Background: an optimization exercise with open tools, aiming at small area, a short achievable clock period and few clock cycles. Do not read the settings as production practice. At most, simulation tests tie the RTL to the original design; equivalence was not proved. The series may have gaps, and a smaller design here may also do less where the tests do not look. Function not checked in runs 1 to 4, 6 and 14: the RTL went through the layout flow alone.

### Routed clock nets over the placement, run 1

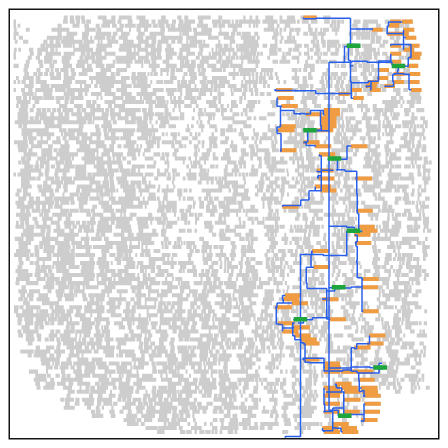
### Logic cells by family, run 1

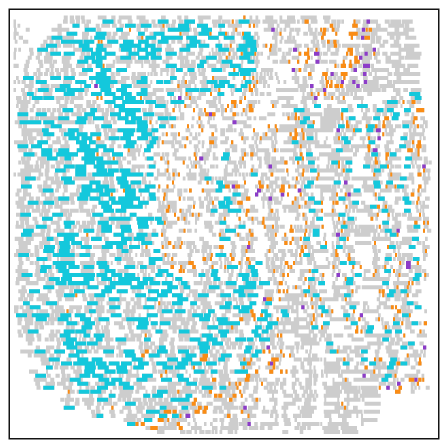
### Routed metal, one color a layer, run 1

Bar = 100 um. Only two layers are drawn.
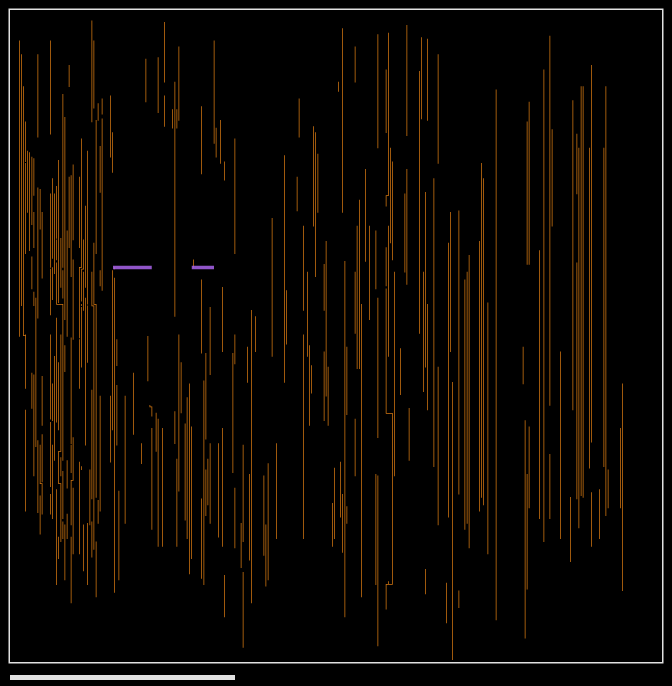
--- flow/design.v: outline only ---
// module brv32p_muldiv: 1437 lines
module brv32p_muldiv (
  input  logic        clk,
  input  logic        rst_n,
  input  logic        start,
  input  logic        hold,        
  input  logic [2:0]  op,          
  input  logic [31:0] a,           
  input  logic [31:0] b,           
  output logic [31:0] result,
  output logic        busy,
  output logic        valid        
);
  // ...
==> flow/flow/run.sh <==
#!/bin/bash
# Own flow: the standard layout, except that the synthesis maps the logic
# with an area-oriented ABC script (flow/abc_area.script) in place of ORFS's
# speed script. Everything else, registers included, is the standard synthesis:
# the same synth_recipe.tcl and ORFS synth.tcl, with only the abc call's script
# swapped. Timing is then repaired by the standard placement and CTS steps.
# Port buffers are buf_2 cells instead of ORFS's default pick.
set -euo pipefail
W=$(pwd)
FLOWDIR=$(cd "$(dirname "${BASH_SOURCE[0]}")" && pwd)

# ORFS synth.tcl with the abc script replaced
sed "s#log_cmd abc {\*}\$abc_args#log_cmd abc {*}[lreplace \$abc_args 0 1 -script $FLOWDIR/abc_area.script]#" \
  "$FLOW_HOME/scripts/synth.tcl" > "$W/own_synth_body.tcl"
grep -q "abc_area.script" "$W/own_synth_body.tcl"
sed "s#source \$::env(SCRIPTS_DIR)/synth.tcl#source $W/own_synth_body.tcl#" \
  "$W/synth_recipe.tcl" > "$W/own_synth.tcl"
grep -q "own_synth_body.tcl" "$W/own_synth.tcl"

# standard.sh with the synthesis script swapped, for the synthesis step only
sed "s#SYNTH_SCRIPT=[^ ]*#SYNTH_SCRIPT=$W/own_synth.tcl#" "$W/standard.sh" > "$W/own_standard.sh"
grep -q "own_synth.tcl" "$W/own_standard.sh"
# standard.sh whose port buffers are buf_2 cells (ORFS's default pick is a
# delay cell); every port still gets its buffer
sed "s#CLKGATE_MAP_FILE= #CLKGATE_MAP_FILE= BUFFER_PORTS_ARGS=-buffer_cell\\\\ sky130_fd_sc_hd__buf_2 #" "$W/standard.sh" > "$W/own_finish.sh"
grep -q "BUFFER_PORTS_ARGS" "$W/own_finish.sh"

bash "$W/own_standard.sh" synth > "$W/synth_make.log" 2>&1
bash "$W/own_finish.sh" finish > "$W/finish_make.log" 2>&1
test -f "$W/out/final.def"
==> flow/flow/abc_area.script <==
&get -n
&st
&dch
&nf -D 11000
&put
topo
stime -c
==> flow/standard.sh <==
#!/bin/bash
# synth_recipe.tcl (not shown) runs the flow's synth.tcl, then flattens the netlist and writes it again
# the make line also repeats each setting of config.mk as NAME=value (left out here)
make -C /OpenROAD-flow-scripts/flow DESIGN_CONFIG=/design/flow/config.mk WORK_HOME=/design/flow/orfs CLKGATE_MAP_FILE= SYNTH_SCRIPT=/design/flow/synth_recipe.tcl "${@:-finish}"
==> flow/config.mk <==
export PLATFORM = sky130hd
export DESIGN_NAME = brv32p_muldiv
export DESIGN_NICKNAME = brv32p_muldiv
export VERILOG_FILES = /design/flow/design.v
export SDC_FILE = /design/flow/constraint.sdc
export NUM_CORES = 8
export LEC_CHECK = 0
export CAP_MARGIN = 20
export CORE_MARGIN = 2
export CORE_UTILIZATION = 50
export PLACE_DENSITY = 0.65
export SETUP_SLACK_MARGIN = 2
export SLEW_MARGIN = 20
==> flow/constraint.sdc <==
create_clock -name core_clock -period 16.0 [get_ports {clk}]
set_input_delay 3.2000 -clock core_clock [delete_from_list [all_inputs] [get_ports {clk}]]
set_output_delay 3.2000 -clock core_clock [all_outputs]
set_load 0.01 [all_outputs]
==> flow_summary_export.csv, run 1 <==
group,metric,value,unit
worst_setup_path,crit_top_cell,"fa_1",
finish,layout.cells.non_filler,6189,
clock_tree,clk_pin_slew_worst_paths,0.07,ns
worst_setup_path,crit_slowest_cell,"ha_2",
sta,setup_ws,2.18,ns
finish,multi_input_cells,4412,
clock_tree,cts-root-buf,"clkbuf_16",
sta,rsz0062_at_grt,"true",
global_route,met2_usage,0.645,
sta,finalHoldViolCount,0,
global_route,grt_first_pass_wirelength,256000,um
finish,most-common-layout-cells,"xor2_1, a22oi_1, fa_1",
finish,multi_input_area_share,0.829,
synth,async_flop_share,0.00935,
route,routed.top_layer,"met5",
worst_setup_path,crit_family,"adder cells",
finish,regArea,0.00291,mm2
worst_setup_path,worst_ep_arrival_time,10.62,ns
route,drcViolationCount,0,
global_route,grt_busiest_layer,"met2",
sta,holdWs,0.493,ns
sta,worstMarginPinSlew,1.10,ns
route,routed_via_density,6.73,
worst_setup_path,path_class,"in2out",
clock_tree,clkLatencyLatePin,0.39,ns
finish,final_common_cell,"xor2_1",
route,drt_iter0_drc,4820,
die,die_y,289,um
sta,setup_viol,0,
synth,yosysWarningCount,1,
global_route,grtUsageTotal,0.405,
outcome,outcome,"no timing/DRC/antenna violations",
route,wl,174000,um
die,start_util,0.506,
finish,drive_gt1_frac,0.0687,
worst_setup_path,critical_path_peak_fanout,21,
hold_path,hold_path.class,"reg2reg",
global_route,grt_pass1_vias,40800,
die,die_area,0.0837,mm2
route,route.vias.total,41600,
place,portBuffers,104,
die,rows,104,
synth,synthXorXnorAreaFrac,0.182,
finish,final_util,0.555,
global_route,grt_overflow,0,
finish,numSequentialCells,107,
synth,synth_top_family_by_area,"adder cells",
worst_setup_path,required,12.80,ns
synth,syn_nets,5660,
synth,yosysMostFrequentCell,"xor2_1",
clock_tree,htree_levels,3,
die,io_pins,105,
route,wl_met2,77700,um
synth,synth.top_cell.area_share,0.229,
worst_setup_path,end_kind,"output pin",
job,max-cap-violations,0,
place,dp_hpwl,132000,um
die,core-area,0.0805,mm2
clock_tree,cts_made_buffers,9,
synth,synth_area_leader_cell,"fa_1",
synth,synth_simple_gate_area_frac,0.120,
synth,synth_mux_area_frac,0.0212,
finish,n_clock_buffer,9,
sta,max_freq,72.4,MHz
worst_setup_path,reg2reg_slack,2.46,ns
global_route,antenna_found_initial,5,
global_route,grt_max_degree,72,
synth,synth_edf_count,76,
place,pre_cts_ws,1.65,ns
place,dpl.cell_count,6132,
Back to the opening pictures, 'Routed clock nets over the placement':
[flip-flops] orange | count: 107
[clock wires] blue | length: 1,760 um
[cells driving clock nets] green | count: 9
routed clock nets: 10

Back to the opening pictures, 'Logic cells by family':
| family | color | cells |
|---|---|---|
| AND and OR gates | purple | 61 |
| NAND gates | orange | 567 |
| adder and majority cells | cyan | 750 |

Back to the opening pictures, 'Routed metal, one color a layer':
| layer | color | wire length |
|---|---|---|
| met4 | orange | 13,300 um |
| met5 | purple | 23.9 um |

==> run 2: changes to the inputs <==
--- a/flow/config.mk
+++ b/flow/config.mk
@@ -7,7 +7,7 @@
 export LEC_CHECK = 0
 export CAP_MARGIN = 20
 export CORE_MARGIN = 2
-export CORE_UTILIZATION = 50
-export PLACE_DENSITY = 0.65
+export CORE_UTILIZATION = 55
+export PLACE_DENSITY = 0.7
 export SETUP_SLACK_MARGIN = 2
 export SLEW_MARGIN = 20
### Logic cells by family, run 2

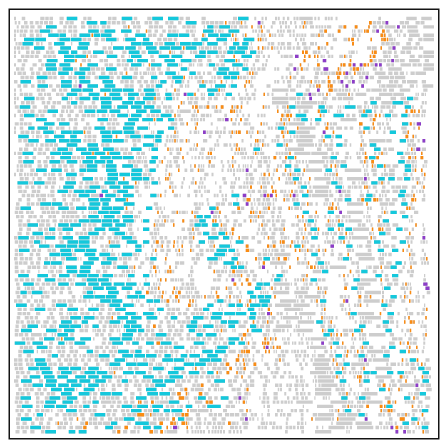
Non-Filler Instances: 6,088
commonest non-fill, non-tap cell in the layout: xor2_1
fraction of area in multi-input gates: 0.831

### Routed metal, one color a layer, run 2

Bar = 100 um. Only two layers are drawn.
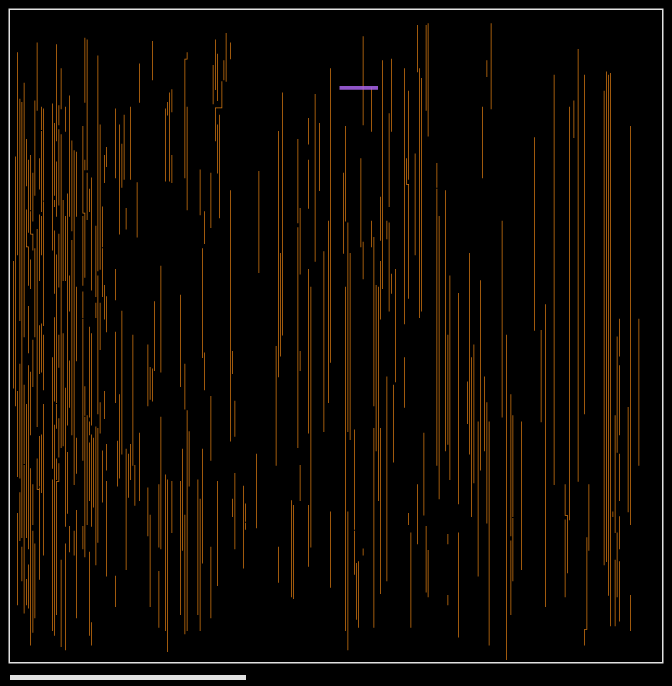
| layer | color | wire length |
|---|---|---|
| met5 | purple | 14.7 um |
| met4 | orange | 15,000 um |
vias: 42.1k
WL/cell: 28.6 um

==> flow_summary_export.csv, run 2 <==
group,metric,value,unit
outcome,outcome,"no timing/DRC/antenna violations",
synth,synth_edf_count,76,
clock_tree,cts_made_buffers,9,
synth,synth_area_leader_cell,"fa_1",
die,start_util,0.557,
place,pre_cts_ws,1.72,ns
global_route,grtUsageTotal,0.441,
synth,synth_simple_gate_area_frac,0.120,
synth,async_flop_share,0.00935,
synth,yosysMostFrequentCell,"xor2_1",
clock_tree,cts_tree,"built",
worst_setup_path,path_class,"in2out",
die,core-area,0.0731,mm2
global_route,grt_overflow,0,
sta,worstMarginPinSlew,1.22,ns
global_route,grt_pass1_vias,41900,
worst_setup_path,required,12.80,ns
die,die_y,276,um
global_route,met2_usage,0.712,
finish,final_util,0.609,
sta,holdWs,0.488,ns
sta,max_freq,71.8,MHz
sta,rsz0062_at_grt,"false",
finish,regArea,0.00291,mm2
worst_setup_path,crit_family,"adder cells",
clock_tree,clk_pin_slew_worst_paths,0.08,ns
hold_path,hold_path.class,"reg2reg",
route,wl,174000,um
worst_setup_path,end_kind,"output pin",
die,io_pins,105,
finish,insertedDiodeCount,1,
worst_setup_path,worst_ep_arrival_time,10.73,ns
route,wl_met2,77400,um
sta,finalHoldViolCount,0,
synth,synth_top_family_by_area,"adder cells",
worst_setup_path,reg2reg_slack,2.53,ns
sta,setup_viol,0,
clock_tree,clkLatencyLatePin,0.39,ns
synth,synthXorXnorAreaFrac,0.182,
finish,multi_input_cells,4410,
synth,syn_nets,5660,
worst_setup_path,crit_slowest_cell,"nor2b_2",
clock_tree,cts-root-buf,"clkbuf_16",
route,routed.top_layer,"met5",
synth,yosysWarningCount,1,
global_route,grt_busiest_layer,"met2",
place,dp_hpwl,131000,um
global_route,grt_first_pass_wirelength,257000,um
sta,setup_ws,2.07,ns
global_route,grt_max_degree,75,
finish,numSequentialCells,107,
worst_setup_path,critical_path_peak_fanout,15,
synth,synth_cell_types,61,
### Routed clock nets over the placement, run 2

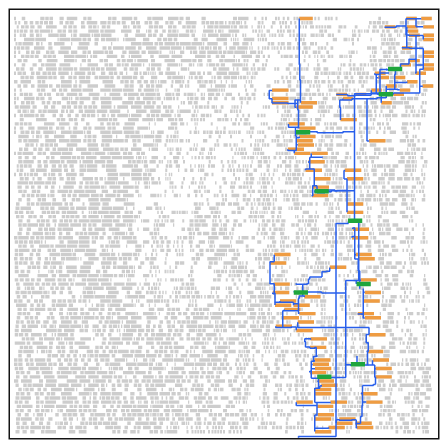
final worst clock skew: 0.0172 ns

==> run 3: changes to the inputs <==
--- a/flow/config.mk
+++ b/flow/config.mk
@@ -8,6 +8,6 @@
 export CAP_MARGIN = 20
 export CORE_MARGIN = 2
 export CORE_UTILIZATION = 55
-export PLACE_DENSITY = 0.7
+export PLACE_DENSITY = 0.85
 export SETUP_SLACK_MARGIN = 2
 export SLEW_MARGIN = 20
### Routed clock nets over the placement, run 3

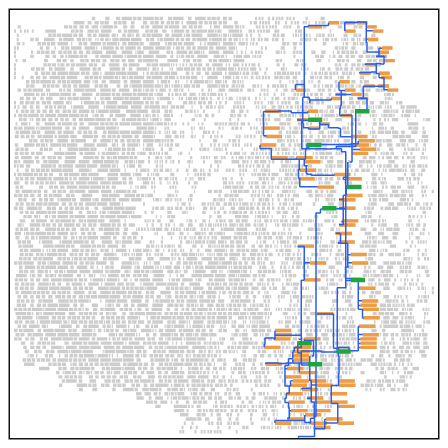
[flip-flops] orange | count: 107
[cells driving clock nets] green | count: 9
[clock wires] blue | length: 1,720 um
routed clock nets: 10

### Routed metal, one color a layer, run 3

Bar = 100 um. Only two layers are drawn.
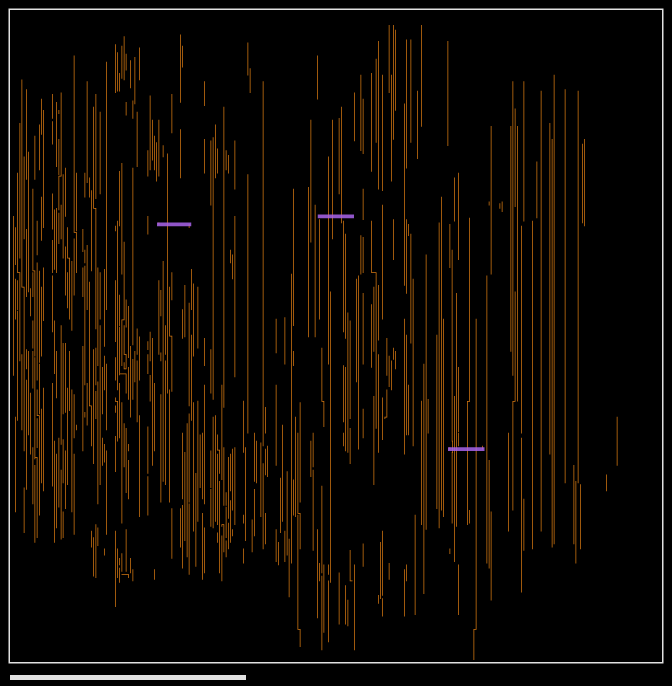
| layer | color | wire length |
|---|---|---|
| met5 | purple | 40.5 um |
| met4 | orange | 15,100 um |

==> flow_summary_export.csv, run 3 <==
group,metric,value,unit
outcome,outcome,"no timing/DRC/antenna violations",
synth,yosysMostFrequentCell,"xor2_1",
synth,synth_mux_area_frac,0.0212,
synth,synth.top_cell.area_share,0.229,
route,routed.top_layer,"met5",
finish,layout.cells.non_filler,6082,
place,dp_hpwl,126000,um
clock_tree,clk_pin_slew_worst_paths,0.08,ns
place,portBuffers,104,
place,pre_cts_ws,1.65,ns
global_route,antenna_found_initial,6,
global_route,grt_busiest_layer,"met2",
sta,max_freq,72.1,MHz
clock_tree,cts_tree,"built",
die,rows,99,
die,io_pins,105,
sta,finalHoldViolCount,0,
route,drcViolationCount,0,
route,wire_per_inst,27.8,um
global_route,grt_overflow,0,
clock_tree,htree_levels,3,
global_route,grt_pass1_vias,42900,
synth,async_flop_share,0.00935,
worst_setup_path,crit_top_cell,"fa_1",
sta,fin_worst_skew,0.0175,ns
worst_setup_path,crit_slowest_cell,"nor2b_2",
global_route,grt_first_pass_wirelength,254000,um
synth,synthXorXnorAreaFrac,0.182,
worst_setup_path,end_kind,"output pin",
die,start_util,0.557,
sta,worstMarginPinSlew,1.18,ns
route,drt_iter0_drc,6446,
worst_setup_path,crit_family,"adder cells",
route,wl,169000,um
route,routed_via_density,7.04,
clock_tree,cts_made_buffers,9,
sta,setup_viol,0,
sta,rsz0062_at_grt,"false",
die,die_y,276,um
route,route.vias.total,42800,
worst_setup_path,worst_ep_arrival_time,10.66,ns
hold_path,hold_path.class,"reg2reg",
sta,holdWs,0.488,ns
worst_setup_path,required,12.80,ns
die,die_area,0.0762,mm2
global_route,grtUsageTotal,0.430,
global_route,met2_usage,0.666,
synth,synth_area_leader_cell,"fa_1",
finish,multi_input_cells,4410,
synth,synth_edf_count,76,
finish,most-common-layout-cells,"xor2_1, a22oi_1, fa_1",
synth,synth_cell_types,61,
job,max-cap-violations,0,
synth,yosysWarningCount,1,
worst_setup_path,critical_path_peak_fanout,12,
synth,synth_top_family_by_area,"adder cells",
finish,drive_gt1_frac,0.0668,
synth,synth_simple_gate_area_frac,0.120,
worst_setup_path,reg2reg_slack,2.55,ns
place,dpl.cell_count,6024,
### Cell outlines without signal wires, run 3

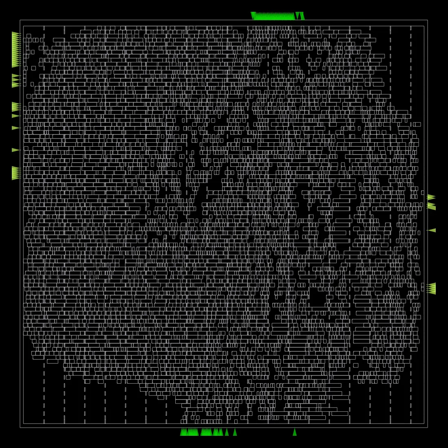
tap cells: 959
core area: 0.0731 mm2
post-layout util: 0.609

==> run 4: changes to the inputs <==
--- a/flow/config.mk
+++ b/flow/config.mk
@@ -7,7 +7,7 @@
 export LEC_CHECK = 0
 export CAP_MARGIN = 20
 export CORE_MARGIN = 2
-export CORE_UTILIZATION = 55
-export PLACE_DENSITY = 0.85
+export CORE_UTILIZATION = 60
+export PLACE_DENSITY = 0.75
 export SETUP_SLACK_MARGIN = 2
 export SLEW_MARGIN = 20
### Routed clock nets over the placement, run 4

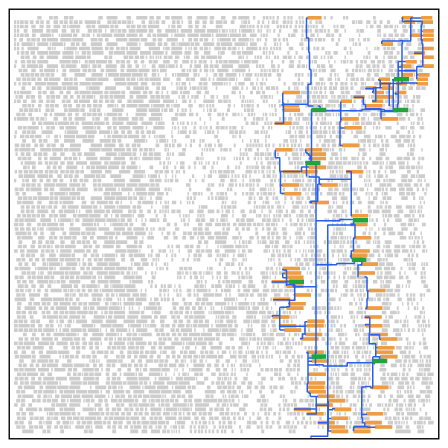
[cells driving clock nets] green | count: 9
[clock wires] blue | length: 1,590 um
[flip-flops] orange | count: 107
routed clock nets: 10
clock latency (worst-skew pair): 0.38 ns
final worst clock skew: 0.0136 ns

### Routed metal, one color a layer, run 4

Bar = 100 um. Only two layers are drawn.
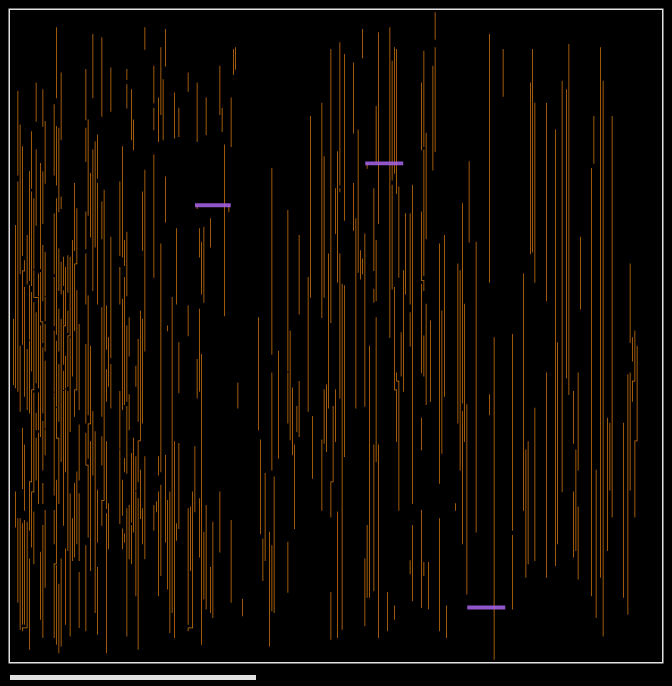
| layer | color | wire length |
|---|---|---|
| met4 | orange | 15,200 um |
| met5 | purple | 40.5 um |

==> flow_summary_export.csv, run 4 <==
group,metric,value,unit
sta,rsz0062_at_grt,"true",
clock_tree,cts_made_buffers,9,
sta,finalHoldViolCount,0,
route,drt_iter0_drc,4996,
finish,drive_gt1_frac,0.0650,
worst_setup_path,end_kind,"output pin",
synth,syn_nets,5660,
synth,synth_mux_area_frac,0.0212,
worst_setup_path,crit_family,"adder cells",
finish,insertedDiodeCount,1,
finish,multi_input_cells,4411,
worst_setup_path,reg2reg_slack,2.58,ns
die,io_pins,105,
synth,synth_cell_types,61,
synth,synth.top_cell.area_share,0.229,
worst_setup_path,critical_path_peak_fanout,25,
worst_setup_path,required,12.80,ns
job,max-cap-violations,0,
global_route,grtUsageTotal,0.471,
clock_tree,cts-root-buf,"clkbuf_16",
route,drcViolationCount,0,
worst_setup_path,worst_ep_arrival_time,10.74,ns
outcome,outcome,"no timing/DRC/antenna violations",
synth,synth_area_leader_cell,"fa_1",
synth,synth_edf_count,76,
synth,synth_simple_gate_area_frac,0.120,
place,dpl.cell_count,5941,
global_route,grt_first_pass_wirelength,252000,um
clock_tree,cts_tree,"built",
sta,holdWs,0.490,ns
die,start_util,0.606,
global_route,grt_busiest_layer,"met2",
finish,layout.cells.non_filler,5983,
sta,worstMarginPinSlew,1.22,ns
synth,synth_top_family_by_area,"adder cells",
global_route,met2_usage,0.745,
route,routed.top_layer,"met5",
clock_tree,htree_levels,3,
route,wl_met2,74300,um
place,dp_hpwl,128000,um
worst_setup_path,crit_slowest_cell,"buf_2",
die,die_area,0.0700,mm2
worst_setup_path,crit_top_cell,"fa_1",
global_route,grt_pass1_vias,42200,
global_route,grt_max_degree,83,
route,route.vias.total,42400,
### Cell outlines without signal wires, run 4

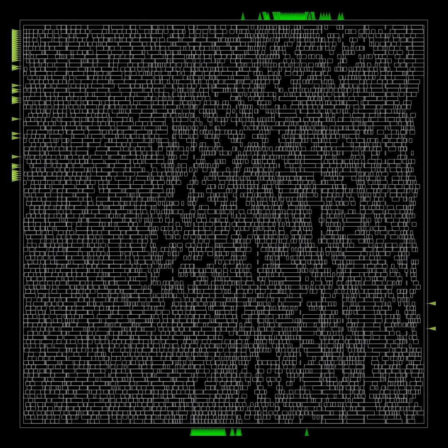
core area: 0.0672 mm2
post-layout util: 0.659

==> run 5: changes to the inputs <==
--- a/flow/design.v
+++ b/flow/design.v
@@ -1297,8 +1297,11 @@
   assign abs_a = a_neg ? (~a + 32'd1) : a;
   assign b_nx  = b_neg ? b : ~b;               
   assign b_mag = ~b_nx;                        
-  logic b_zero;
+  logic b_zero, a_lt_b;
+  logic [32:0] cmp;
   assign b_zero = (b == 32'd0);
+  assign cmp    = {1'b0, abs_a} + {1'b1, b_nx} + {32'd0, d_cin};
+  assign a_lt_b = cmp[32];
   function automatic logic [5:0] bitlen(input logic [31:0] x);
     logic [15:0] z1; logic [15:0] c1;
     logic [7:0]  z2; logic [15:0] c2;
@@ -1356,7 +1359,7 @@
   logic [35:0] dv_r;
   logic is_div_op, div_launch, div_fast;
   assign is_div_op  = op[2];
-  assign div_fast   = b_zero | (len_a < len_b);    
+  assign div_fast   = b_zero | a_lt_b;
   assign div_launch = start && !div_active && is_div_op && !div_fast;
   logic [31:0] rem_n, quo_n, rem_2, quo_2;
   logic [35:0] dv_n;
--- a/flow/flow/run.sh
+++ b/flow/flow/run.sh
@@ -4,7 +4,6 @@
 # speed script. Everything else, registers included, is the standard synthesis:
 # the same synth_recipe.tcl and ORFS synth.tcl, with only the abc call's script
 # swapped. Timing is then repaired by the standard placement and CTS steps.
-# Port buffers are buf_2 cells instead of ORFS's default pick.
 set -euo pipefail
 W=$(pwd)
 FLOWDIR=$(cd "$(dirname "${BASH_SOURCE[0]}")" && pwd)
@@ -20,11 +19,7 @@
 # standard.sh with the synthesis script swapped, for the synthesis step only
 sed "s#SYNTH_SCRIPT=[^ ]*#SYNTH_SCRIPT=$W/own_synth.tcl#" "$W/standard.sh" > "$W/own_standard.sh"
 grep -q "own_synth.tcl" "$W/own_standard.sh"
-# standard.sh whose port buffers are buf_2 cells (ORFS's default pick is a
-# delay cell); every port still gets its buffer
-sed "s#CLKGATE_MAP_FILE= #CLKGATE_MAP_FILE= BUFFER_PORTS_ARGS=-buffer_cell\\\\ sky130_fd_sc_hd__buf_2 #" "$W/standard.sh" > "$W/own_finish.sh"
-grep -q "BUFFER_PORTS_ARGS" "$W/own_finish.sh"
 
 bash "$W/own_standard.sh" synth > "$W/synth_make.log" 2>&1
-bash "$W/own_finish.sh" finish > "$W/finish_make.log" 2>&1
+bash "$W/standard.sh" finish > "$W/finish_make.log" 2>&1
 test -f "$W/out/final.def"
--- a/flow/config.mk
+++ b/flow/config.mk
@@ -7,7 +7,7 @@
 export LEC_CHECK = 0
 export CAP_MARGIN = 20
 export CORE_MARGIN = 2
-export CORE_UTILIZATION = 60
-export PLACE_DENSITY = 0.75
+export CORE_UTILIZATION = 45
+export PLACE_DENSITY = 0.6
 export SETUP_SLACK_MARGIN = 2
 export SLEW_MARGIN = 20
### Cell outlines without signal wires, run 5

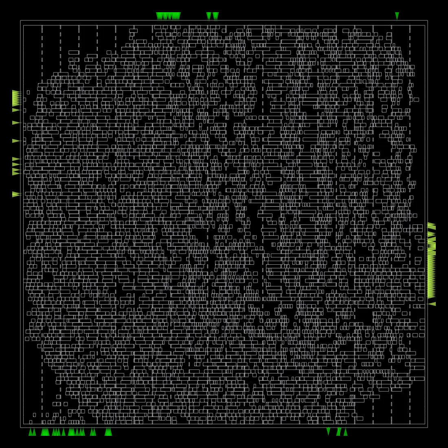
Non-Filler Instances: 6,347
tap cells: 1,176

### Routed clock nets over the placement, run 5

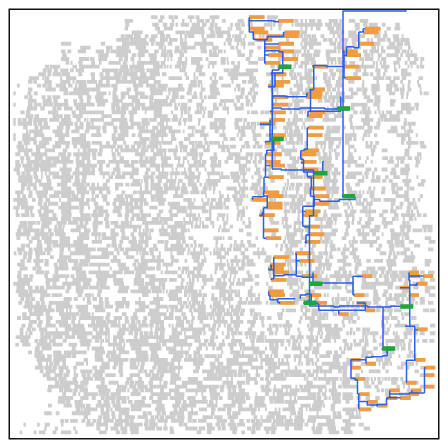
[clock wires] blue | length: 1,740 um
[cells driving clock nets] green | count: 9
[flip-flops] orange | count: 107
routed clock nets: 10
final worst clock skew: 0.0130 ns
clock latency (worst-skew pair): 0.40 ns

==> flow_summary_export.csv, run 5 <==
group,metric,value,unit
worst_setup_path,path_class,"in2out",
finish,multi_input_cells,4361,
die,die_y,306,um
finish,multi_input_comb_area,0.0376,mm2
synth,yosysMostFrequentCell,"a22oi_1",
route,routed_via_density,6.61,
synth,synthXorXnorAreaFrac,0.176,
place,pre_cts_ws,0.440,ns
sta,setup_ws,2.03,ns
synth,yosysWarningCount,1,
clock_tree,cts_made_buffers,9,
worst_setup_path,worst_ep_arrival_time,10.77,ns
synth,synth_area_leader_cell,"fa_1",
finish,insertedDiodeCount,5,
global_route,grtUsageTotal,0.380,
global_route,met2_usage,0.602,
sta,max_freq,71.6,MHz
clock_tree,postCtsResizedCells,164,
die,die_area,0.0934,mm2
die,rows,110,
synth,syn_nets,5663,
synth,synth_mux_area_frac,0.0188,
place,dp_hpwl,138000,um
outcome,outcome,"no timing/DRC/antenna violations",
route,wl,181000,um
global_route,grt_first_pass_wirelength,270000,um
synth,synth_simple_gate_area_frac,0.112,
route,drcViolationCount,0,
worst_setup_path,crit_top_cell,"fa_1",
route,route.vias.total,42000,
synth,synth_cell_types,65,
route,drt_iter0_drc,4962,
place,portBuffers,104,
synth,synth_edf_count,76,
sta,setup_viol,0,
global_route,grt_busiest_layer,"met2",
worst_setup_path,required,12.80,ns
global_route,gr-usage-met1,0.496,
route,routed.top_layer,"met5",
clock_tree,htree_levels,3,
place,dpl.cell_count,6258,
die,io_pins,105,
finish,regArea,0.00291,mm2
worst_setup_path,crit_slowest_cell,"fa_1",
synth,yosysSeqAreaShare,0.0710,
sta,worstMarginPinSlew,1.13,ns
synth,synth.top_cell.area_share,0.227,
job,max-cap-violations,0,
global_route,grt_pass1_vias,42300,
sta,finalHoldViolCount,0,
die,core-area,0.0901,mm2
worst_setup_path,reg2reg_slack,2.92,ns
finish,multi_input_area_share,0.807,
synth,async_flop_share,0.00935,
finish,numSequentialCells,107,
sta,holdWs,0.485,ns
synth,syn_area_per_cell,8.50,um2
route,wire_per_inst,28.5,um
finish,drive_gt1_frac,0.0850,
clock_tree,post_cts_buffers,51,
worst_setup_path,end_kind,"output pin",
clock_tree,clk_pin_slew_worst_paths,0.08,ns
route,wl_met2,80600,um
global_route,antenna_found_initial,8,
finish,final_common_cell,"a22oi_1",
global_route,grt_max_degree,75,
synth,synth_top_family_by_area,"adder cells",
finish,n_clock_buffer,9,
hold_path,hold_path.class,"reg2reg",
global_route,grt_overflow,0,
worst_setup_path,critical_path_peak_fanout,10,
Testbench counts for the RTL of run 5, summed over its fixed seeds: cycles 17,182.
### Routed metal, one color a layer, run 5

Bar = 100 um. Only two layers are drawn.
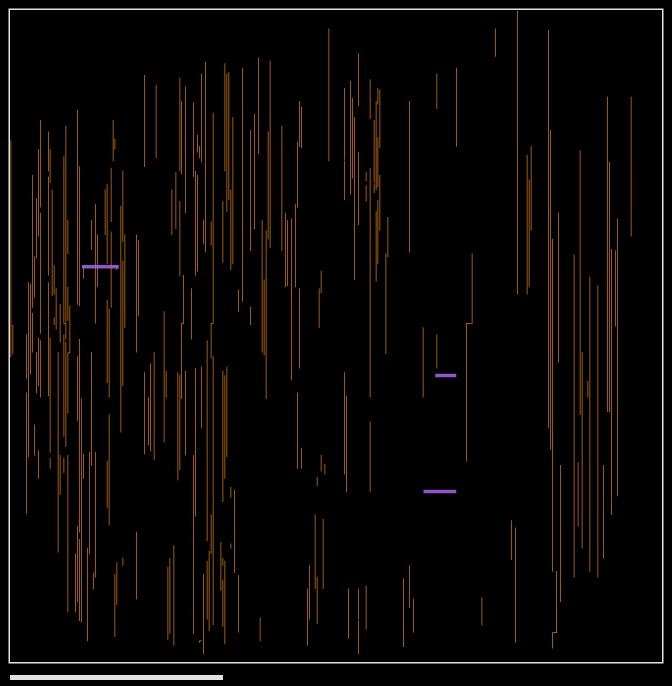
| layer | color | wire length |
|---|---|---|
| met4 | orange | 10,300 um |
| met5 | purple | 37.7 um |

==> run 6: changes to the inputs <==
--- a/flow/design.v
+++ b/flow/design.v
@@ -1286,7 +1286,8 @@
   assign {c1054, s1053} = c930 + pp15_33 + pp16_31;
   assign sum_a = {c1052, c1050, c1048, c1046, c1044, c1042, c1040, c1038, c1036, c1034, c1032, c1030, c1028, c1026, c1024, c1022, c1020, c1018, c1016, c1014, c1012, c1010, c1008, c1006, c1004, c1002, c1000, c998, c996, c994, c992, c990, c988, c986, c984, c982, c980, c978, c976, c974, c972, c970, c968, c966, c964, c962, c960, c958, c956, c954, c952, c950, c948, c946, c944, c942, c940, c938, c936, c934, c932, s931, pp0_1, pp0_0};
   assign sum_b = {s1053, s1051, s1049, s1047, s1045, s1043, s1041, s1039, s1037, s1035, s1033, s1031, s1029, s1027, s1025, s1023, s1021, s1019, s1017, s1015, s1013, s1011, s1009, s1007, s1005, s1003, s1001, s999, s997, s995, s993, s991, s989, s987, s985, s983, s981, s979, s977, s975, s973, s971, s969, s967, s965, s963, s961, s959, s957, s955, s953, s951, s949, s947, s945, s943, s941, s939, s937, s935, s933, bneg[1], 1'b0, bneg[0]};
-  assign prod = sum_a + sum_b;
+  logic prod_co;
+  sk_add #(.W(64)) u_prod_add (.a(sum_a), .b(sum_b), .cin(1'b0), .s(prod), .cout(prod_co));
   logic        div_signed;
   logic        a_neg, b_neg, d_cin;
   logic [31:0] abs_a, b_nx, b_mag;
@@ -1297,11 +1298,8 @@
   assign abs_a = a_neg ? (~a + 32'd1) : a;
   assign b_nx  = b_neg ? b : ~b;               
   assign b_mag = ~b_nx;                        
-  logic b_zero, a_lt_b;
-  logic [32:0] cmp;
+  logic b_zero;
   assign b_zero = (b == 32'd0);
-  assign cmp    = {1'b0, abs_a} + {1'b1, b_nx} + {32'd0, d_cin};
-  assign a_lt_b = cmp[32];
   function automatic logic [5:0] bitlen(input logic [31:0] x);
     logic [15:0] z1; logic [15:0] c1;
     logic [7:0]  z2; logic [15:0] c2;
@@ -1359,34 +1357,30 @@
   logic [35:0] dv_r;
   logic is_div_op, div_launch, div_fast;
   assign is_div_op  = op[2];
-  assign div_fast   = b_zero | a_lt_b;
+  assign div_fast   = b_zero | (len_a < len_b);    
   assign div_launch = start && !div_active && is_div_op && !div_fast;
   logic [31:0] rem_n, quo_n, rem_2, quo_2;
   logic [35:0] dv_n;
-  always_comb begin
-    logic [31:0] rm, qv;
-    logic [35:0] dv;
-    logic [36:0] diff;
-    rm = rem_r;
-    dv = dv_r;
-    qv = quo_r;
-    rem_2 = rem_r;
-    quo_2 = quo_r;
-    for (int s = 0; s < 4; s++) begin
-      diff = {4'd0, rm, 1'b1} + {dv, cin_r};
-      if (!diff[36])
-        rm = diff[32:1];
-      qv = {qv[30:0], ~diff[36]};
-      dv = {dv[35], dv[35:1]};
-      if (s == 1) begin
-        rem_2 = rm;
-        quo_2 = qv;
-      end
-    end
-    rem_n = rm;
-    quo_n = qv;
-    dv_n  = dv;
-  end
+  logic [31:0] st_rm [5];
+  logic [31:0] st_qv [5];
+  logic [35:0] st_dv [5];
+  logic [35:0] st_sum [4];
+  logic [3:0]  st_co;
+  assign st_rm[0] = rem_r;
+  assign st_qv[0] = quo_r;
+  assign st_dv[0] = dv_r;
+  for (genvar s = 0; s < 4; s++) begin : g_step
+    pfx_add #(.W(36)) u_add (.a({4'd0, st_rm[s]}), .b(st_dv[s]), .cin(cin_r),
+                             .s(st_sum[s]), .cout(st_co[s]));
+    assign st_rm[s+1] = st_co[s] ? st_sum[s][31:0] : st_rm[s];
+    assign st_qv[s+1] = {st_qv[s][30:0], st_co[s]};
+    assign st_dv[s+1] = {st_dv[s][35], st_dv[s][35:1]};
+  end
+  assign rem_2 = st_rm[2];
+  assign quo_2 = st_qv[2];
+  assign rem_n = st_rm[4];
+  assign quo_n = st_qv[4];
+  assign dv_n  = st_dv[4];
   logic div_last;
   assign div_last = div_active && (div_cnt == 4'd0);
   always_ff @(posedge clk or negedge rst_n) begin
@@ -1438,3 +1432,75 @@
     busy  = start & (div_active ? !div_last : (is_div_op && !div_fast));
   end
 endmodule
+module pfx_add #(parameter int W = 64) (
+  input  logic [W-1:0] a,
+  input  logic [W-1:0] b,
+  input  logic         cin,
+  output logic [W-1:0] s,
+  output logic         cout
+);
+  always_comb begin
+    logic [W:0] g, p, gn, pn;                 
+    g[0] = cin;
+    p[0] = 1'b0;
+    for (int i = 0; i < W; i++) begin
+      g[i+1] = a[i] & b[i];
+      p[i+1] = a[i] ^ b[i];
+    end
+    s = p[W:1];
+    gn = g;
+    pn = p;
+    for (int i = 1; i <= W; i += 2) begin
+      gn[i] = g[i] | (p[i] & g[i-1]);
+      pn[i] = p[i] & p[i-1];
+    end
+    g = gn;
+    p = pn;
+    for (int d = 2; d <= W; d *= 2) begin
+      gn = g;
+      pn = p;
+      for (int i = 1; i <= W; i += 2)
+        if (i - d >= 1) begin
+          gn[i] = g[i] | (p[i] & g[i-d]);
+          pn[i] = p[i] & p[i-d];
+        end
+      g = gn;
+      p = pn;
+    end
+    for (int i = 2; i <= W; i += 2)
+      g[i] = g[i] | (p[i] & g[i-1]);
+    s = s ^ g[W-1:0];
+    cout = g[W];
+  end
+endmodule
+module sk_add #(parameter int W = 64) (
+  input  logic [W-1:0] a,
+  input  logic [W-1:0] b,
+  input  logic         cin,
+  output logic [W-1:0] s,
+  output logic         cout
+);
+  always_comb begin
+    logic [W:0] g, p, gn, pn;                 
+    g[0] = cin;
+    p[0] = 1'b0;
+    for (int i = 0; i < W; i++) begin
+      g[i+1] = a[i] & b[i];
+      p[i+1] = a[i] ^ b[i];
+    end
+    s = p[W:1];
+    for (int d = 1; d <= W; d *= 2) begin
+      gn = g;
+      pn = p;
+      for (int i = 0; i <= W; i++)
+        if ((i / d) % 2 == 1) begin
+          gn[i] = g[i] | (p[i] & g[(i / d) * d - 1]);
+          pn[i] = p[i] & p[(i / d) * d - 1];
+        end
+      g = gn;
+      p = pn;
+    end
+    s = s ^ g[W-1:0];
+    cout = g[W];
+  end
+endmodule
--- a/flow/flow/run.sh
+++ b/flow/flow/run.sh
@@ -4,6 +4,7 @@
 # speed script. Everything else, registers included, is the standard synthesis:
 # the same synth_recipe.tcl and ORFS synth.tcl, with only the abc call's script
 # swapped. Timing is then repaired by the standard placement and CTS steps.
+# Port buffers are buf_2 cells instead of ORFS's default pick.
 set -euo pipefail
 W=$(pwd)
 FLOWDIR=$(cd "$(dirname "${BASH_SOURCE[0]}")" && pwd)
@@ -19,7 +20,11 @@
 # standard.sh with the synthesis script swapped, for the synthesis step only
 sed "s#SYNTH_SCRIPT=[^ ]*#SYNTH_SCRIPT=$W/own_synth.tcl#" "$W/standard.sh" > "$W/own_standard.sh"
 grep -q "own_synth.tcl" "$W/own_standard.sh"
+# standard.sh whose port buffers are buf_2 cells (ORFS's default pick is a
+# delay cell); every port still gets its buffer
+sed "s#CLKGATE_MAP_FILE= #CLKGATE_MAP_FILE= BUFFER_PORTS_ARGS=-buffer_cell\\\\ sky130_fd_sc_hd__buf_2 #" "$W/standard.sh" > "$W/own_finish.sh"
+grep -q "BUFFER_PORTS_ARGS" "$W/own_finish.sh"
 
 bash "$W/own_standard.sh" synth > "$W/synth_make.log" 2>&1
-bash "$W/standard.sh" finish > "$W/finish_make.log" 2>&1
+bash "$W/own_finish.sh" finish > "$W/finish_make.log" 2>&1
 test -f "$W/out/final.def"
--- a/flow/config.mk
+++ b/flow/config.mk
@@ -7,7 +7,7 @@
 export LEC_CHECK = 0
 export CAP_MARGIN = 20
 export CORE_MARGIN = 2
-export CORE_UTILIZATION = 45
-export PLACE_DENSITY = 0.6
+export CORE_UTILIZATION = 55
+export PLACE_DENSITY = 0.7
 export SETUP_SLACK_MARGIN = 2
 export SLEW_MARGIN = 20
### Cell outlines without signal wires, run 6

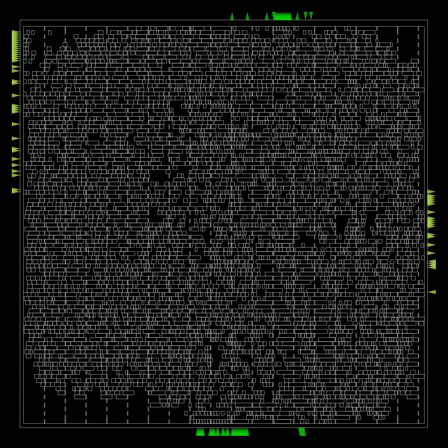
tap cells: 940
row cnt: 97
Seq area share: 0.0676

### Routed metal, one color a layer, run 6

Bar = 100 um. Only two layers are drawn.
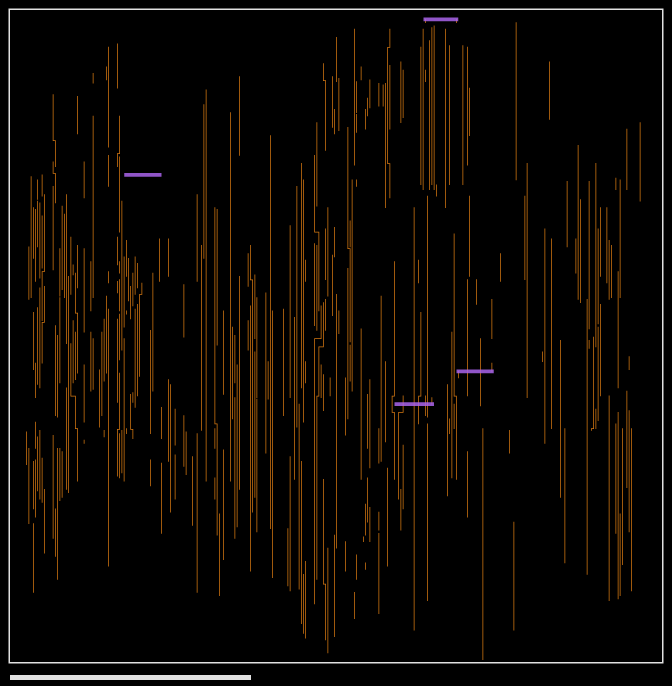
| layer | color | wire length |
|---|---|---|
| met5 | purple | 55.2 um |
| met4 | orange | 11,200 um |

==> flow_summary_export.csv, run 6 <==
group,metric,value,unit
finish,multi_input_area_share,0.818,
synth,syn_nets,5286,
sta,holdWs,0.488,ns
synth,yosysSeqAreaShare,0.0743,
die,die_area,0.0733,mm2
synth,syn_area_per_cell,8.89,um2
worst_setup_path,crit_top_cell,"fa_1",
finish,layout.cells.non_filler,5636,
finish,n_clock_buffer,10,
finish,numSequentialCells,107,
sta,setup_viol,0,
worst_setup_path,path_class,"in2out",
hold_path,hold_path.class,"reg2reg",
die,io_pins,105,
die,die_y,271,um
route,drt_iter0_drc,5122,
global_route,grt_busiest_layer,"met2",
die,die_x,271,um
worst_setup_path,worst_ep_arrival_time,10.72,ns
place,portBuffers,104,
route,wire_per_inst,28.9,um
sta,final.period_utilization,0.870,
finish,multi_input_cells,3888,
place,dp_hpwl,120000,um
place,dpl.cell_count,5596,
finish,drive_gt1_frac,0.0803,
synth,synth_simple_gate_area_frac,0.0949,
worst_setup_path,required,12.80,ns
route,wl,163000,um
outcome,outcome,"no timing/DRC/antenna violations",
die,core-area,0.0703,mm2
clock_tree,postCtsResizedCells,25,
route,routed_via_density,6.97,
route,routed.top_layer,"met5",
synth,synth_cell_types,66,
synth,synth_area_leader_cell,"fa_1",
worst_setup_path,end_kind,"output pin",
worst_setup_path,reg2reg_slack,3.15,ns
synth,yosysMostFrequentCell,"xnor2_1",
sta,setup_ws,2.08,ns
job,max-cap-violations,0,
synth,async_flop_share,0.00935,
global_route,grtUsageTotal,0.437,
route,route.vias.total,39300,
synth,synthXorXnorAreaFrac,0.177,
route,drcViolationCount,0,
finish,multi_input_comb_area,0.0352,mm2
synth,synth_mux_area_frac,0.00930,
clock_tree,post_cts_buffers,10,
synth,synth.top_cell.area_share,0.271,
global_route,grt_max_degree,69,
clock_tree,cts-root-buf,"clkbuf_16",
clock_tree,cts_tree,"built",
die,start_util,0.557,
global_route,antenna_found_initial,6,
global_route,gr-usage-met1,0.566,
clock_tree,clk_pin_slew_worst_paths,0.08,ns
synth,synth_edf_count,76,
worst_setup_path,crit_slowest_cell,"fa_1",
global_route,met2_usage,0.649,
global_route,grt_overflow,0,
synth,synth_top_family_by_area,"adder cells",
place,pre_cts_ws,1.35,ns
global_route,grt_pass1_vias,39000,
synth,ys.flop_type,"edfxtp_1",
worst_setup_path,crit_family,"adder cells",
sta,rsz0062_at_grt,"true",
finish,insertedDiodeCount,4,
finish,final_util,0.612,
sta,max_freq,71.8,MHz
sta,worstMarginPinSlew,1.13,ns
clock_tree,htree_levels,3,
finish,regArea,0.00291,mm2
worst_setup_path,critical_path_peak_fanout,13,
global_route,grt_first_pass_wirelength,244000,um
sta,finalHoldViolCount,0,
route,wl_met2,68600,um
finish,most-common-layout-cells,"xnor2_1, fa_1, a22oi_1",
### Routed clock nets over the placement, run 6

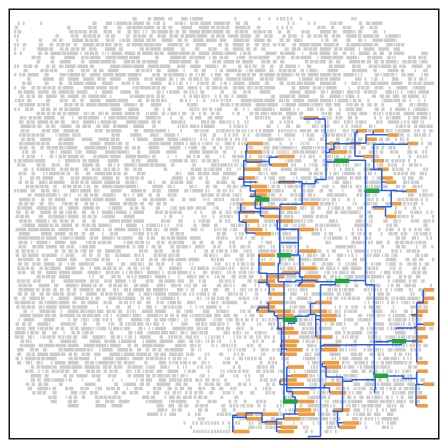
clock latency (worst-skew pair): 0.39 ns
final worst clock skew: 0.0153 ns

==> run 7: changes to the inputs <==
--- a/flow/design.v
+++ b/flow/design.v
@@ -1287,7 +1287,7 @@
   assign sum_a = {c1052, c1050, c1048, c1046, c1044, c1042, c1040, c1038, c1036, c1034, c1032, c1030, c1028, c1026, c1024, c1022, c1020, c1018, c1016, c1014, c1012, c1010, c1008, c1006, c1004, c1002, c1000, c998, c996, c994, c992, c990, c988, c986, c984, c982, c980, c978, c976, c974, c972, c970, c968, c966, c964, c962, c960, c958, c956, c954, c952, c950, c948, c946, c944, c942, c940, c938, c936, c934, c932, s931, pp0_1, pp0_0};
   assign sum_b = {s1053, s1051, s1049, s1047, s1045, s1043, s1041, s1039, s1037, s1035, s1033, s1031, s1029, s1027, s1025, s1023, s1021, s1019, s1017, s1015, s1013, s1011, s1009, s1007, s1005, s1003, s1001, s999, s997, s995, s993, s991, s989, s987, s985, s983, s981, s979, s977, s975, s973, s971, s969, s967, s965, s963, s961, s959, s957, s955, s953, s951, s949, s947, s945, s943, s941, s939, s937, s935, s933, bneg[1], 1'b0, bneg[0]};
   logic prod_co;
-  sk_add #(.W(64)) u_prod_add (.a(sum_a), .b(sum_b), .cin(1'b0), .s(prod), .cout(prod_co));
+  pfx_add #(.W(64)) u_prod_add (.a(sum_a), .b(sum_b), .cin(1'b0), .s(prod), .cout(prod_co));
   logic        div_signed;
   logic        a_neg, b_neg, d_cin;
   logic [31:0] abs_a, b_nx, b_mag;
@@ -1472,35 +1472,4 @@
     s = s ^ g[W-1:0];
     cout = g[W];
   end
-endmodule
-module sk_add #(parameter int W = 64) (
-  input  logic [W-1:0] a,
-  input  logic [W-1:0] b,
-  input  logic         cin,
-  output logic [W-1:0] s,
-  output logic         cout
-);
-  always_comb begin
-    logic [W:0] g, p, gn, pn;                 
-    g[0] = cin;
-    p[0] = 1'b0;
-    for (int i = 0; i < W; i++) begin
-      g[i+1] = a[i] & b[i];
-      p[i+1] = a[i] ^ b[i];
-    end
-    s = p[W:1];
-    for (int d = 1; d <= W; d *= 2) begin
-      gn = g;
-      pn = p;
-      for (int i = 0; i <= W; i++)
-        if ((i / d) % 2 == 1) begin
-          gn[i] = g[i] | (p[i] & g[(i / d) * d - 1]);
-          pn[i] = p[i] & p[(i / d) * d - 1];
-        end
-      g = gn;
-      p = pn;
-    end
-    s = s ^ g[W-1:0];
-    cout = g[W];
-  end
 endmodule
### Routed clock nets over the placement, run 7

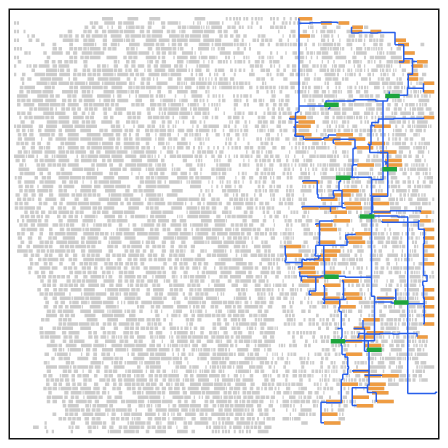
[clock wires] blue | length: 1,730 um
[flip-flops] orange | count: 107
[cells driving clock nets] green | count: 9
routed clock nets: 10

### Cell outlines without signal wires, run 7

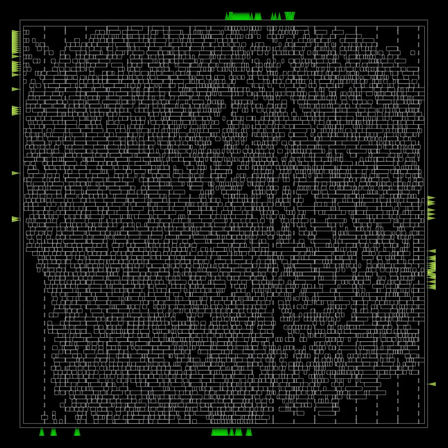
Seq area share: 0.0672
Non-Filler Instances: 5,602
core area: 0.0703 mm2
# fillers: 6,214
Seq cells: 107

==> flow_summary_export.csv, run 7 <==
group,metric,value,unit
outcome,outcome,"no timing/DRC/antenna violations",
clock_tree,clkLatencyLatePin,0.39,ns
synth,synthXorXnorAreaFrac,0.172,
die,die_area,0.0733,mm2
die,die_x,271,um
die,rows,97,
synth,synth.top_cell.area_share,0.285,
synth,synth_mux_area_frac,0.0101,
place,portBuffers,104,
worst_setup_path,crit_slowest_cell,"fa_1",
die,start_util,0.557,
finish,multi_input_area_share,0.814,
synth,yosysSeqAreaShare,0.0743,
global_route,gr-usage-met1,0.531,
clock_tree,htree_levels,3,
worst_setup_path,crit_top_cell,"fa_1",
synth,synth_simple_gate_area_frac,0.0920,
synth,synth_area_leader_cell,"fa_1",
finish,final_common_cell,"xnor2_1",
sta,holdWs,0.481,ns
route,routed_via_density,7.00,
sta,setup_viol,0,
finish,final_util,0.616,
die,taps,940,
clock_tree,clk_pin_slew_worst_paths,0.08,ns
synth,syn_area_per_cell,8.97,um2
synth,synth_top_family_by_area,"adder cells",
worst_setup_path,critical_path_peak_fanout,24,
clock_tree,post_cts_buffers,13,
finish,insertedDiodeCount,3,
sta,setup_ws,2.12,ns
synth,synth_compound_area_frac,0.237,
clock_tree,postCtsResizedCells,37,
route,drt_iter0_drc,5102,
global_route,grt_max_degree,78,
place,dpl.cell_count,5542,
worst_setup_path,required,12.80,ns
global_route,grt_busiest_layer,"met2",
place,pre_cts_ws,1.38,ns
clock_tree,cts_tree,"built",
synth,synth_cell_types,59,
route,wl_met2,71100,um
place,dp_hpwl,123000,um
clock_tree,cts-root-buf,"clkbuf_16",
finish,drive_gt1_frac,0.0824,
worst_setup_path,end_kind,"output pin",
sta,fin_worst_skew,0.0120,ns
global_route,grt_first_pass_wirelength,245000,um
sta,final.period_utilization,0.867,
finish,multi_input_cells,3843,
finish,n_clock_buffer,9,
finish,most-common-layout-cells,"xnor2_1, fa_1, a22oi_1",
global_route,grt_pass1_vias,39000,
synth,syn_nets,5270,
synth,synth_edf_count,76,
synth,yosysMostFrequentCell,"xnor2_1",
die,io_pins,105,
global_route,grt_overflow,0,
clock_tree,cts_made_buffers,9,
route,drcViolationCount,0,
synth,yosysWarningCount,10,
Testbench counts for the RTL of run 7, summed over its fixed seeds: cycles 17,273.
### Routed metal, one color a layer, run 7

Bar = 100 um. Only two layers are drawn.
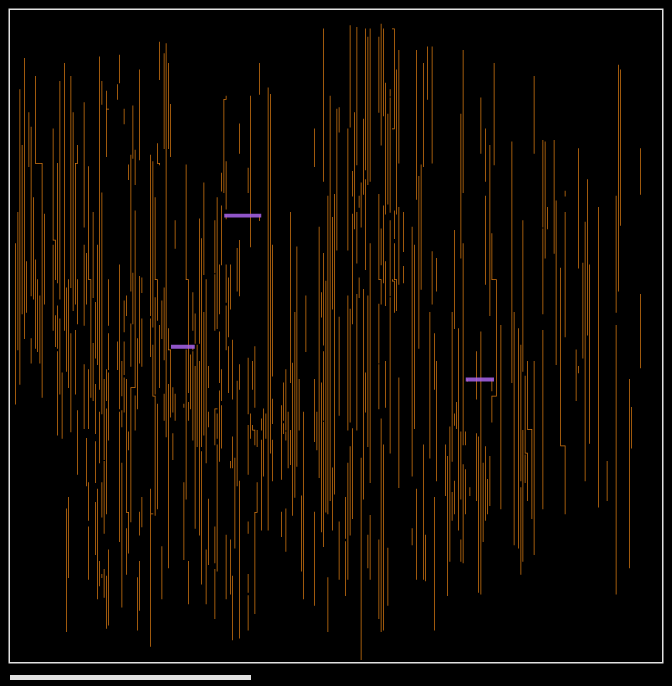
GRT Total Usage: 0.442
vias: 39.2k
Routed WL: 165,000 um
WL/cell: 29.5 um

==> run 8: changes to the inputs <==
--- a/flow/design.v
+++ b/flow/design.v
@@ -1419,15 +1419,14 @@
   end
   logic [31:0] fast_result;
   assign fast_result = op[1] ? a : {32{b_zero}};
-  logic [31:0] mul_result;
-  assign mul_result = (op[1:0] == 2'b00) ? prod[31:0] : prod[63:32];
+  logic sel_lo, sel_hi, sel_dv, sel_fs;
+  assign sel_dv = div_active;
+  assign sel_fs = !div_active && is_div_op;
+  assign sel_lo = !div_active && !is_div_op && (op[1:0] == 2'b00);
+  assign sel_hi = !div_active && !is_div_op && (op[1:0] != 2'b00);
   always_comb begin
-    if (div_active)
-      result = div_result;
-    else if (is_div_op)
-      result = fast_result;
-    else
-      result = mul_result;
+    result = ({32{sel_lo}} & prod[31:0]) | ({32{sel_hi}} & prod[63:32])
+           | ({32{sel_dv}} & div_result) | ({32{sel_fs}} & fast_result);
     valid = start & (div_active ? div_last : (!is_div_op || div_fast));
     busy  = start & (div_active ? !div_last : (is_div_op && !div_fast));
   end
### Routed clock nets over the placement, run 8

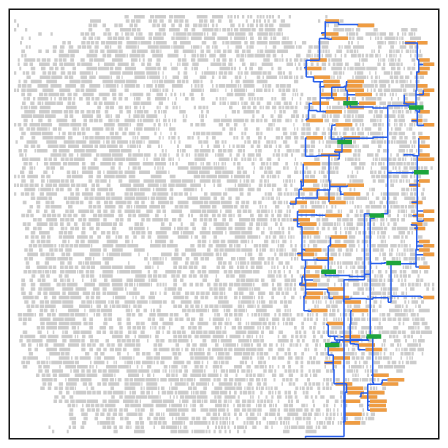
[flip-flops] orange | count: 107
[cells driving clock nets] green | count: 9
[clock wires] blue | length: 1,630 um
routed clock nets: 10
final worst clock skew: 0.0172 ns

### Logic cells by family, run 8

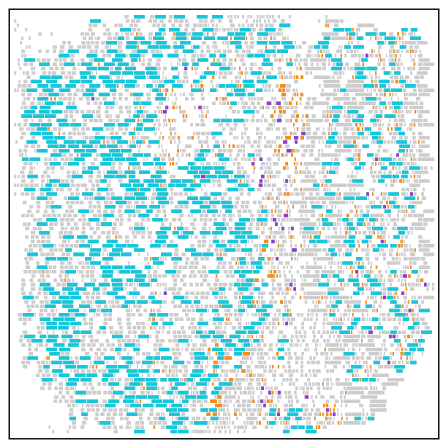
commonest non-fill, non-tap cell in the layout: xnor2_1
fraction of area in multi-input gates: 0.813

==> flow_summary_export.csv, run 8 <==
group,metric,value,unit
synth,synth_edf_count,76,
route,routed.top_layer,"met5",
clock_tree,htree_levels,3,
place,dp_hpwl,123000,um
place,dpl.cell_count,5496,
worst_setup_path,worst_ep_arrival_time,10.77,ns
finish,most-common-layout-cells,"xnor2_1, fa_1, a22oi_1",
sta,final.period_utilization,0.873,
global_route,grt_pass1_vias,38300,
finish,nFillCells,6304,
die,die_x,269,um
synth,yosysMostFrequentCell,"xnor2_1",
die,core-area,0.0699,mm2
clock_tree,postCtsResizedCells,22,
synth,yosysSeqAreaShare,0.0750,
synth,syn_area_per_cell,9.02,um2
synth,syn_nets,5204,
clock_tree,cts-root-buf,"clkbuf_16",
sta,max_freq,71.6,MHz
route,drcViolationCount,0,
die,rows,97,
outcome,outcome,"no timing/DRC/antenna violations",
worst_setup_path,reg2reg_slack,2.79,ns
synth,synth_simple_gate_area_frac,0.0909,
worst_setup_path,required,12.80,ns
worst_setup_path,crit_slowest_cell,"ha_2",
global_route,grtUsageTotal,0.445,
die,die_y,269,um
die,start_util,0.554,
finish,insertedDiodeCount,4,
finish,regArea,0.00291,mm2
synth,synthXorXnorAreaFrac,0.176,
global_route,gr-usage-met1,0.541,
route,drt_iter0_drc,5241,
hold_path,hold_path.class,"reg2reg",
synth,yosysWarningCount,10,
synth,ys.flop_type,"edfxtp_1",
route,wl,164000,um
global_route,grt_max_degree,64,
sta,worstMarginPinSlew,1.10,ns
finish,final_util,0.610,
clock_tree,clkLatencyLatePin,0.39,ns
Testbench counts for the RTL of run 8, summed over its fixed seeds: cycles 17,273.
### I/O nets highlighted, run 8

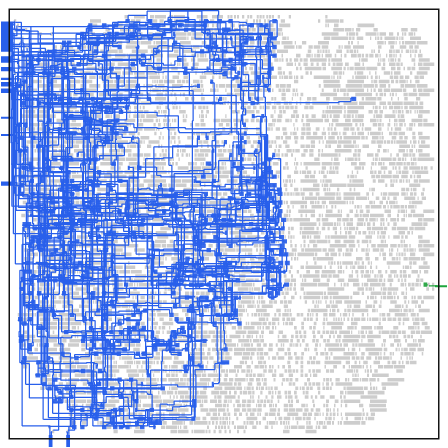
| port | color | bits | direction | end cells | buffers | wire |
|---|---|---|---|---|---|---|
| a | blue | 32 | input | 659 | 65 | 29.0 mm |
| valid | green | 1 | output | 1 | 1 | 5.90 um |
I/O pin count: 105
# port buffers: 104

==> run 9: changes to the inputs <==
--- a/flow/flow/run.sh
+++ b/flow/flow/run.sh
@@ -3,7 +3,8 @@
 # with an area-oriented ABC script (flow/abc_area.script) in place of ORFS's
 # speed script. Everything else, registers included, is the standard synthesis:
 # the same synth_recipe.tcl and ORFS synth.tcl, with only the abc call's script
-# swapped. Timing is then repaired by the standard placement and CTS steps.
+# swapped and synth's fine stage run without its generic abc pass. Timing is
+# then repaired by the standard placement and CTS steps.
 # Port buffers are buf_2 cells instead of ORFS's default pick.
 set -euo pipefail
 W=$(pwd)
@@ -13,6 +14,10 @@
 sed "s#log_cmd abc {\*}\$abc_args#log_cmd abc {*}[lreplace \$abc_args 0 1 -script $FLOWDIR/abc_area.script]#" \
   "$FLOW_HOME/scripts/synth.tcl" > "$W/own_synth_body.tcl"
 grep -q "abc_area.script" "$W/own_synth_body.tcl"
+# no generic abc pass inside synth's fine stage: extract_fa then finds the
+# design's adders in their own polarity, without inverters between them
+sed -i "s#synth -top \$::env(DESIGN_NAME) -run fine: {\*}\$synth_full_args#synth -top \$::env(DESIGN_NAME) -run fine: -noabc {*}\$synth_full_args#" "$W/own_synth_body.tcl"
+grep -q "run fine: -noabc" "$W/own_synth_body.tcl"
 sed "s#source \$::env(SCRIPTS_DIR)/synth.tcl#source $W/own_synth_body.tcl#" \
   "$W/synth_recipe.tcl" > "$W/own_synth.tcl"
 grep -q "own_synth_body.tcl" "$W/own_synth.tcl"
==> flow/flow/abc_area.script (replaced) <==
&get -n
&st
&dch
&nf
&st
&dch
&nf
&put
topo
stime -c
### Routed clock nets over the placement, run 9

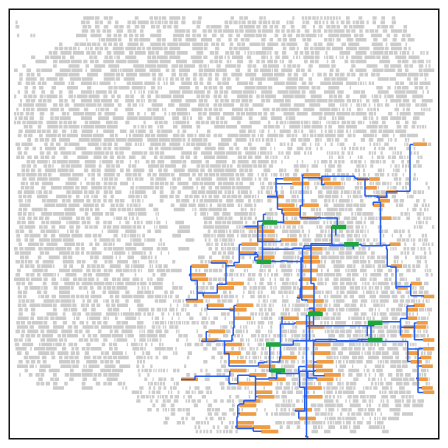
[cells driving clock nets] green | count: 9
[flip-flops] orange | count: 107
[clock wires] blue | length: 1,720 um
routed clock nets: 10
clock latency (worst-skew pair): 0.38 ns
final worst clock skew: 0.0153 ns

### Cell outlines without signal wires, run 9

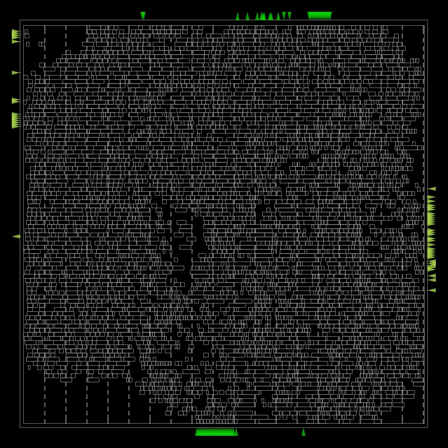
Seq area share: 0.0681
# fillers: 6,004
post-layout util: 0.621

==> flow_summary_export.csv, run 9 <==
group,metric,value,unit
synth,synth_top_family_by_area,"adder cells",
hold_path,hold_path.class,"reg2reg",
die,core-area,0.0687,mm2
route,drcViolationCount,0,
job,max-cap-violations,0,
route,drt_iter0_drc,4824,
finish,multi_input_comb_area,0.0354,mm2
worst_setup_path,path_class,"in2out",
global_route,gr-usage-met1,0.560,
clock_tree,htree_levels,3,
global_route,grt_pass1_vias,37100,
route,routed_via_density,7.04,
worst_setup_path,required,12.80,ns
global_route,grt_busiest_layer,"met2",
finish,regArea,0.00291,mm2
synth,synth_edf_count,76,
clock_tree,post_cts_buffers,12,
global_route,antenna_found_initial,7,
clock_tree,postCtsResizedCells,40,
finish,final_common_cell,"xnor2_1",
die,die_y,268,um
finish,drive_gt1_frac,0.0993,
die,die_x,268,um
finish,numSequentialCells,107,
die,die_area,0.0716,mm2
global_route,grt_overflow,0,
synth,synth.top_cell.area_share,0.295,
synth,yosysMostFrequentCell,"xnor2_1",
finish,n_clock_buffer,9,
synth,syn_nets,4978,
die,rows,96,
finish,multi_input_cells,3791,
sta,holdWs,0.464,ns
synth,synthXorXnorAreaFrac,0.173,
place,pre_cts_ws,1.42,ns
worst_setup_path,crit_family,"adder cells",
synth,yosysSeqAreaShare,0.0761,
place,dpl.cell_count,5236,
route,routed.top_layer,"met5",
die,start_util,0.556,
sta,max_freq,71.1,MHz
place,dp_hpwl,116000,um
synth,synth_mux_area_frac,0.0308,
synth,ys.flop_type,"edfxtp_1",
outcome,outcome,"no timing/DRC/antenna violations",
synth,async_flop_share,0.00935,
synth,synth_simple_gate_area_frac,0.0999,
global_route,grtUsageTotal,0.435,
synth,synth_cell_types,63,
worst_setup_path,end_kind,"output pin",
finish,most-common-layout-cells,"xnor2_1, fa_1, a22oi_1",
route,wl,158000,um
synth,synth_compound_area_frac,0.216,
sta,finalHoldViolCount,0,
sta,worstMarginPinSlew,1.18,ns
global_route,grt_max_degree,67,
route,route.vias.total,37400,
sta,setup_ws,1.94,ns
clock_tree,cts-root-buf,"clkbuf_16",
worst_setup_path,reg2reg_slack,2.90,ns
### Logic cells by family, run 9

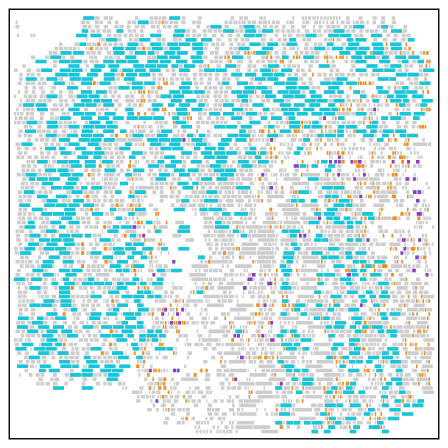
| family | color | cells | most used |
|---|---|---|---|
| AND and OR gates | purple | 66 | and2_0 |
| NAND gates | orange | 472 | nand2_1 |
| adder and majority cells | cyan | 846 | fa_1 |
Non-Filler Instances: 5,315
fraction of area in multi-input gates: 0.829

==> run 10: changes to the inputs <==
==> flow/flow/abc_area.script (replaced) <==
&get -n
&st
&dch
&nf -D 11000
&put
topo
stime -c
--- a/flow/config.mk
+++ b/flow/config.mk
@@ -8,6 +8,7 @@
 export CAP_MARGIN = 20
 export CORE_MARGIN = 2
 export CORE_UTILIZATION = 55
+export GPL_TIMING_DRIVEN = 0
 export PLACE_DENSITY = 0.7
 export SETUP_SLACK_MARGIN = 2
 export SLEW_MARGIN = 20
### Routed metal, one color a layer, run 10

Bar = 100 um. Only two layers are drawn.
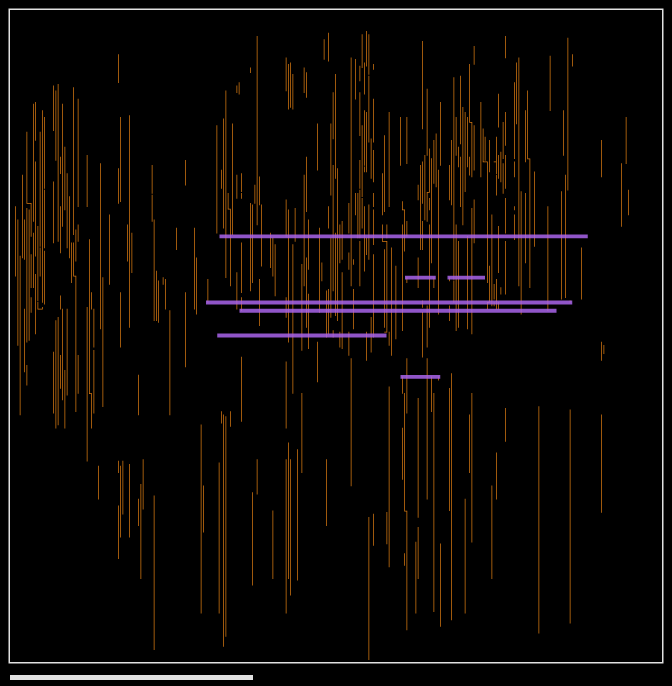
vias: 38.7k
Routed WL: 158,000 um

### Cell outlines without signal wires, run 10

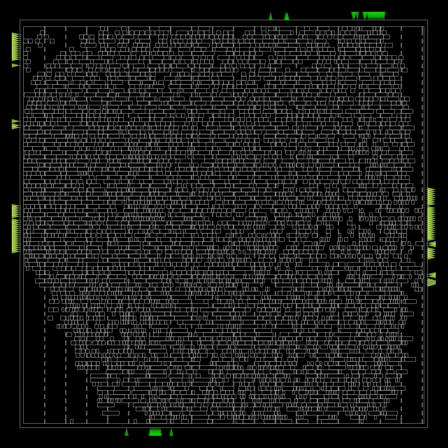
core area: 0.0688 mm2
Non-Filler Instances: 5,353
post-layout util: 0.638

==> flow_summary_export.csv, run 10 <==
group,metric,value,unit
global_route,grt_pass1_vias,38000,
worst_setup_path,required,12.80,ns
finish,multi_input_cells,3871,
sta,holdWs,0.455,ns
clock_tree,clk_pin_slew_worst_paths,0.08,ns
synth,yosysSeqAreaShare,0.0757,
synth,async_flop_share,0.00935,
finish,n_clock_buffer,9,
global_route,met2_usage,0.624,
global_route,antenna_found_initial,6,
finish,multi_input_comb_area,0.0357,mm2
sta,max_freq,71.2,MHz
finish,nFillCells,5741,
clock_tree,cts_tree,"built",
worst_setup_path,reg2reg_slack,2.63,ns
place,dp_hpwl,110000,um
global_route,grt_first_pass_wirelength,234000,um
hold_path,hold_path.class,"reg2reg",
die,start_util,0.558,
finish,regArea,0.00291,mm2
global_route,grt_max_degree,105,
sta,setup_viol,0,
synth,synth_mux_area_frac,0.00997,
place,pre_cts_ws,0.307,ns
synth,synth_top_family_by_area,"adder cells",
route,routed_via_density,7.24,
synth,yosysMostFrequentCell,"xnor2_1",
die,die_y,268,um
synth,synth_edf_count,76,
die,io_pins,105,
worst_setup_path,crit_slowest_cell,"fa_1",
outcome,outcome,"no timing/DRC/antenna violations",
synth,ys.flop_type,"edfxtp_1",
global_route,gr-usage-met1,0.571,
synth,synthXorXnorAreaFrac,0.183,
worst_setup_path,crit_family,"adder cells",
finish,sh_seq_area,0.0663,
die,rows,96,
clock_tree,cts_made_buffers,9,
synth,synth_compound_area_frac,0.226,
route,wl_met2,65700,um
place,dpl.cell_count,5259,
route,wire_per_inst,29.5,um
die,die_area,0.0719,mm2
job,max-cap-violations,0,
### Routed clock nets over the placement, run 10

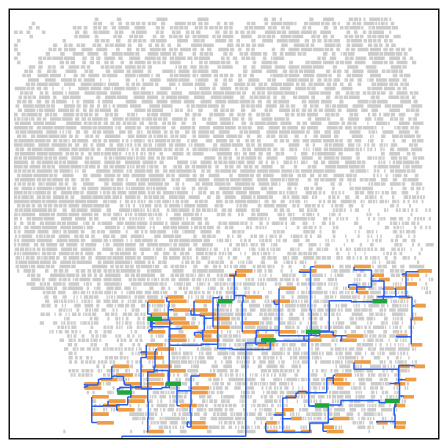
[cells driving clock nets] green | count: 9
[clock wires] blue | length: 1,660 um
[flip-flops] orange | count: 107
routed clock nets: 10
final worst clock skew: 0.0111 ns
clock latency (worst-skew pair): 0.39 ns

==> run 11: changes to the inputs <==
--- a/flow/config.mk
+++ b/flow/config.mk
@@ -8,7 +8,7 @@
 export CAP_MARGIN = 20
 export CORE_MARGIN = 2
 export CORE_UTILIZATION = 55
-export GPL_TIMING_DRIVEN = 0
+export GPL_ROUTABILITY_DRIVEN = 0
 export PLACE_DENSITY = 0.7
 export SETUP_SLACK_MARGIN = 2
 export SLEW_MARGIN = 20
### Routed metal, one color a layer, run 11

Bar = 100 um. Only two layers are drawn.
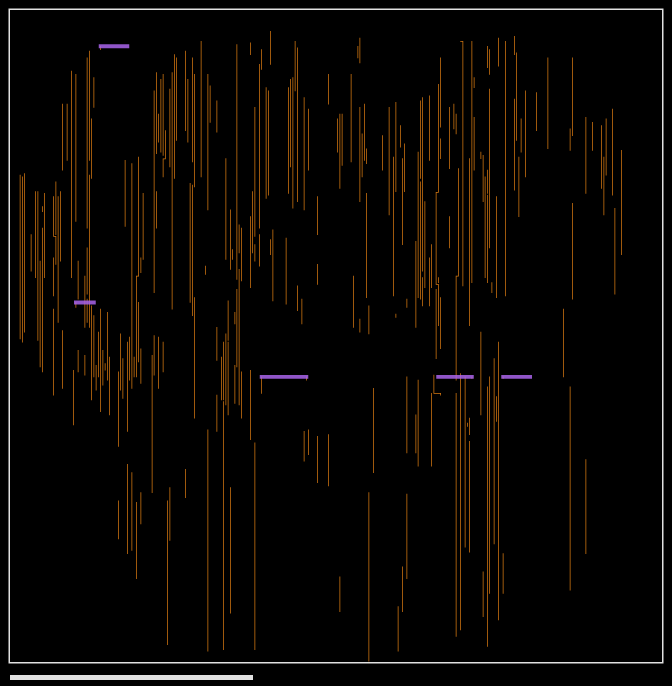
| layer | color | wire length |
|---|---|---|
| met4 | orange | 8,240 um |
| met5 | purple | 61.6 um |

### Cell outlines without signal wires, run 11

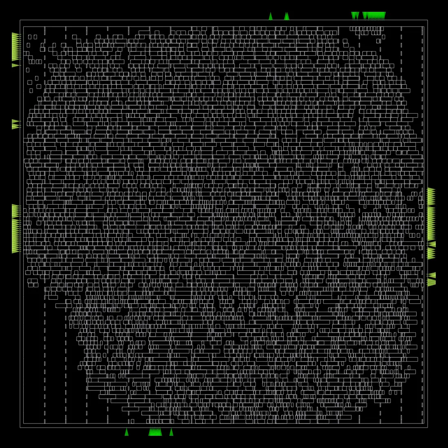
tap cells: 931
Non-Filler Instances: 5,372
post-layout util: 0.615

==> flow_summary_export.csv, run 11 <==
group,metric,value,unit
outcome,outcome,"no timing/DRC/antenna violations",
finish,n_clock_buffer,9,
place,dpl.cell_count,5322,
worst_setup_path,crit_top_cell,"fa_1",
clock_tree,postCtsResizedCells,23,
global_route,grt_overflow,0,
die,die_x,268,um
die,rows,96,
finish,multi_input_area_share,0.834,
synth,yosysSeqAreaShare,0.0757,
sta,max_freq,71.9,MHz
sta,rsz0062_at_grt,"true",
finish,numSequentialCells,107,
die,die_y,268,um
die,start_util,0.558,
finish,multi_input_cells,3867,
global_route,met2_usage,0.591,
finish,nFillCells,6072,
route,routed_via_density,7.00,
route,drcViolationCount,0,
synth,ys.flop_type,"edfxtp_1",
finish,sh_seq_area,0.0687,
clock_tree,clkLatencyLatePin,0.40,ns
sta,final.period_utilization,0.870,
global_route,gr-usage-met1,0.570,
sta,holdWs,0.458,ns
synth,synth_edf_count,76,
worst_setup_path,crit_slowest_cell,"nor2b_4",
synth,syn_area_per_cell,9.26,um2
sta,worstMarginPinSlew,1.19,ns
worst_setup_path,critical_path_peak_fanout,18,
route,wl,150000,um
route,wire_per_inst,27.9,um
worst_setup_path,end_kind,"output pin",
finish,most-common-layout-cells,"xnor2_1, fa_1, a22oi_1",
synth,async_flop_share,0.00935,
sta,finalHoldViolCount,0,
global_route,antenna_found_initial,4,
clock_tree,cts-root-buf,"clkbuf_16",
finish,insertedDiodeCount,1,
worst_setup_path,path_class,"in2out",
finish,regArea,0.00291,mm2
die,core-area,0.0688,mm2
place,dp_hpwl,112000,um
### I/O nets highlighted, run 11

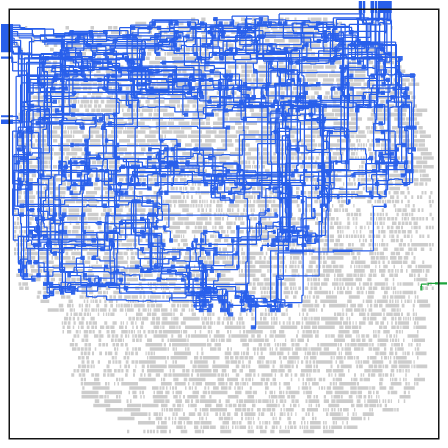
| port | color | bits | direction | end cells | buffers | wire |
|---|---|---|---|---|---|---|
| a | blue | 32 | input | 663 | 59 | 26.6 mm |
| valid | green | 1 | output | 1 | 1 | 12.0 um |

==> run 12: changes to the inputs <==
==> flow/flow/abc_area.script (replaced) <==
&get -n
&st
&dch
&nf -R 1000
&put
topo
stime -c
--- a/flow/config.mk
+++ b/flow/config.mk
@@ -8,7 +8,6 @@
 export CAP_MARGIN = 20
 export CORE_MARGIN = 2
 export CORE_UTILIZATION = 55
-export GPL_ROUTABILITY_DRIVEN = 0
 export PLACE_DENSITY = 0.7
 export SETUP_SLACK_MARGIN = 2
 export SLEW_MARGIN = 20
### Routed clock nets over the placement, run 12

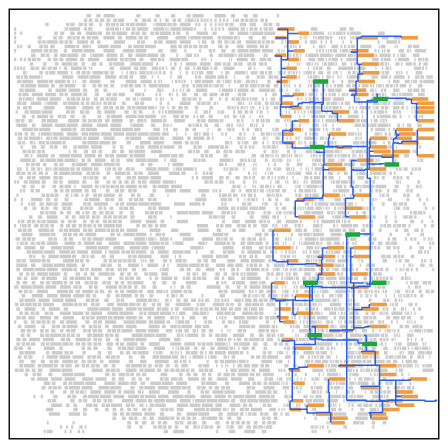
[flip-flops] orange | count: 107
[cells driving clock nets] green | count: 9
[clock wires] blue | length: 1,720 um
routed clock nets: 10
final worst clock skew: 0.00949 ns

### Logic cells by family, run 12

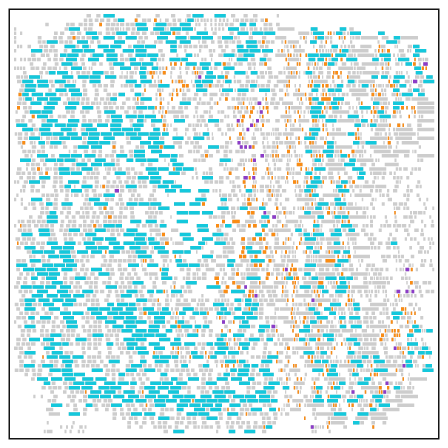
Non-Filler Instances: 5,335
fraction of area in multi-input gates: 0.822

==> flow_summary_export.csv, run 12 <==
group,metric,value,unit
route,drcViolationCount,0,
route,drt_iter0_drc,5343,
die,io_pins,105,
sta,worstMarginPinSlew,1.18,ns
synth,synth_cell_types,54,
place,dp_hpwl,116000,um
finish,regArea,0.00291,mm2
die,die_area,0.0708,mm2
global_route,met2_usage,0.679,
sta,setup_ws,2.09,ns
finish,nFillCells,5961,
finish,n_clock_buffer,10,
worst_setup_path,end_kind,"output pin",
finish,insertedDiodeCount,5,
sta,holdWs,0.452,ns
worst_setup_path,critical_path_peak_fanout,11,
sta,finalHoldViolCount,0,
worst_setup_path,required,12.80,ns
clock_tree,htree_levels,3,
global_route,grt_overflow,0,
sta,rsz0062_at_grt,"false",
clock_tree,post_cts_buffers,28,
die,core-area,0.0683,mm2
clock_tree,clk_pin_slew_worst_paths,0.08,ns
outcome,outcome,"no timing/DRC/antenna violations",
worst_setup_path,path_class,"in2out",
die,die_x,266,um
synth,async_flop_share,0.00935,
synth,synth_top_family_by_area,"adder cells",
die,die_y,266,um
clock_tree,clkLatencyLatePin,0.38,ns
route,routed_via_density,7.00,
global_route,grt_first_pass_wirelength,232000,um
finish,most-common-layout-cells,"xnor2_1, fa_1, a22oi_1",
worst_setup_path,crit_slowest_cell,"fa_1",
sta,setup_viol,0,
synth,synth_compound_area_frac,0.211,
die,taps,882,
place,pre_cts_ws,0.940,ns
finish,final_common_cell,"xnor2_1",
### Routed metal, one color a layer, run 12

Bar = 100 um. Only two layers are drawn.
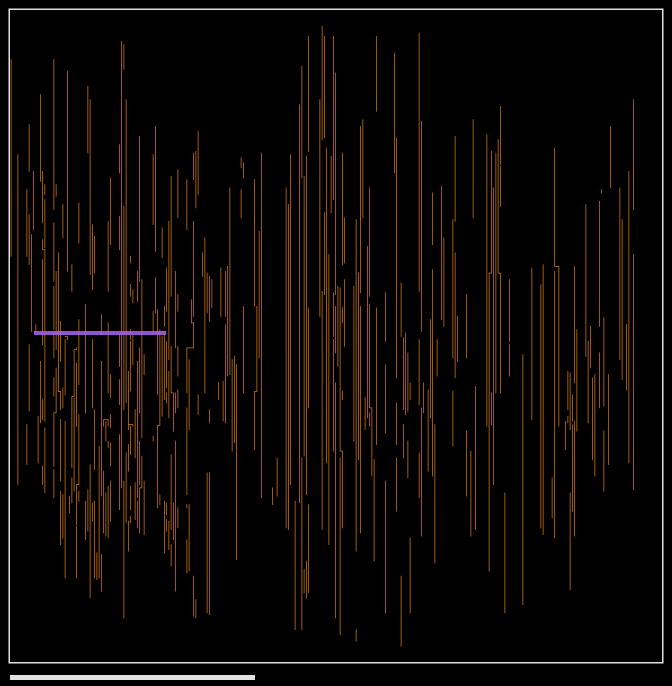
| layer | color | wire length |
|---|---|---|
| met4 | orange | 12,400 um |
| met5 | purple | 52.4 um |
vias: 37.4k
Routed WL: 159,000 um
WL/cell: 29.9 um
GRT Total Usage: 0.440

==> run 13: changes to the inputs <==
==> flow/flow/abc_area.script (replaced) <==
&get -n
&st
&dch
&nf -D 11000
&put
topo
stime -c
### Logic cells by family, run 13

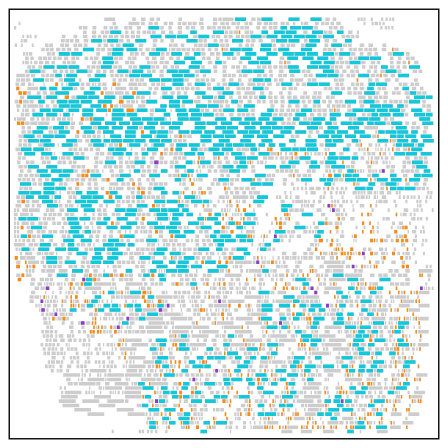
fraction of area in multi-input gates: 0.829
Non-Filler Instances: 5,397

### Routed clock nets over the placement, run 13

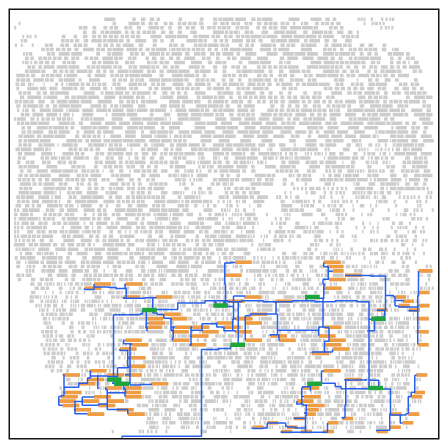
[cells driving clock nets] green | count: 9
[flip-flops] orange | count: 107
[clock wires] blue | length: 1,660 um
routed clock nets: 10
final worst clock skew: 0.0138 ns

==> flow_summary_export.csv, run 13 <==
group,metric,value,unit
outcome,outcome,"no timing/DRC/antenna violations",
sta,holdWs,0.465,ns
place,dpl.cell_count,5334,
worst_setup_path,crit_top_cell,"fa_1",
clock_tree,clk_pin_slew_worst_paths,0.07,ns
finish,regArea,0.00291,mm2
die,die_x,268,um
synth,synth_mux_area_frac,0.00997,
finish,final_common_cell,"xnor2_1",
synth,synth_area_leader_cell,"fa_1",
die,core-area,0.0688,mm2
synth,synth_edf_count,76,
global_route,grt_max_degree,85,
synth,yosysSeqAreaShare,0.0757,
global_route,antenna_found_initial,4,
worst_setup_path,path_class,"in2out",
place,portBuffers,104,
clock_tree,clkLatencyLatePin,0.39,ns
job,max-cap-violations,0,
sta,rsz0062_at_grt,"true",
sta,worstMarginPinSlew,1.26,ns
worst_setup_path,crit_slowest_cell,"nand2b_1",
global_route,met2_usage,0.603,
clock_tree,cts_tree,"built",
sta,setup_viol,0,
global_route,grt_busiest_layer,"met2",
global_route,grt_pass1_vias,36800,
synth,synth.top_cell.area_share,0.294,
sta,final.period_utilization,0.865,
global_route,grt_overflow,0,
worst_setup_path,critical_path_peak_fanout,17,
synth,syn_nets,5064,
route,drcViolationCount,0,
die,die_y,268,um
route,wl_met2,63700,um
route,routed.top_layer,"met5",
clock_tree,postCtsResizedCells,32,
die,die_area,0.0719,mm2
clock_tree,cts_made_buffers,9,
finish,nFillCells,6024,
global_route,gr-usage-met1,0.585,
finish,drive_gt1_frac,0.0894,
die,rows,96,
sta,setup_ws,2.16,ns
synth,synthXorXnorAreaFrac,0.183,
synth,synth_compound_area_frac,0.226,
synth,yosysWarningCount,10,
finish,multi_input_cells,3869,
synth,synth_simple_gate_area_frac,0.103,
global_route,grt_first_pass_wirelength,230000,um
finish,sh_seq_area,0.0682,
die,start_util,0.558,
finish,n_clock_buffer,10,
### Routed metal, one color a layer, run 13

Bar = 100 um. Only two layers are drawn.
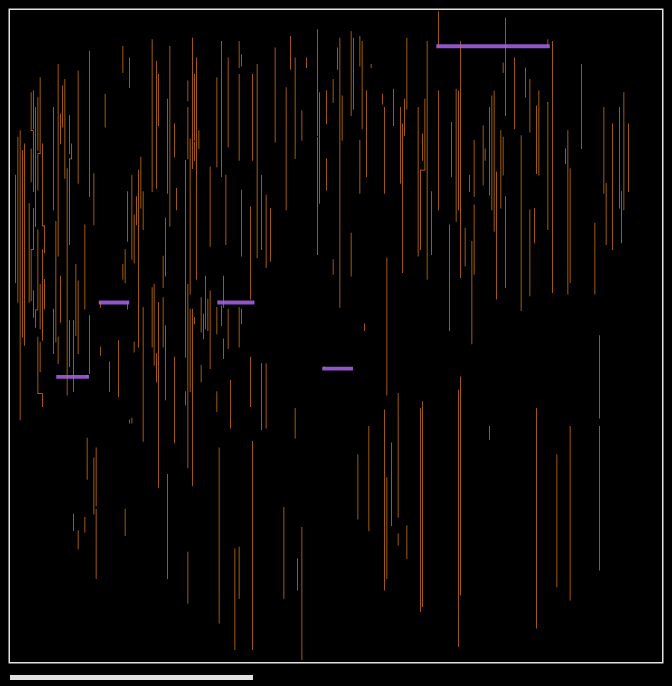
vias: 37.8k
Routed WL: 155,000 um
GRT Total Usage: 0.426
WL/cell: 28.8 um

==> run 14: changes to the inputs <==
--- a/flow/design.v
+++ b/flow/design.v
@@ -130,57 +130,57 @@
   logic s1025, c1026, s1027, c1028, s1029, c1030, s1031, c1032, s1033, c1034, s1035, c1036, s1037, c1038, s1039, c1040;
   logic s1041, c1042, s1043, c1044, s1045, c1046, s1047, c1048, s1049, c1050, s1051, c1052, s1053, c1054;
   logic [63:0] sum_a, sum_b;
-  assign bneg[0] = my[2] & ~(my[1] & my[0]);
   assign bone[0] = my[1] ^ my[0];
-  assign btwo[0] = (my[2] & ~my[1] & ~my[0]) | (~my[2] & my[1] & my[0]);
-  assign bneg[1] = my[4] & ~(my[3] & my[2]);
+  assign bneg[0] = my[2] & (bone[0] | ~my[1]);
+  assign btwo[0] = (my[2] ^ my[1]) & ~bone[0];
   assign bone[1] = my[3] ^ my[2];
-  assign btwo[1] = (my[4] & ~my[3] & ~my[2]) | (~my[4] & my[3] & my[2]);
-  assign bneg[2] = my[6] & ~(my[5] & my[4]);
+  assign bneg[1] = my[4] & (bone[1] | ~my[3]);
+  assign btwo[1] = (my[4] ^ my[3]) & ~bone[1];
   assign bone[2] = my[5] ^ my[4];
-  assign btwo[2] = (my[6] & ~my[5] & ~my[4]) | (~my[6] & my[5] & my[4]);
-  assign bneg[3] = my[8] & ~(my[7] & my[6]);
+  assign bneg[2] = my[6] & (bone[2] | ~my[5]);
+  assign btwo[2] = (my[6] ^ my[5]) & ~bone[2];
   assign bone[3] = my[7] ^ my[6];
-  assign btwo[3] = (my[8] & ~my[7] & ~my[6]) | (~my[8] & my[7] & my[6]);
-  assign bneg[4] = my[10] & ~(my[9] & my[8]);
+  assign bneg[3] = my[8] & (bone[3] | ~my[7]);
+  assign btwo[3] = (my[8] ^ my[7]) & ~bone[3];
   assign bone[4] = my[9] ^ my[8];
-  assign btwo[4] = (my[10] & ~my[9] & ~my[8]) | (~my[10] & my[9] & my[8]);
-  assign bneg[5] = my[12] & ~(my[11] & my[10]);
+  assign bneg[4] = my[10] & (bone[4] | ~my[9]);
+  assign btwo[4] = (my[10] ^ my[9]) & ~bone[4];
   assign bone[5] = my[11] ^ my[10];
-  assign btwo[5] = (my[12] & ~my[11] & ~my[10]) | (~my[12] & my[11] & my[10]);
-  assign bneg[6] = my[14] & ~(my[13] & my[12]);
+  assign bneg[5] = my[12] & (bone[5] | ~my[11]);
+  assign btwo[5] = (my[12] ^ my[11]) & ~bone[5];
   assign bone[6] = my[13] ^ my[12];
-  assign btwo[6] = (my[14] & ~my[13] & ~my[12]) | (~my[14] & my[13] & my[12]);
-  assign bneg[7] = my[16] & ~(my[15] & my[14]);
+  assign bneg[6] = my[14] & (bone[6] | ~my[13]);
+  assign btwo[6] = (my[14] ^ my[13]) & ~bone[6];
   assign bone[7] = my[15] ^ my[14];
-  assign btwo[7] = (my[16] & ~my[15] & ~my[14]) | (~my[16] & my[15] & my[14]);
-  assign bneg[8] = my[18] & ~(my[17] & my[16]);
+  assign bneg[7] = my[16] & (bone[7] | ~my[15]);
+  assign btwo[7] = (my[16] ^ my[15]) & ~bone[7];
   assign bone[8] = my[17] ^ my[16];
-  assign btwo[8] = (my[18] & ~my[17] & ~my[16]) | (~my[18] & my[17] & my[16]);
-  assign bneg[9] = my[20] & ~(my[19] & my[18]);
+  assign bneg[8] = my[18] & (bone[8] | ~my[17]);
+  assign btwo[8] = (my[18] ^ my[17]) & ~bone[8];
   assign bone[9] = my[19] ^ my[18];
-  assign btwo[9] = (my[20] & ~my[19] & ~my[18]) | (~my[20] & my[19] & my[18]);
-  assign bneg[10] = my[22] & ~(my[21] & my[20]);
+  assign bneg[9] = my[20] & (bone[9] | ~my[19]);
+  assign btwo[9] = (my[20] ^ my[19]) & ~bone[9];
   assign bone[10] = my[21] ^ my[20];
-  assign btwo[10] = (my[22] & ~my[21] & ~my[20]) | (~my[22] & my[21] & my[20]);
-  assign bneg[11] = my[24] & ~(my[23] & my[22]);
+  assign bneg[10] = my[22] & (bone[10] | ~my[21]);
+  assign btwo[10] = (my[22] ^ my[21]) & ~bone[10];
   assign bone[11] = my[23] ^ my[22];
-  assign btwo[11] = (my[24] & ~my[23] & ~my[22]) | (~my[24] & my[23] & my[22]);
-  assign bneg[12] = my[26] & ~(my[25] & my[24]);
+  assign bneg[11] = my[24] & (bone[11] | ~my[23]);
+  assign btwo[11] = (my[24] ^ my[23]) & ~bone[11];
   assign bone[12] = my[25] ^ my[24];
-  assign btwo[12] = (my[26] & ~my[25] & ~my[24]) | (~my[26] & my[25] & my[24]);
-  assign bneg[13] = my[28] & ~(my[27] & my[26]);
+  assign bneg[12] = my[26] & (bone[12] | ~my[25]);
+  assign btwo[12] = (my[26] ^ my[25]) & ~bone[12];
   assign bone[13] = my[27] ^ my[26];
-  assign btwo[13] = (my[28] & ~my[27] & ~my[26]) | (~my[28] & my[27] & my[26]);
-  assign bneg[14] = my[30] & ~(my[29] & my[28]);
+  assign bneg[13] = my[28] & (bone[13] | ~my[27]);
+  assign btwo[13] = (my[28] ^ my[27]) & ~bone[13];
   assign bone[14] = my[29] ^ my[28];
-  assign btwo[14] = (my[30] & ~my[29] & ~my[28]) | (~my[30] & my[29] & my[28]);
-  assign bneg[15] = my[32] & ~(my[31] & my[30]);
+  assign bneg[14] = my[30] & (bone[14] | ~my[29]);
+  assign btwo[14] = (my[30] ^ my[29]) & ~bone[14];
   assign bone[15] = my[31] ^ my[30];
-  assign btwo[15] = (my[32] & ~my[31] & ~my[30]) | (~my[32] & my[31] & my[30]);
-  assign bneg[16] = my[34] & ~(my[33] & my[32]);
+  assign bneg[15] = my[32] & (bone[15] | ~my[31]);
+  assign btwo[15] = (my[32] ^ my[31]) & ~bone[15];
   assign bone[16] = my[33] ^ my[32];
-  assign btwo[16] = (my[34] & ~my[33] & ~my[32]) | (~my[34] & my[33] & my[32]);
+  assign bneg[16] = my[34] & (bone[16] | ~my[33]);
+  assign btwo[16] = (my[34] ^ my[33]) & ~bone[16];
   assign pp0_0 = ((bone[0] & mx[0]) | (btwo[0] & 1'b0)) ^ bneg[0];
   assign pp0_1 = ((bone[0] & mx[1]) | (btwo[0] & mx[0])) ^ bneg[0];
   assign pp0_2 = ((bone[0] & mx[2]) | (btwo[0] & mx[1])) ^ bneg[0];
### Routed clock nets over the placement, run 14

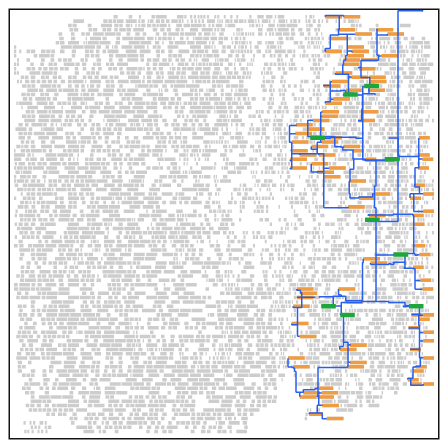
[cells driving clock nets] green | count: 9
[flip-flops] orange | count: 107
[clock wires] blue | length: 1,630 um
routed clock nets: 10
final worst clock skew: 0.0154 ns
clock latency (worst-skew pair): 0.38 ns

### Cell outlines without signal wires, run 14

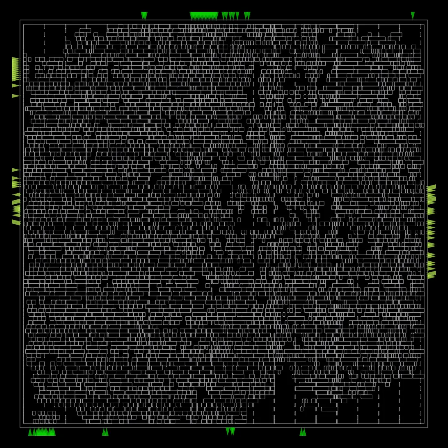
# fillers: 6,230
Seq area share: 0.0673

==> flow_summary_export.csv, run 14 <==
group,metric,value,unit
outcome,outcome,"no timing/DRC/antenna violations",
clock_tree,post_cts_buffers,10,
finish,drive_gt1_frac,0.0926,
finish,final_common_cell,"xnor2_1",
synth,synth.top_cell.area_share,0.291,
route,wl,166000,um
die,start_util,0.555,
die,rows,97,
finish,multi_input_comb_area,0.0358,mm2
clock_tree,cts_made_buffers,9,
sta,max_freq,71.6,MHz
synth,synth_mux_area_frac,0.00968,
route,route.vias.total,38100,
global_route,grt_first_pass_wirelength,241000,um
worst_setup_path,crit_slowest_cell,"fa_1",
finish,numSequentialCells,107,
global_route,grt_busiest_layer,"met2",
sta,rsz0062_at_grt,"true",
route,routed.top_layer,"met5",
die,io_pins,105,
sta,holdWs,0.459,ns
die,die_area,0.0726,mm2
synth,synth_edf_count,76,
route,drcViolationCount,0,
finish,regArea,0.00291,mm2
clock_tree,cts-root-buf,"clkbuf_16",
clock_tree,htree_levels,3,
route,wire_per_inst,30.6,um
synth,synth_top_family_by_area,"adder cells",
clock_tree,postCtsResizedCells,48,
hold_path,hold_path.class,"reg2reg",
sta,worstMarginPinSlew,1.21,ns
clock_tree,clk_pin_slew_worst_paths,0.09,ns
place,portBuffers,104,
sta,finalHoldViolCount,0,
worst_setup_path,path_class,"in2out",
global_route,antenna_found_initial,6,
finish,multi_input_cells,3864,
worst_setup_path,worst_ep_arrival_time,10.76,ns
job,max-cap-violations,0,
die,taps,940,
finish,n_clock_buffer,10,
synth,yosysMostFrequentCell,"xnor2_1",
synth,ys.flop_type,"edfxtp_1",
synth,yosysWarningCount,10,
finish,final_util,0.618,
finish,insertedDiodeCount,3,
die,die_y,269,um
sta,setup_ws,2.04,ns
synth,syn_area_per_cell,9.34,um2
finish,most-common-layout-cells,"xnor2_1, fa_1, a22oi_1",
global_route,grt_overflow,0,
### Logic cells by family, run 14

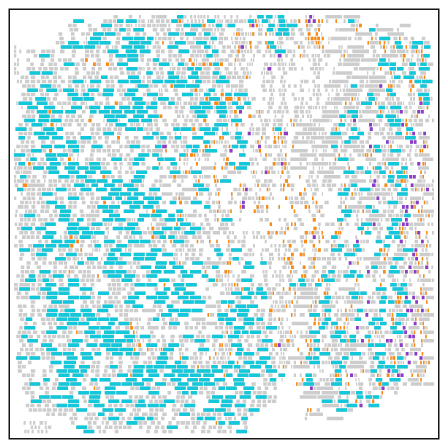
Non-Filler Instances: 5,403
fraction of area in multi-input gates: 0.829

[what the ideal ports hide]
The flow's constraints put no driver on any port. The routed layouts listed below were extracted and timed again, unchanged, in two steps.
Step 1 (the two cells are an assumption about what drives the block):
set clk [get_ports {clk}]
set_driving_cell -lib_cell sky130_fd_sc_hd__clkbuf_16 $clk
set_driving_cell -lib_cell sky130_fd_sc_hd__buf_2 [delete_from_list [all_inputs] $clk]
Step 2 times the ports against the registers' clock, not the clock port: input delays grow and output delays shrink by t, the midpoint of the rising clock arrivals with the driver on.
a / b / c = no drivers / after step 1 / after step 2; a / b = the first two.
| run | shift t [ns] | slack for setup (ns) | worst setup path after step 2 | cell pins on the clock port's net |
|---|---|---|---|---|
| run 1 | 0.443 | 2.183 / 2.099 / 2.099 | input to output | 1 |
| run 2 | 0.435 | 2.069 / 2.021 / 2.021 | input to output | 1 |
| run 3 | 0.423 | 2.138 / 2.120 / 2.120 | input to output | 1 |
| run 4 | 0.433 | 2.064 / 2.041 / 2.041 | input to output | 1 |
| run 5 | 0.442 | 2.034 / 2.017 / 2.017 | input to output | 1 |
| run 6 | 0.430 | 2.076 / 1.991 / 1.991 | input to output | 1 |
| run 7 | 0.433 | 2.125 / 2.074 / 2.074 | input to output | 1 |
| run 8 | 0.434 | 2.030 / 1.984 / 1.984 | input to output | 1 |
| run 9 | 0.411 | 1.938 / 1.859 / 1.859 | input to output | 1 |
| run 10 | 0.429 | 1.950 / 1.867 / 1.867 | input to output | 1 |
| run 11 | 0.434 | 2.087 / 2.063 / 2.063 | input to output | 1 |
| run 12 | 0.430 | 2.088 / 2.039 / 2.039 | input to output | 1 |
| run 13 | 0.424 | 2.163 / 2.108 / 2.108 | input to output | 1 |
| run 14 | 0.425 | 2.038 / 2.017 / 2.017 | input to output | 1 |
After both steps every run listed still meets setup and hold. The setup slack of run 6, which loses most, moves by -0.085 ns with the drivers and by -0.085 ns with both steps.
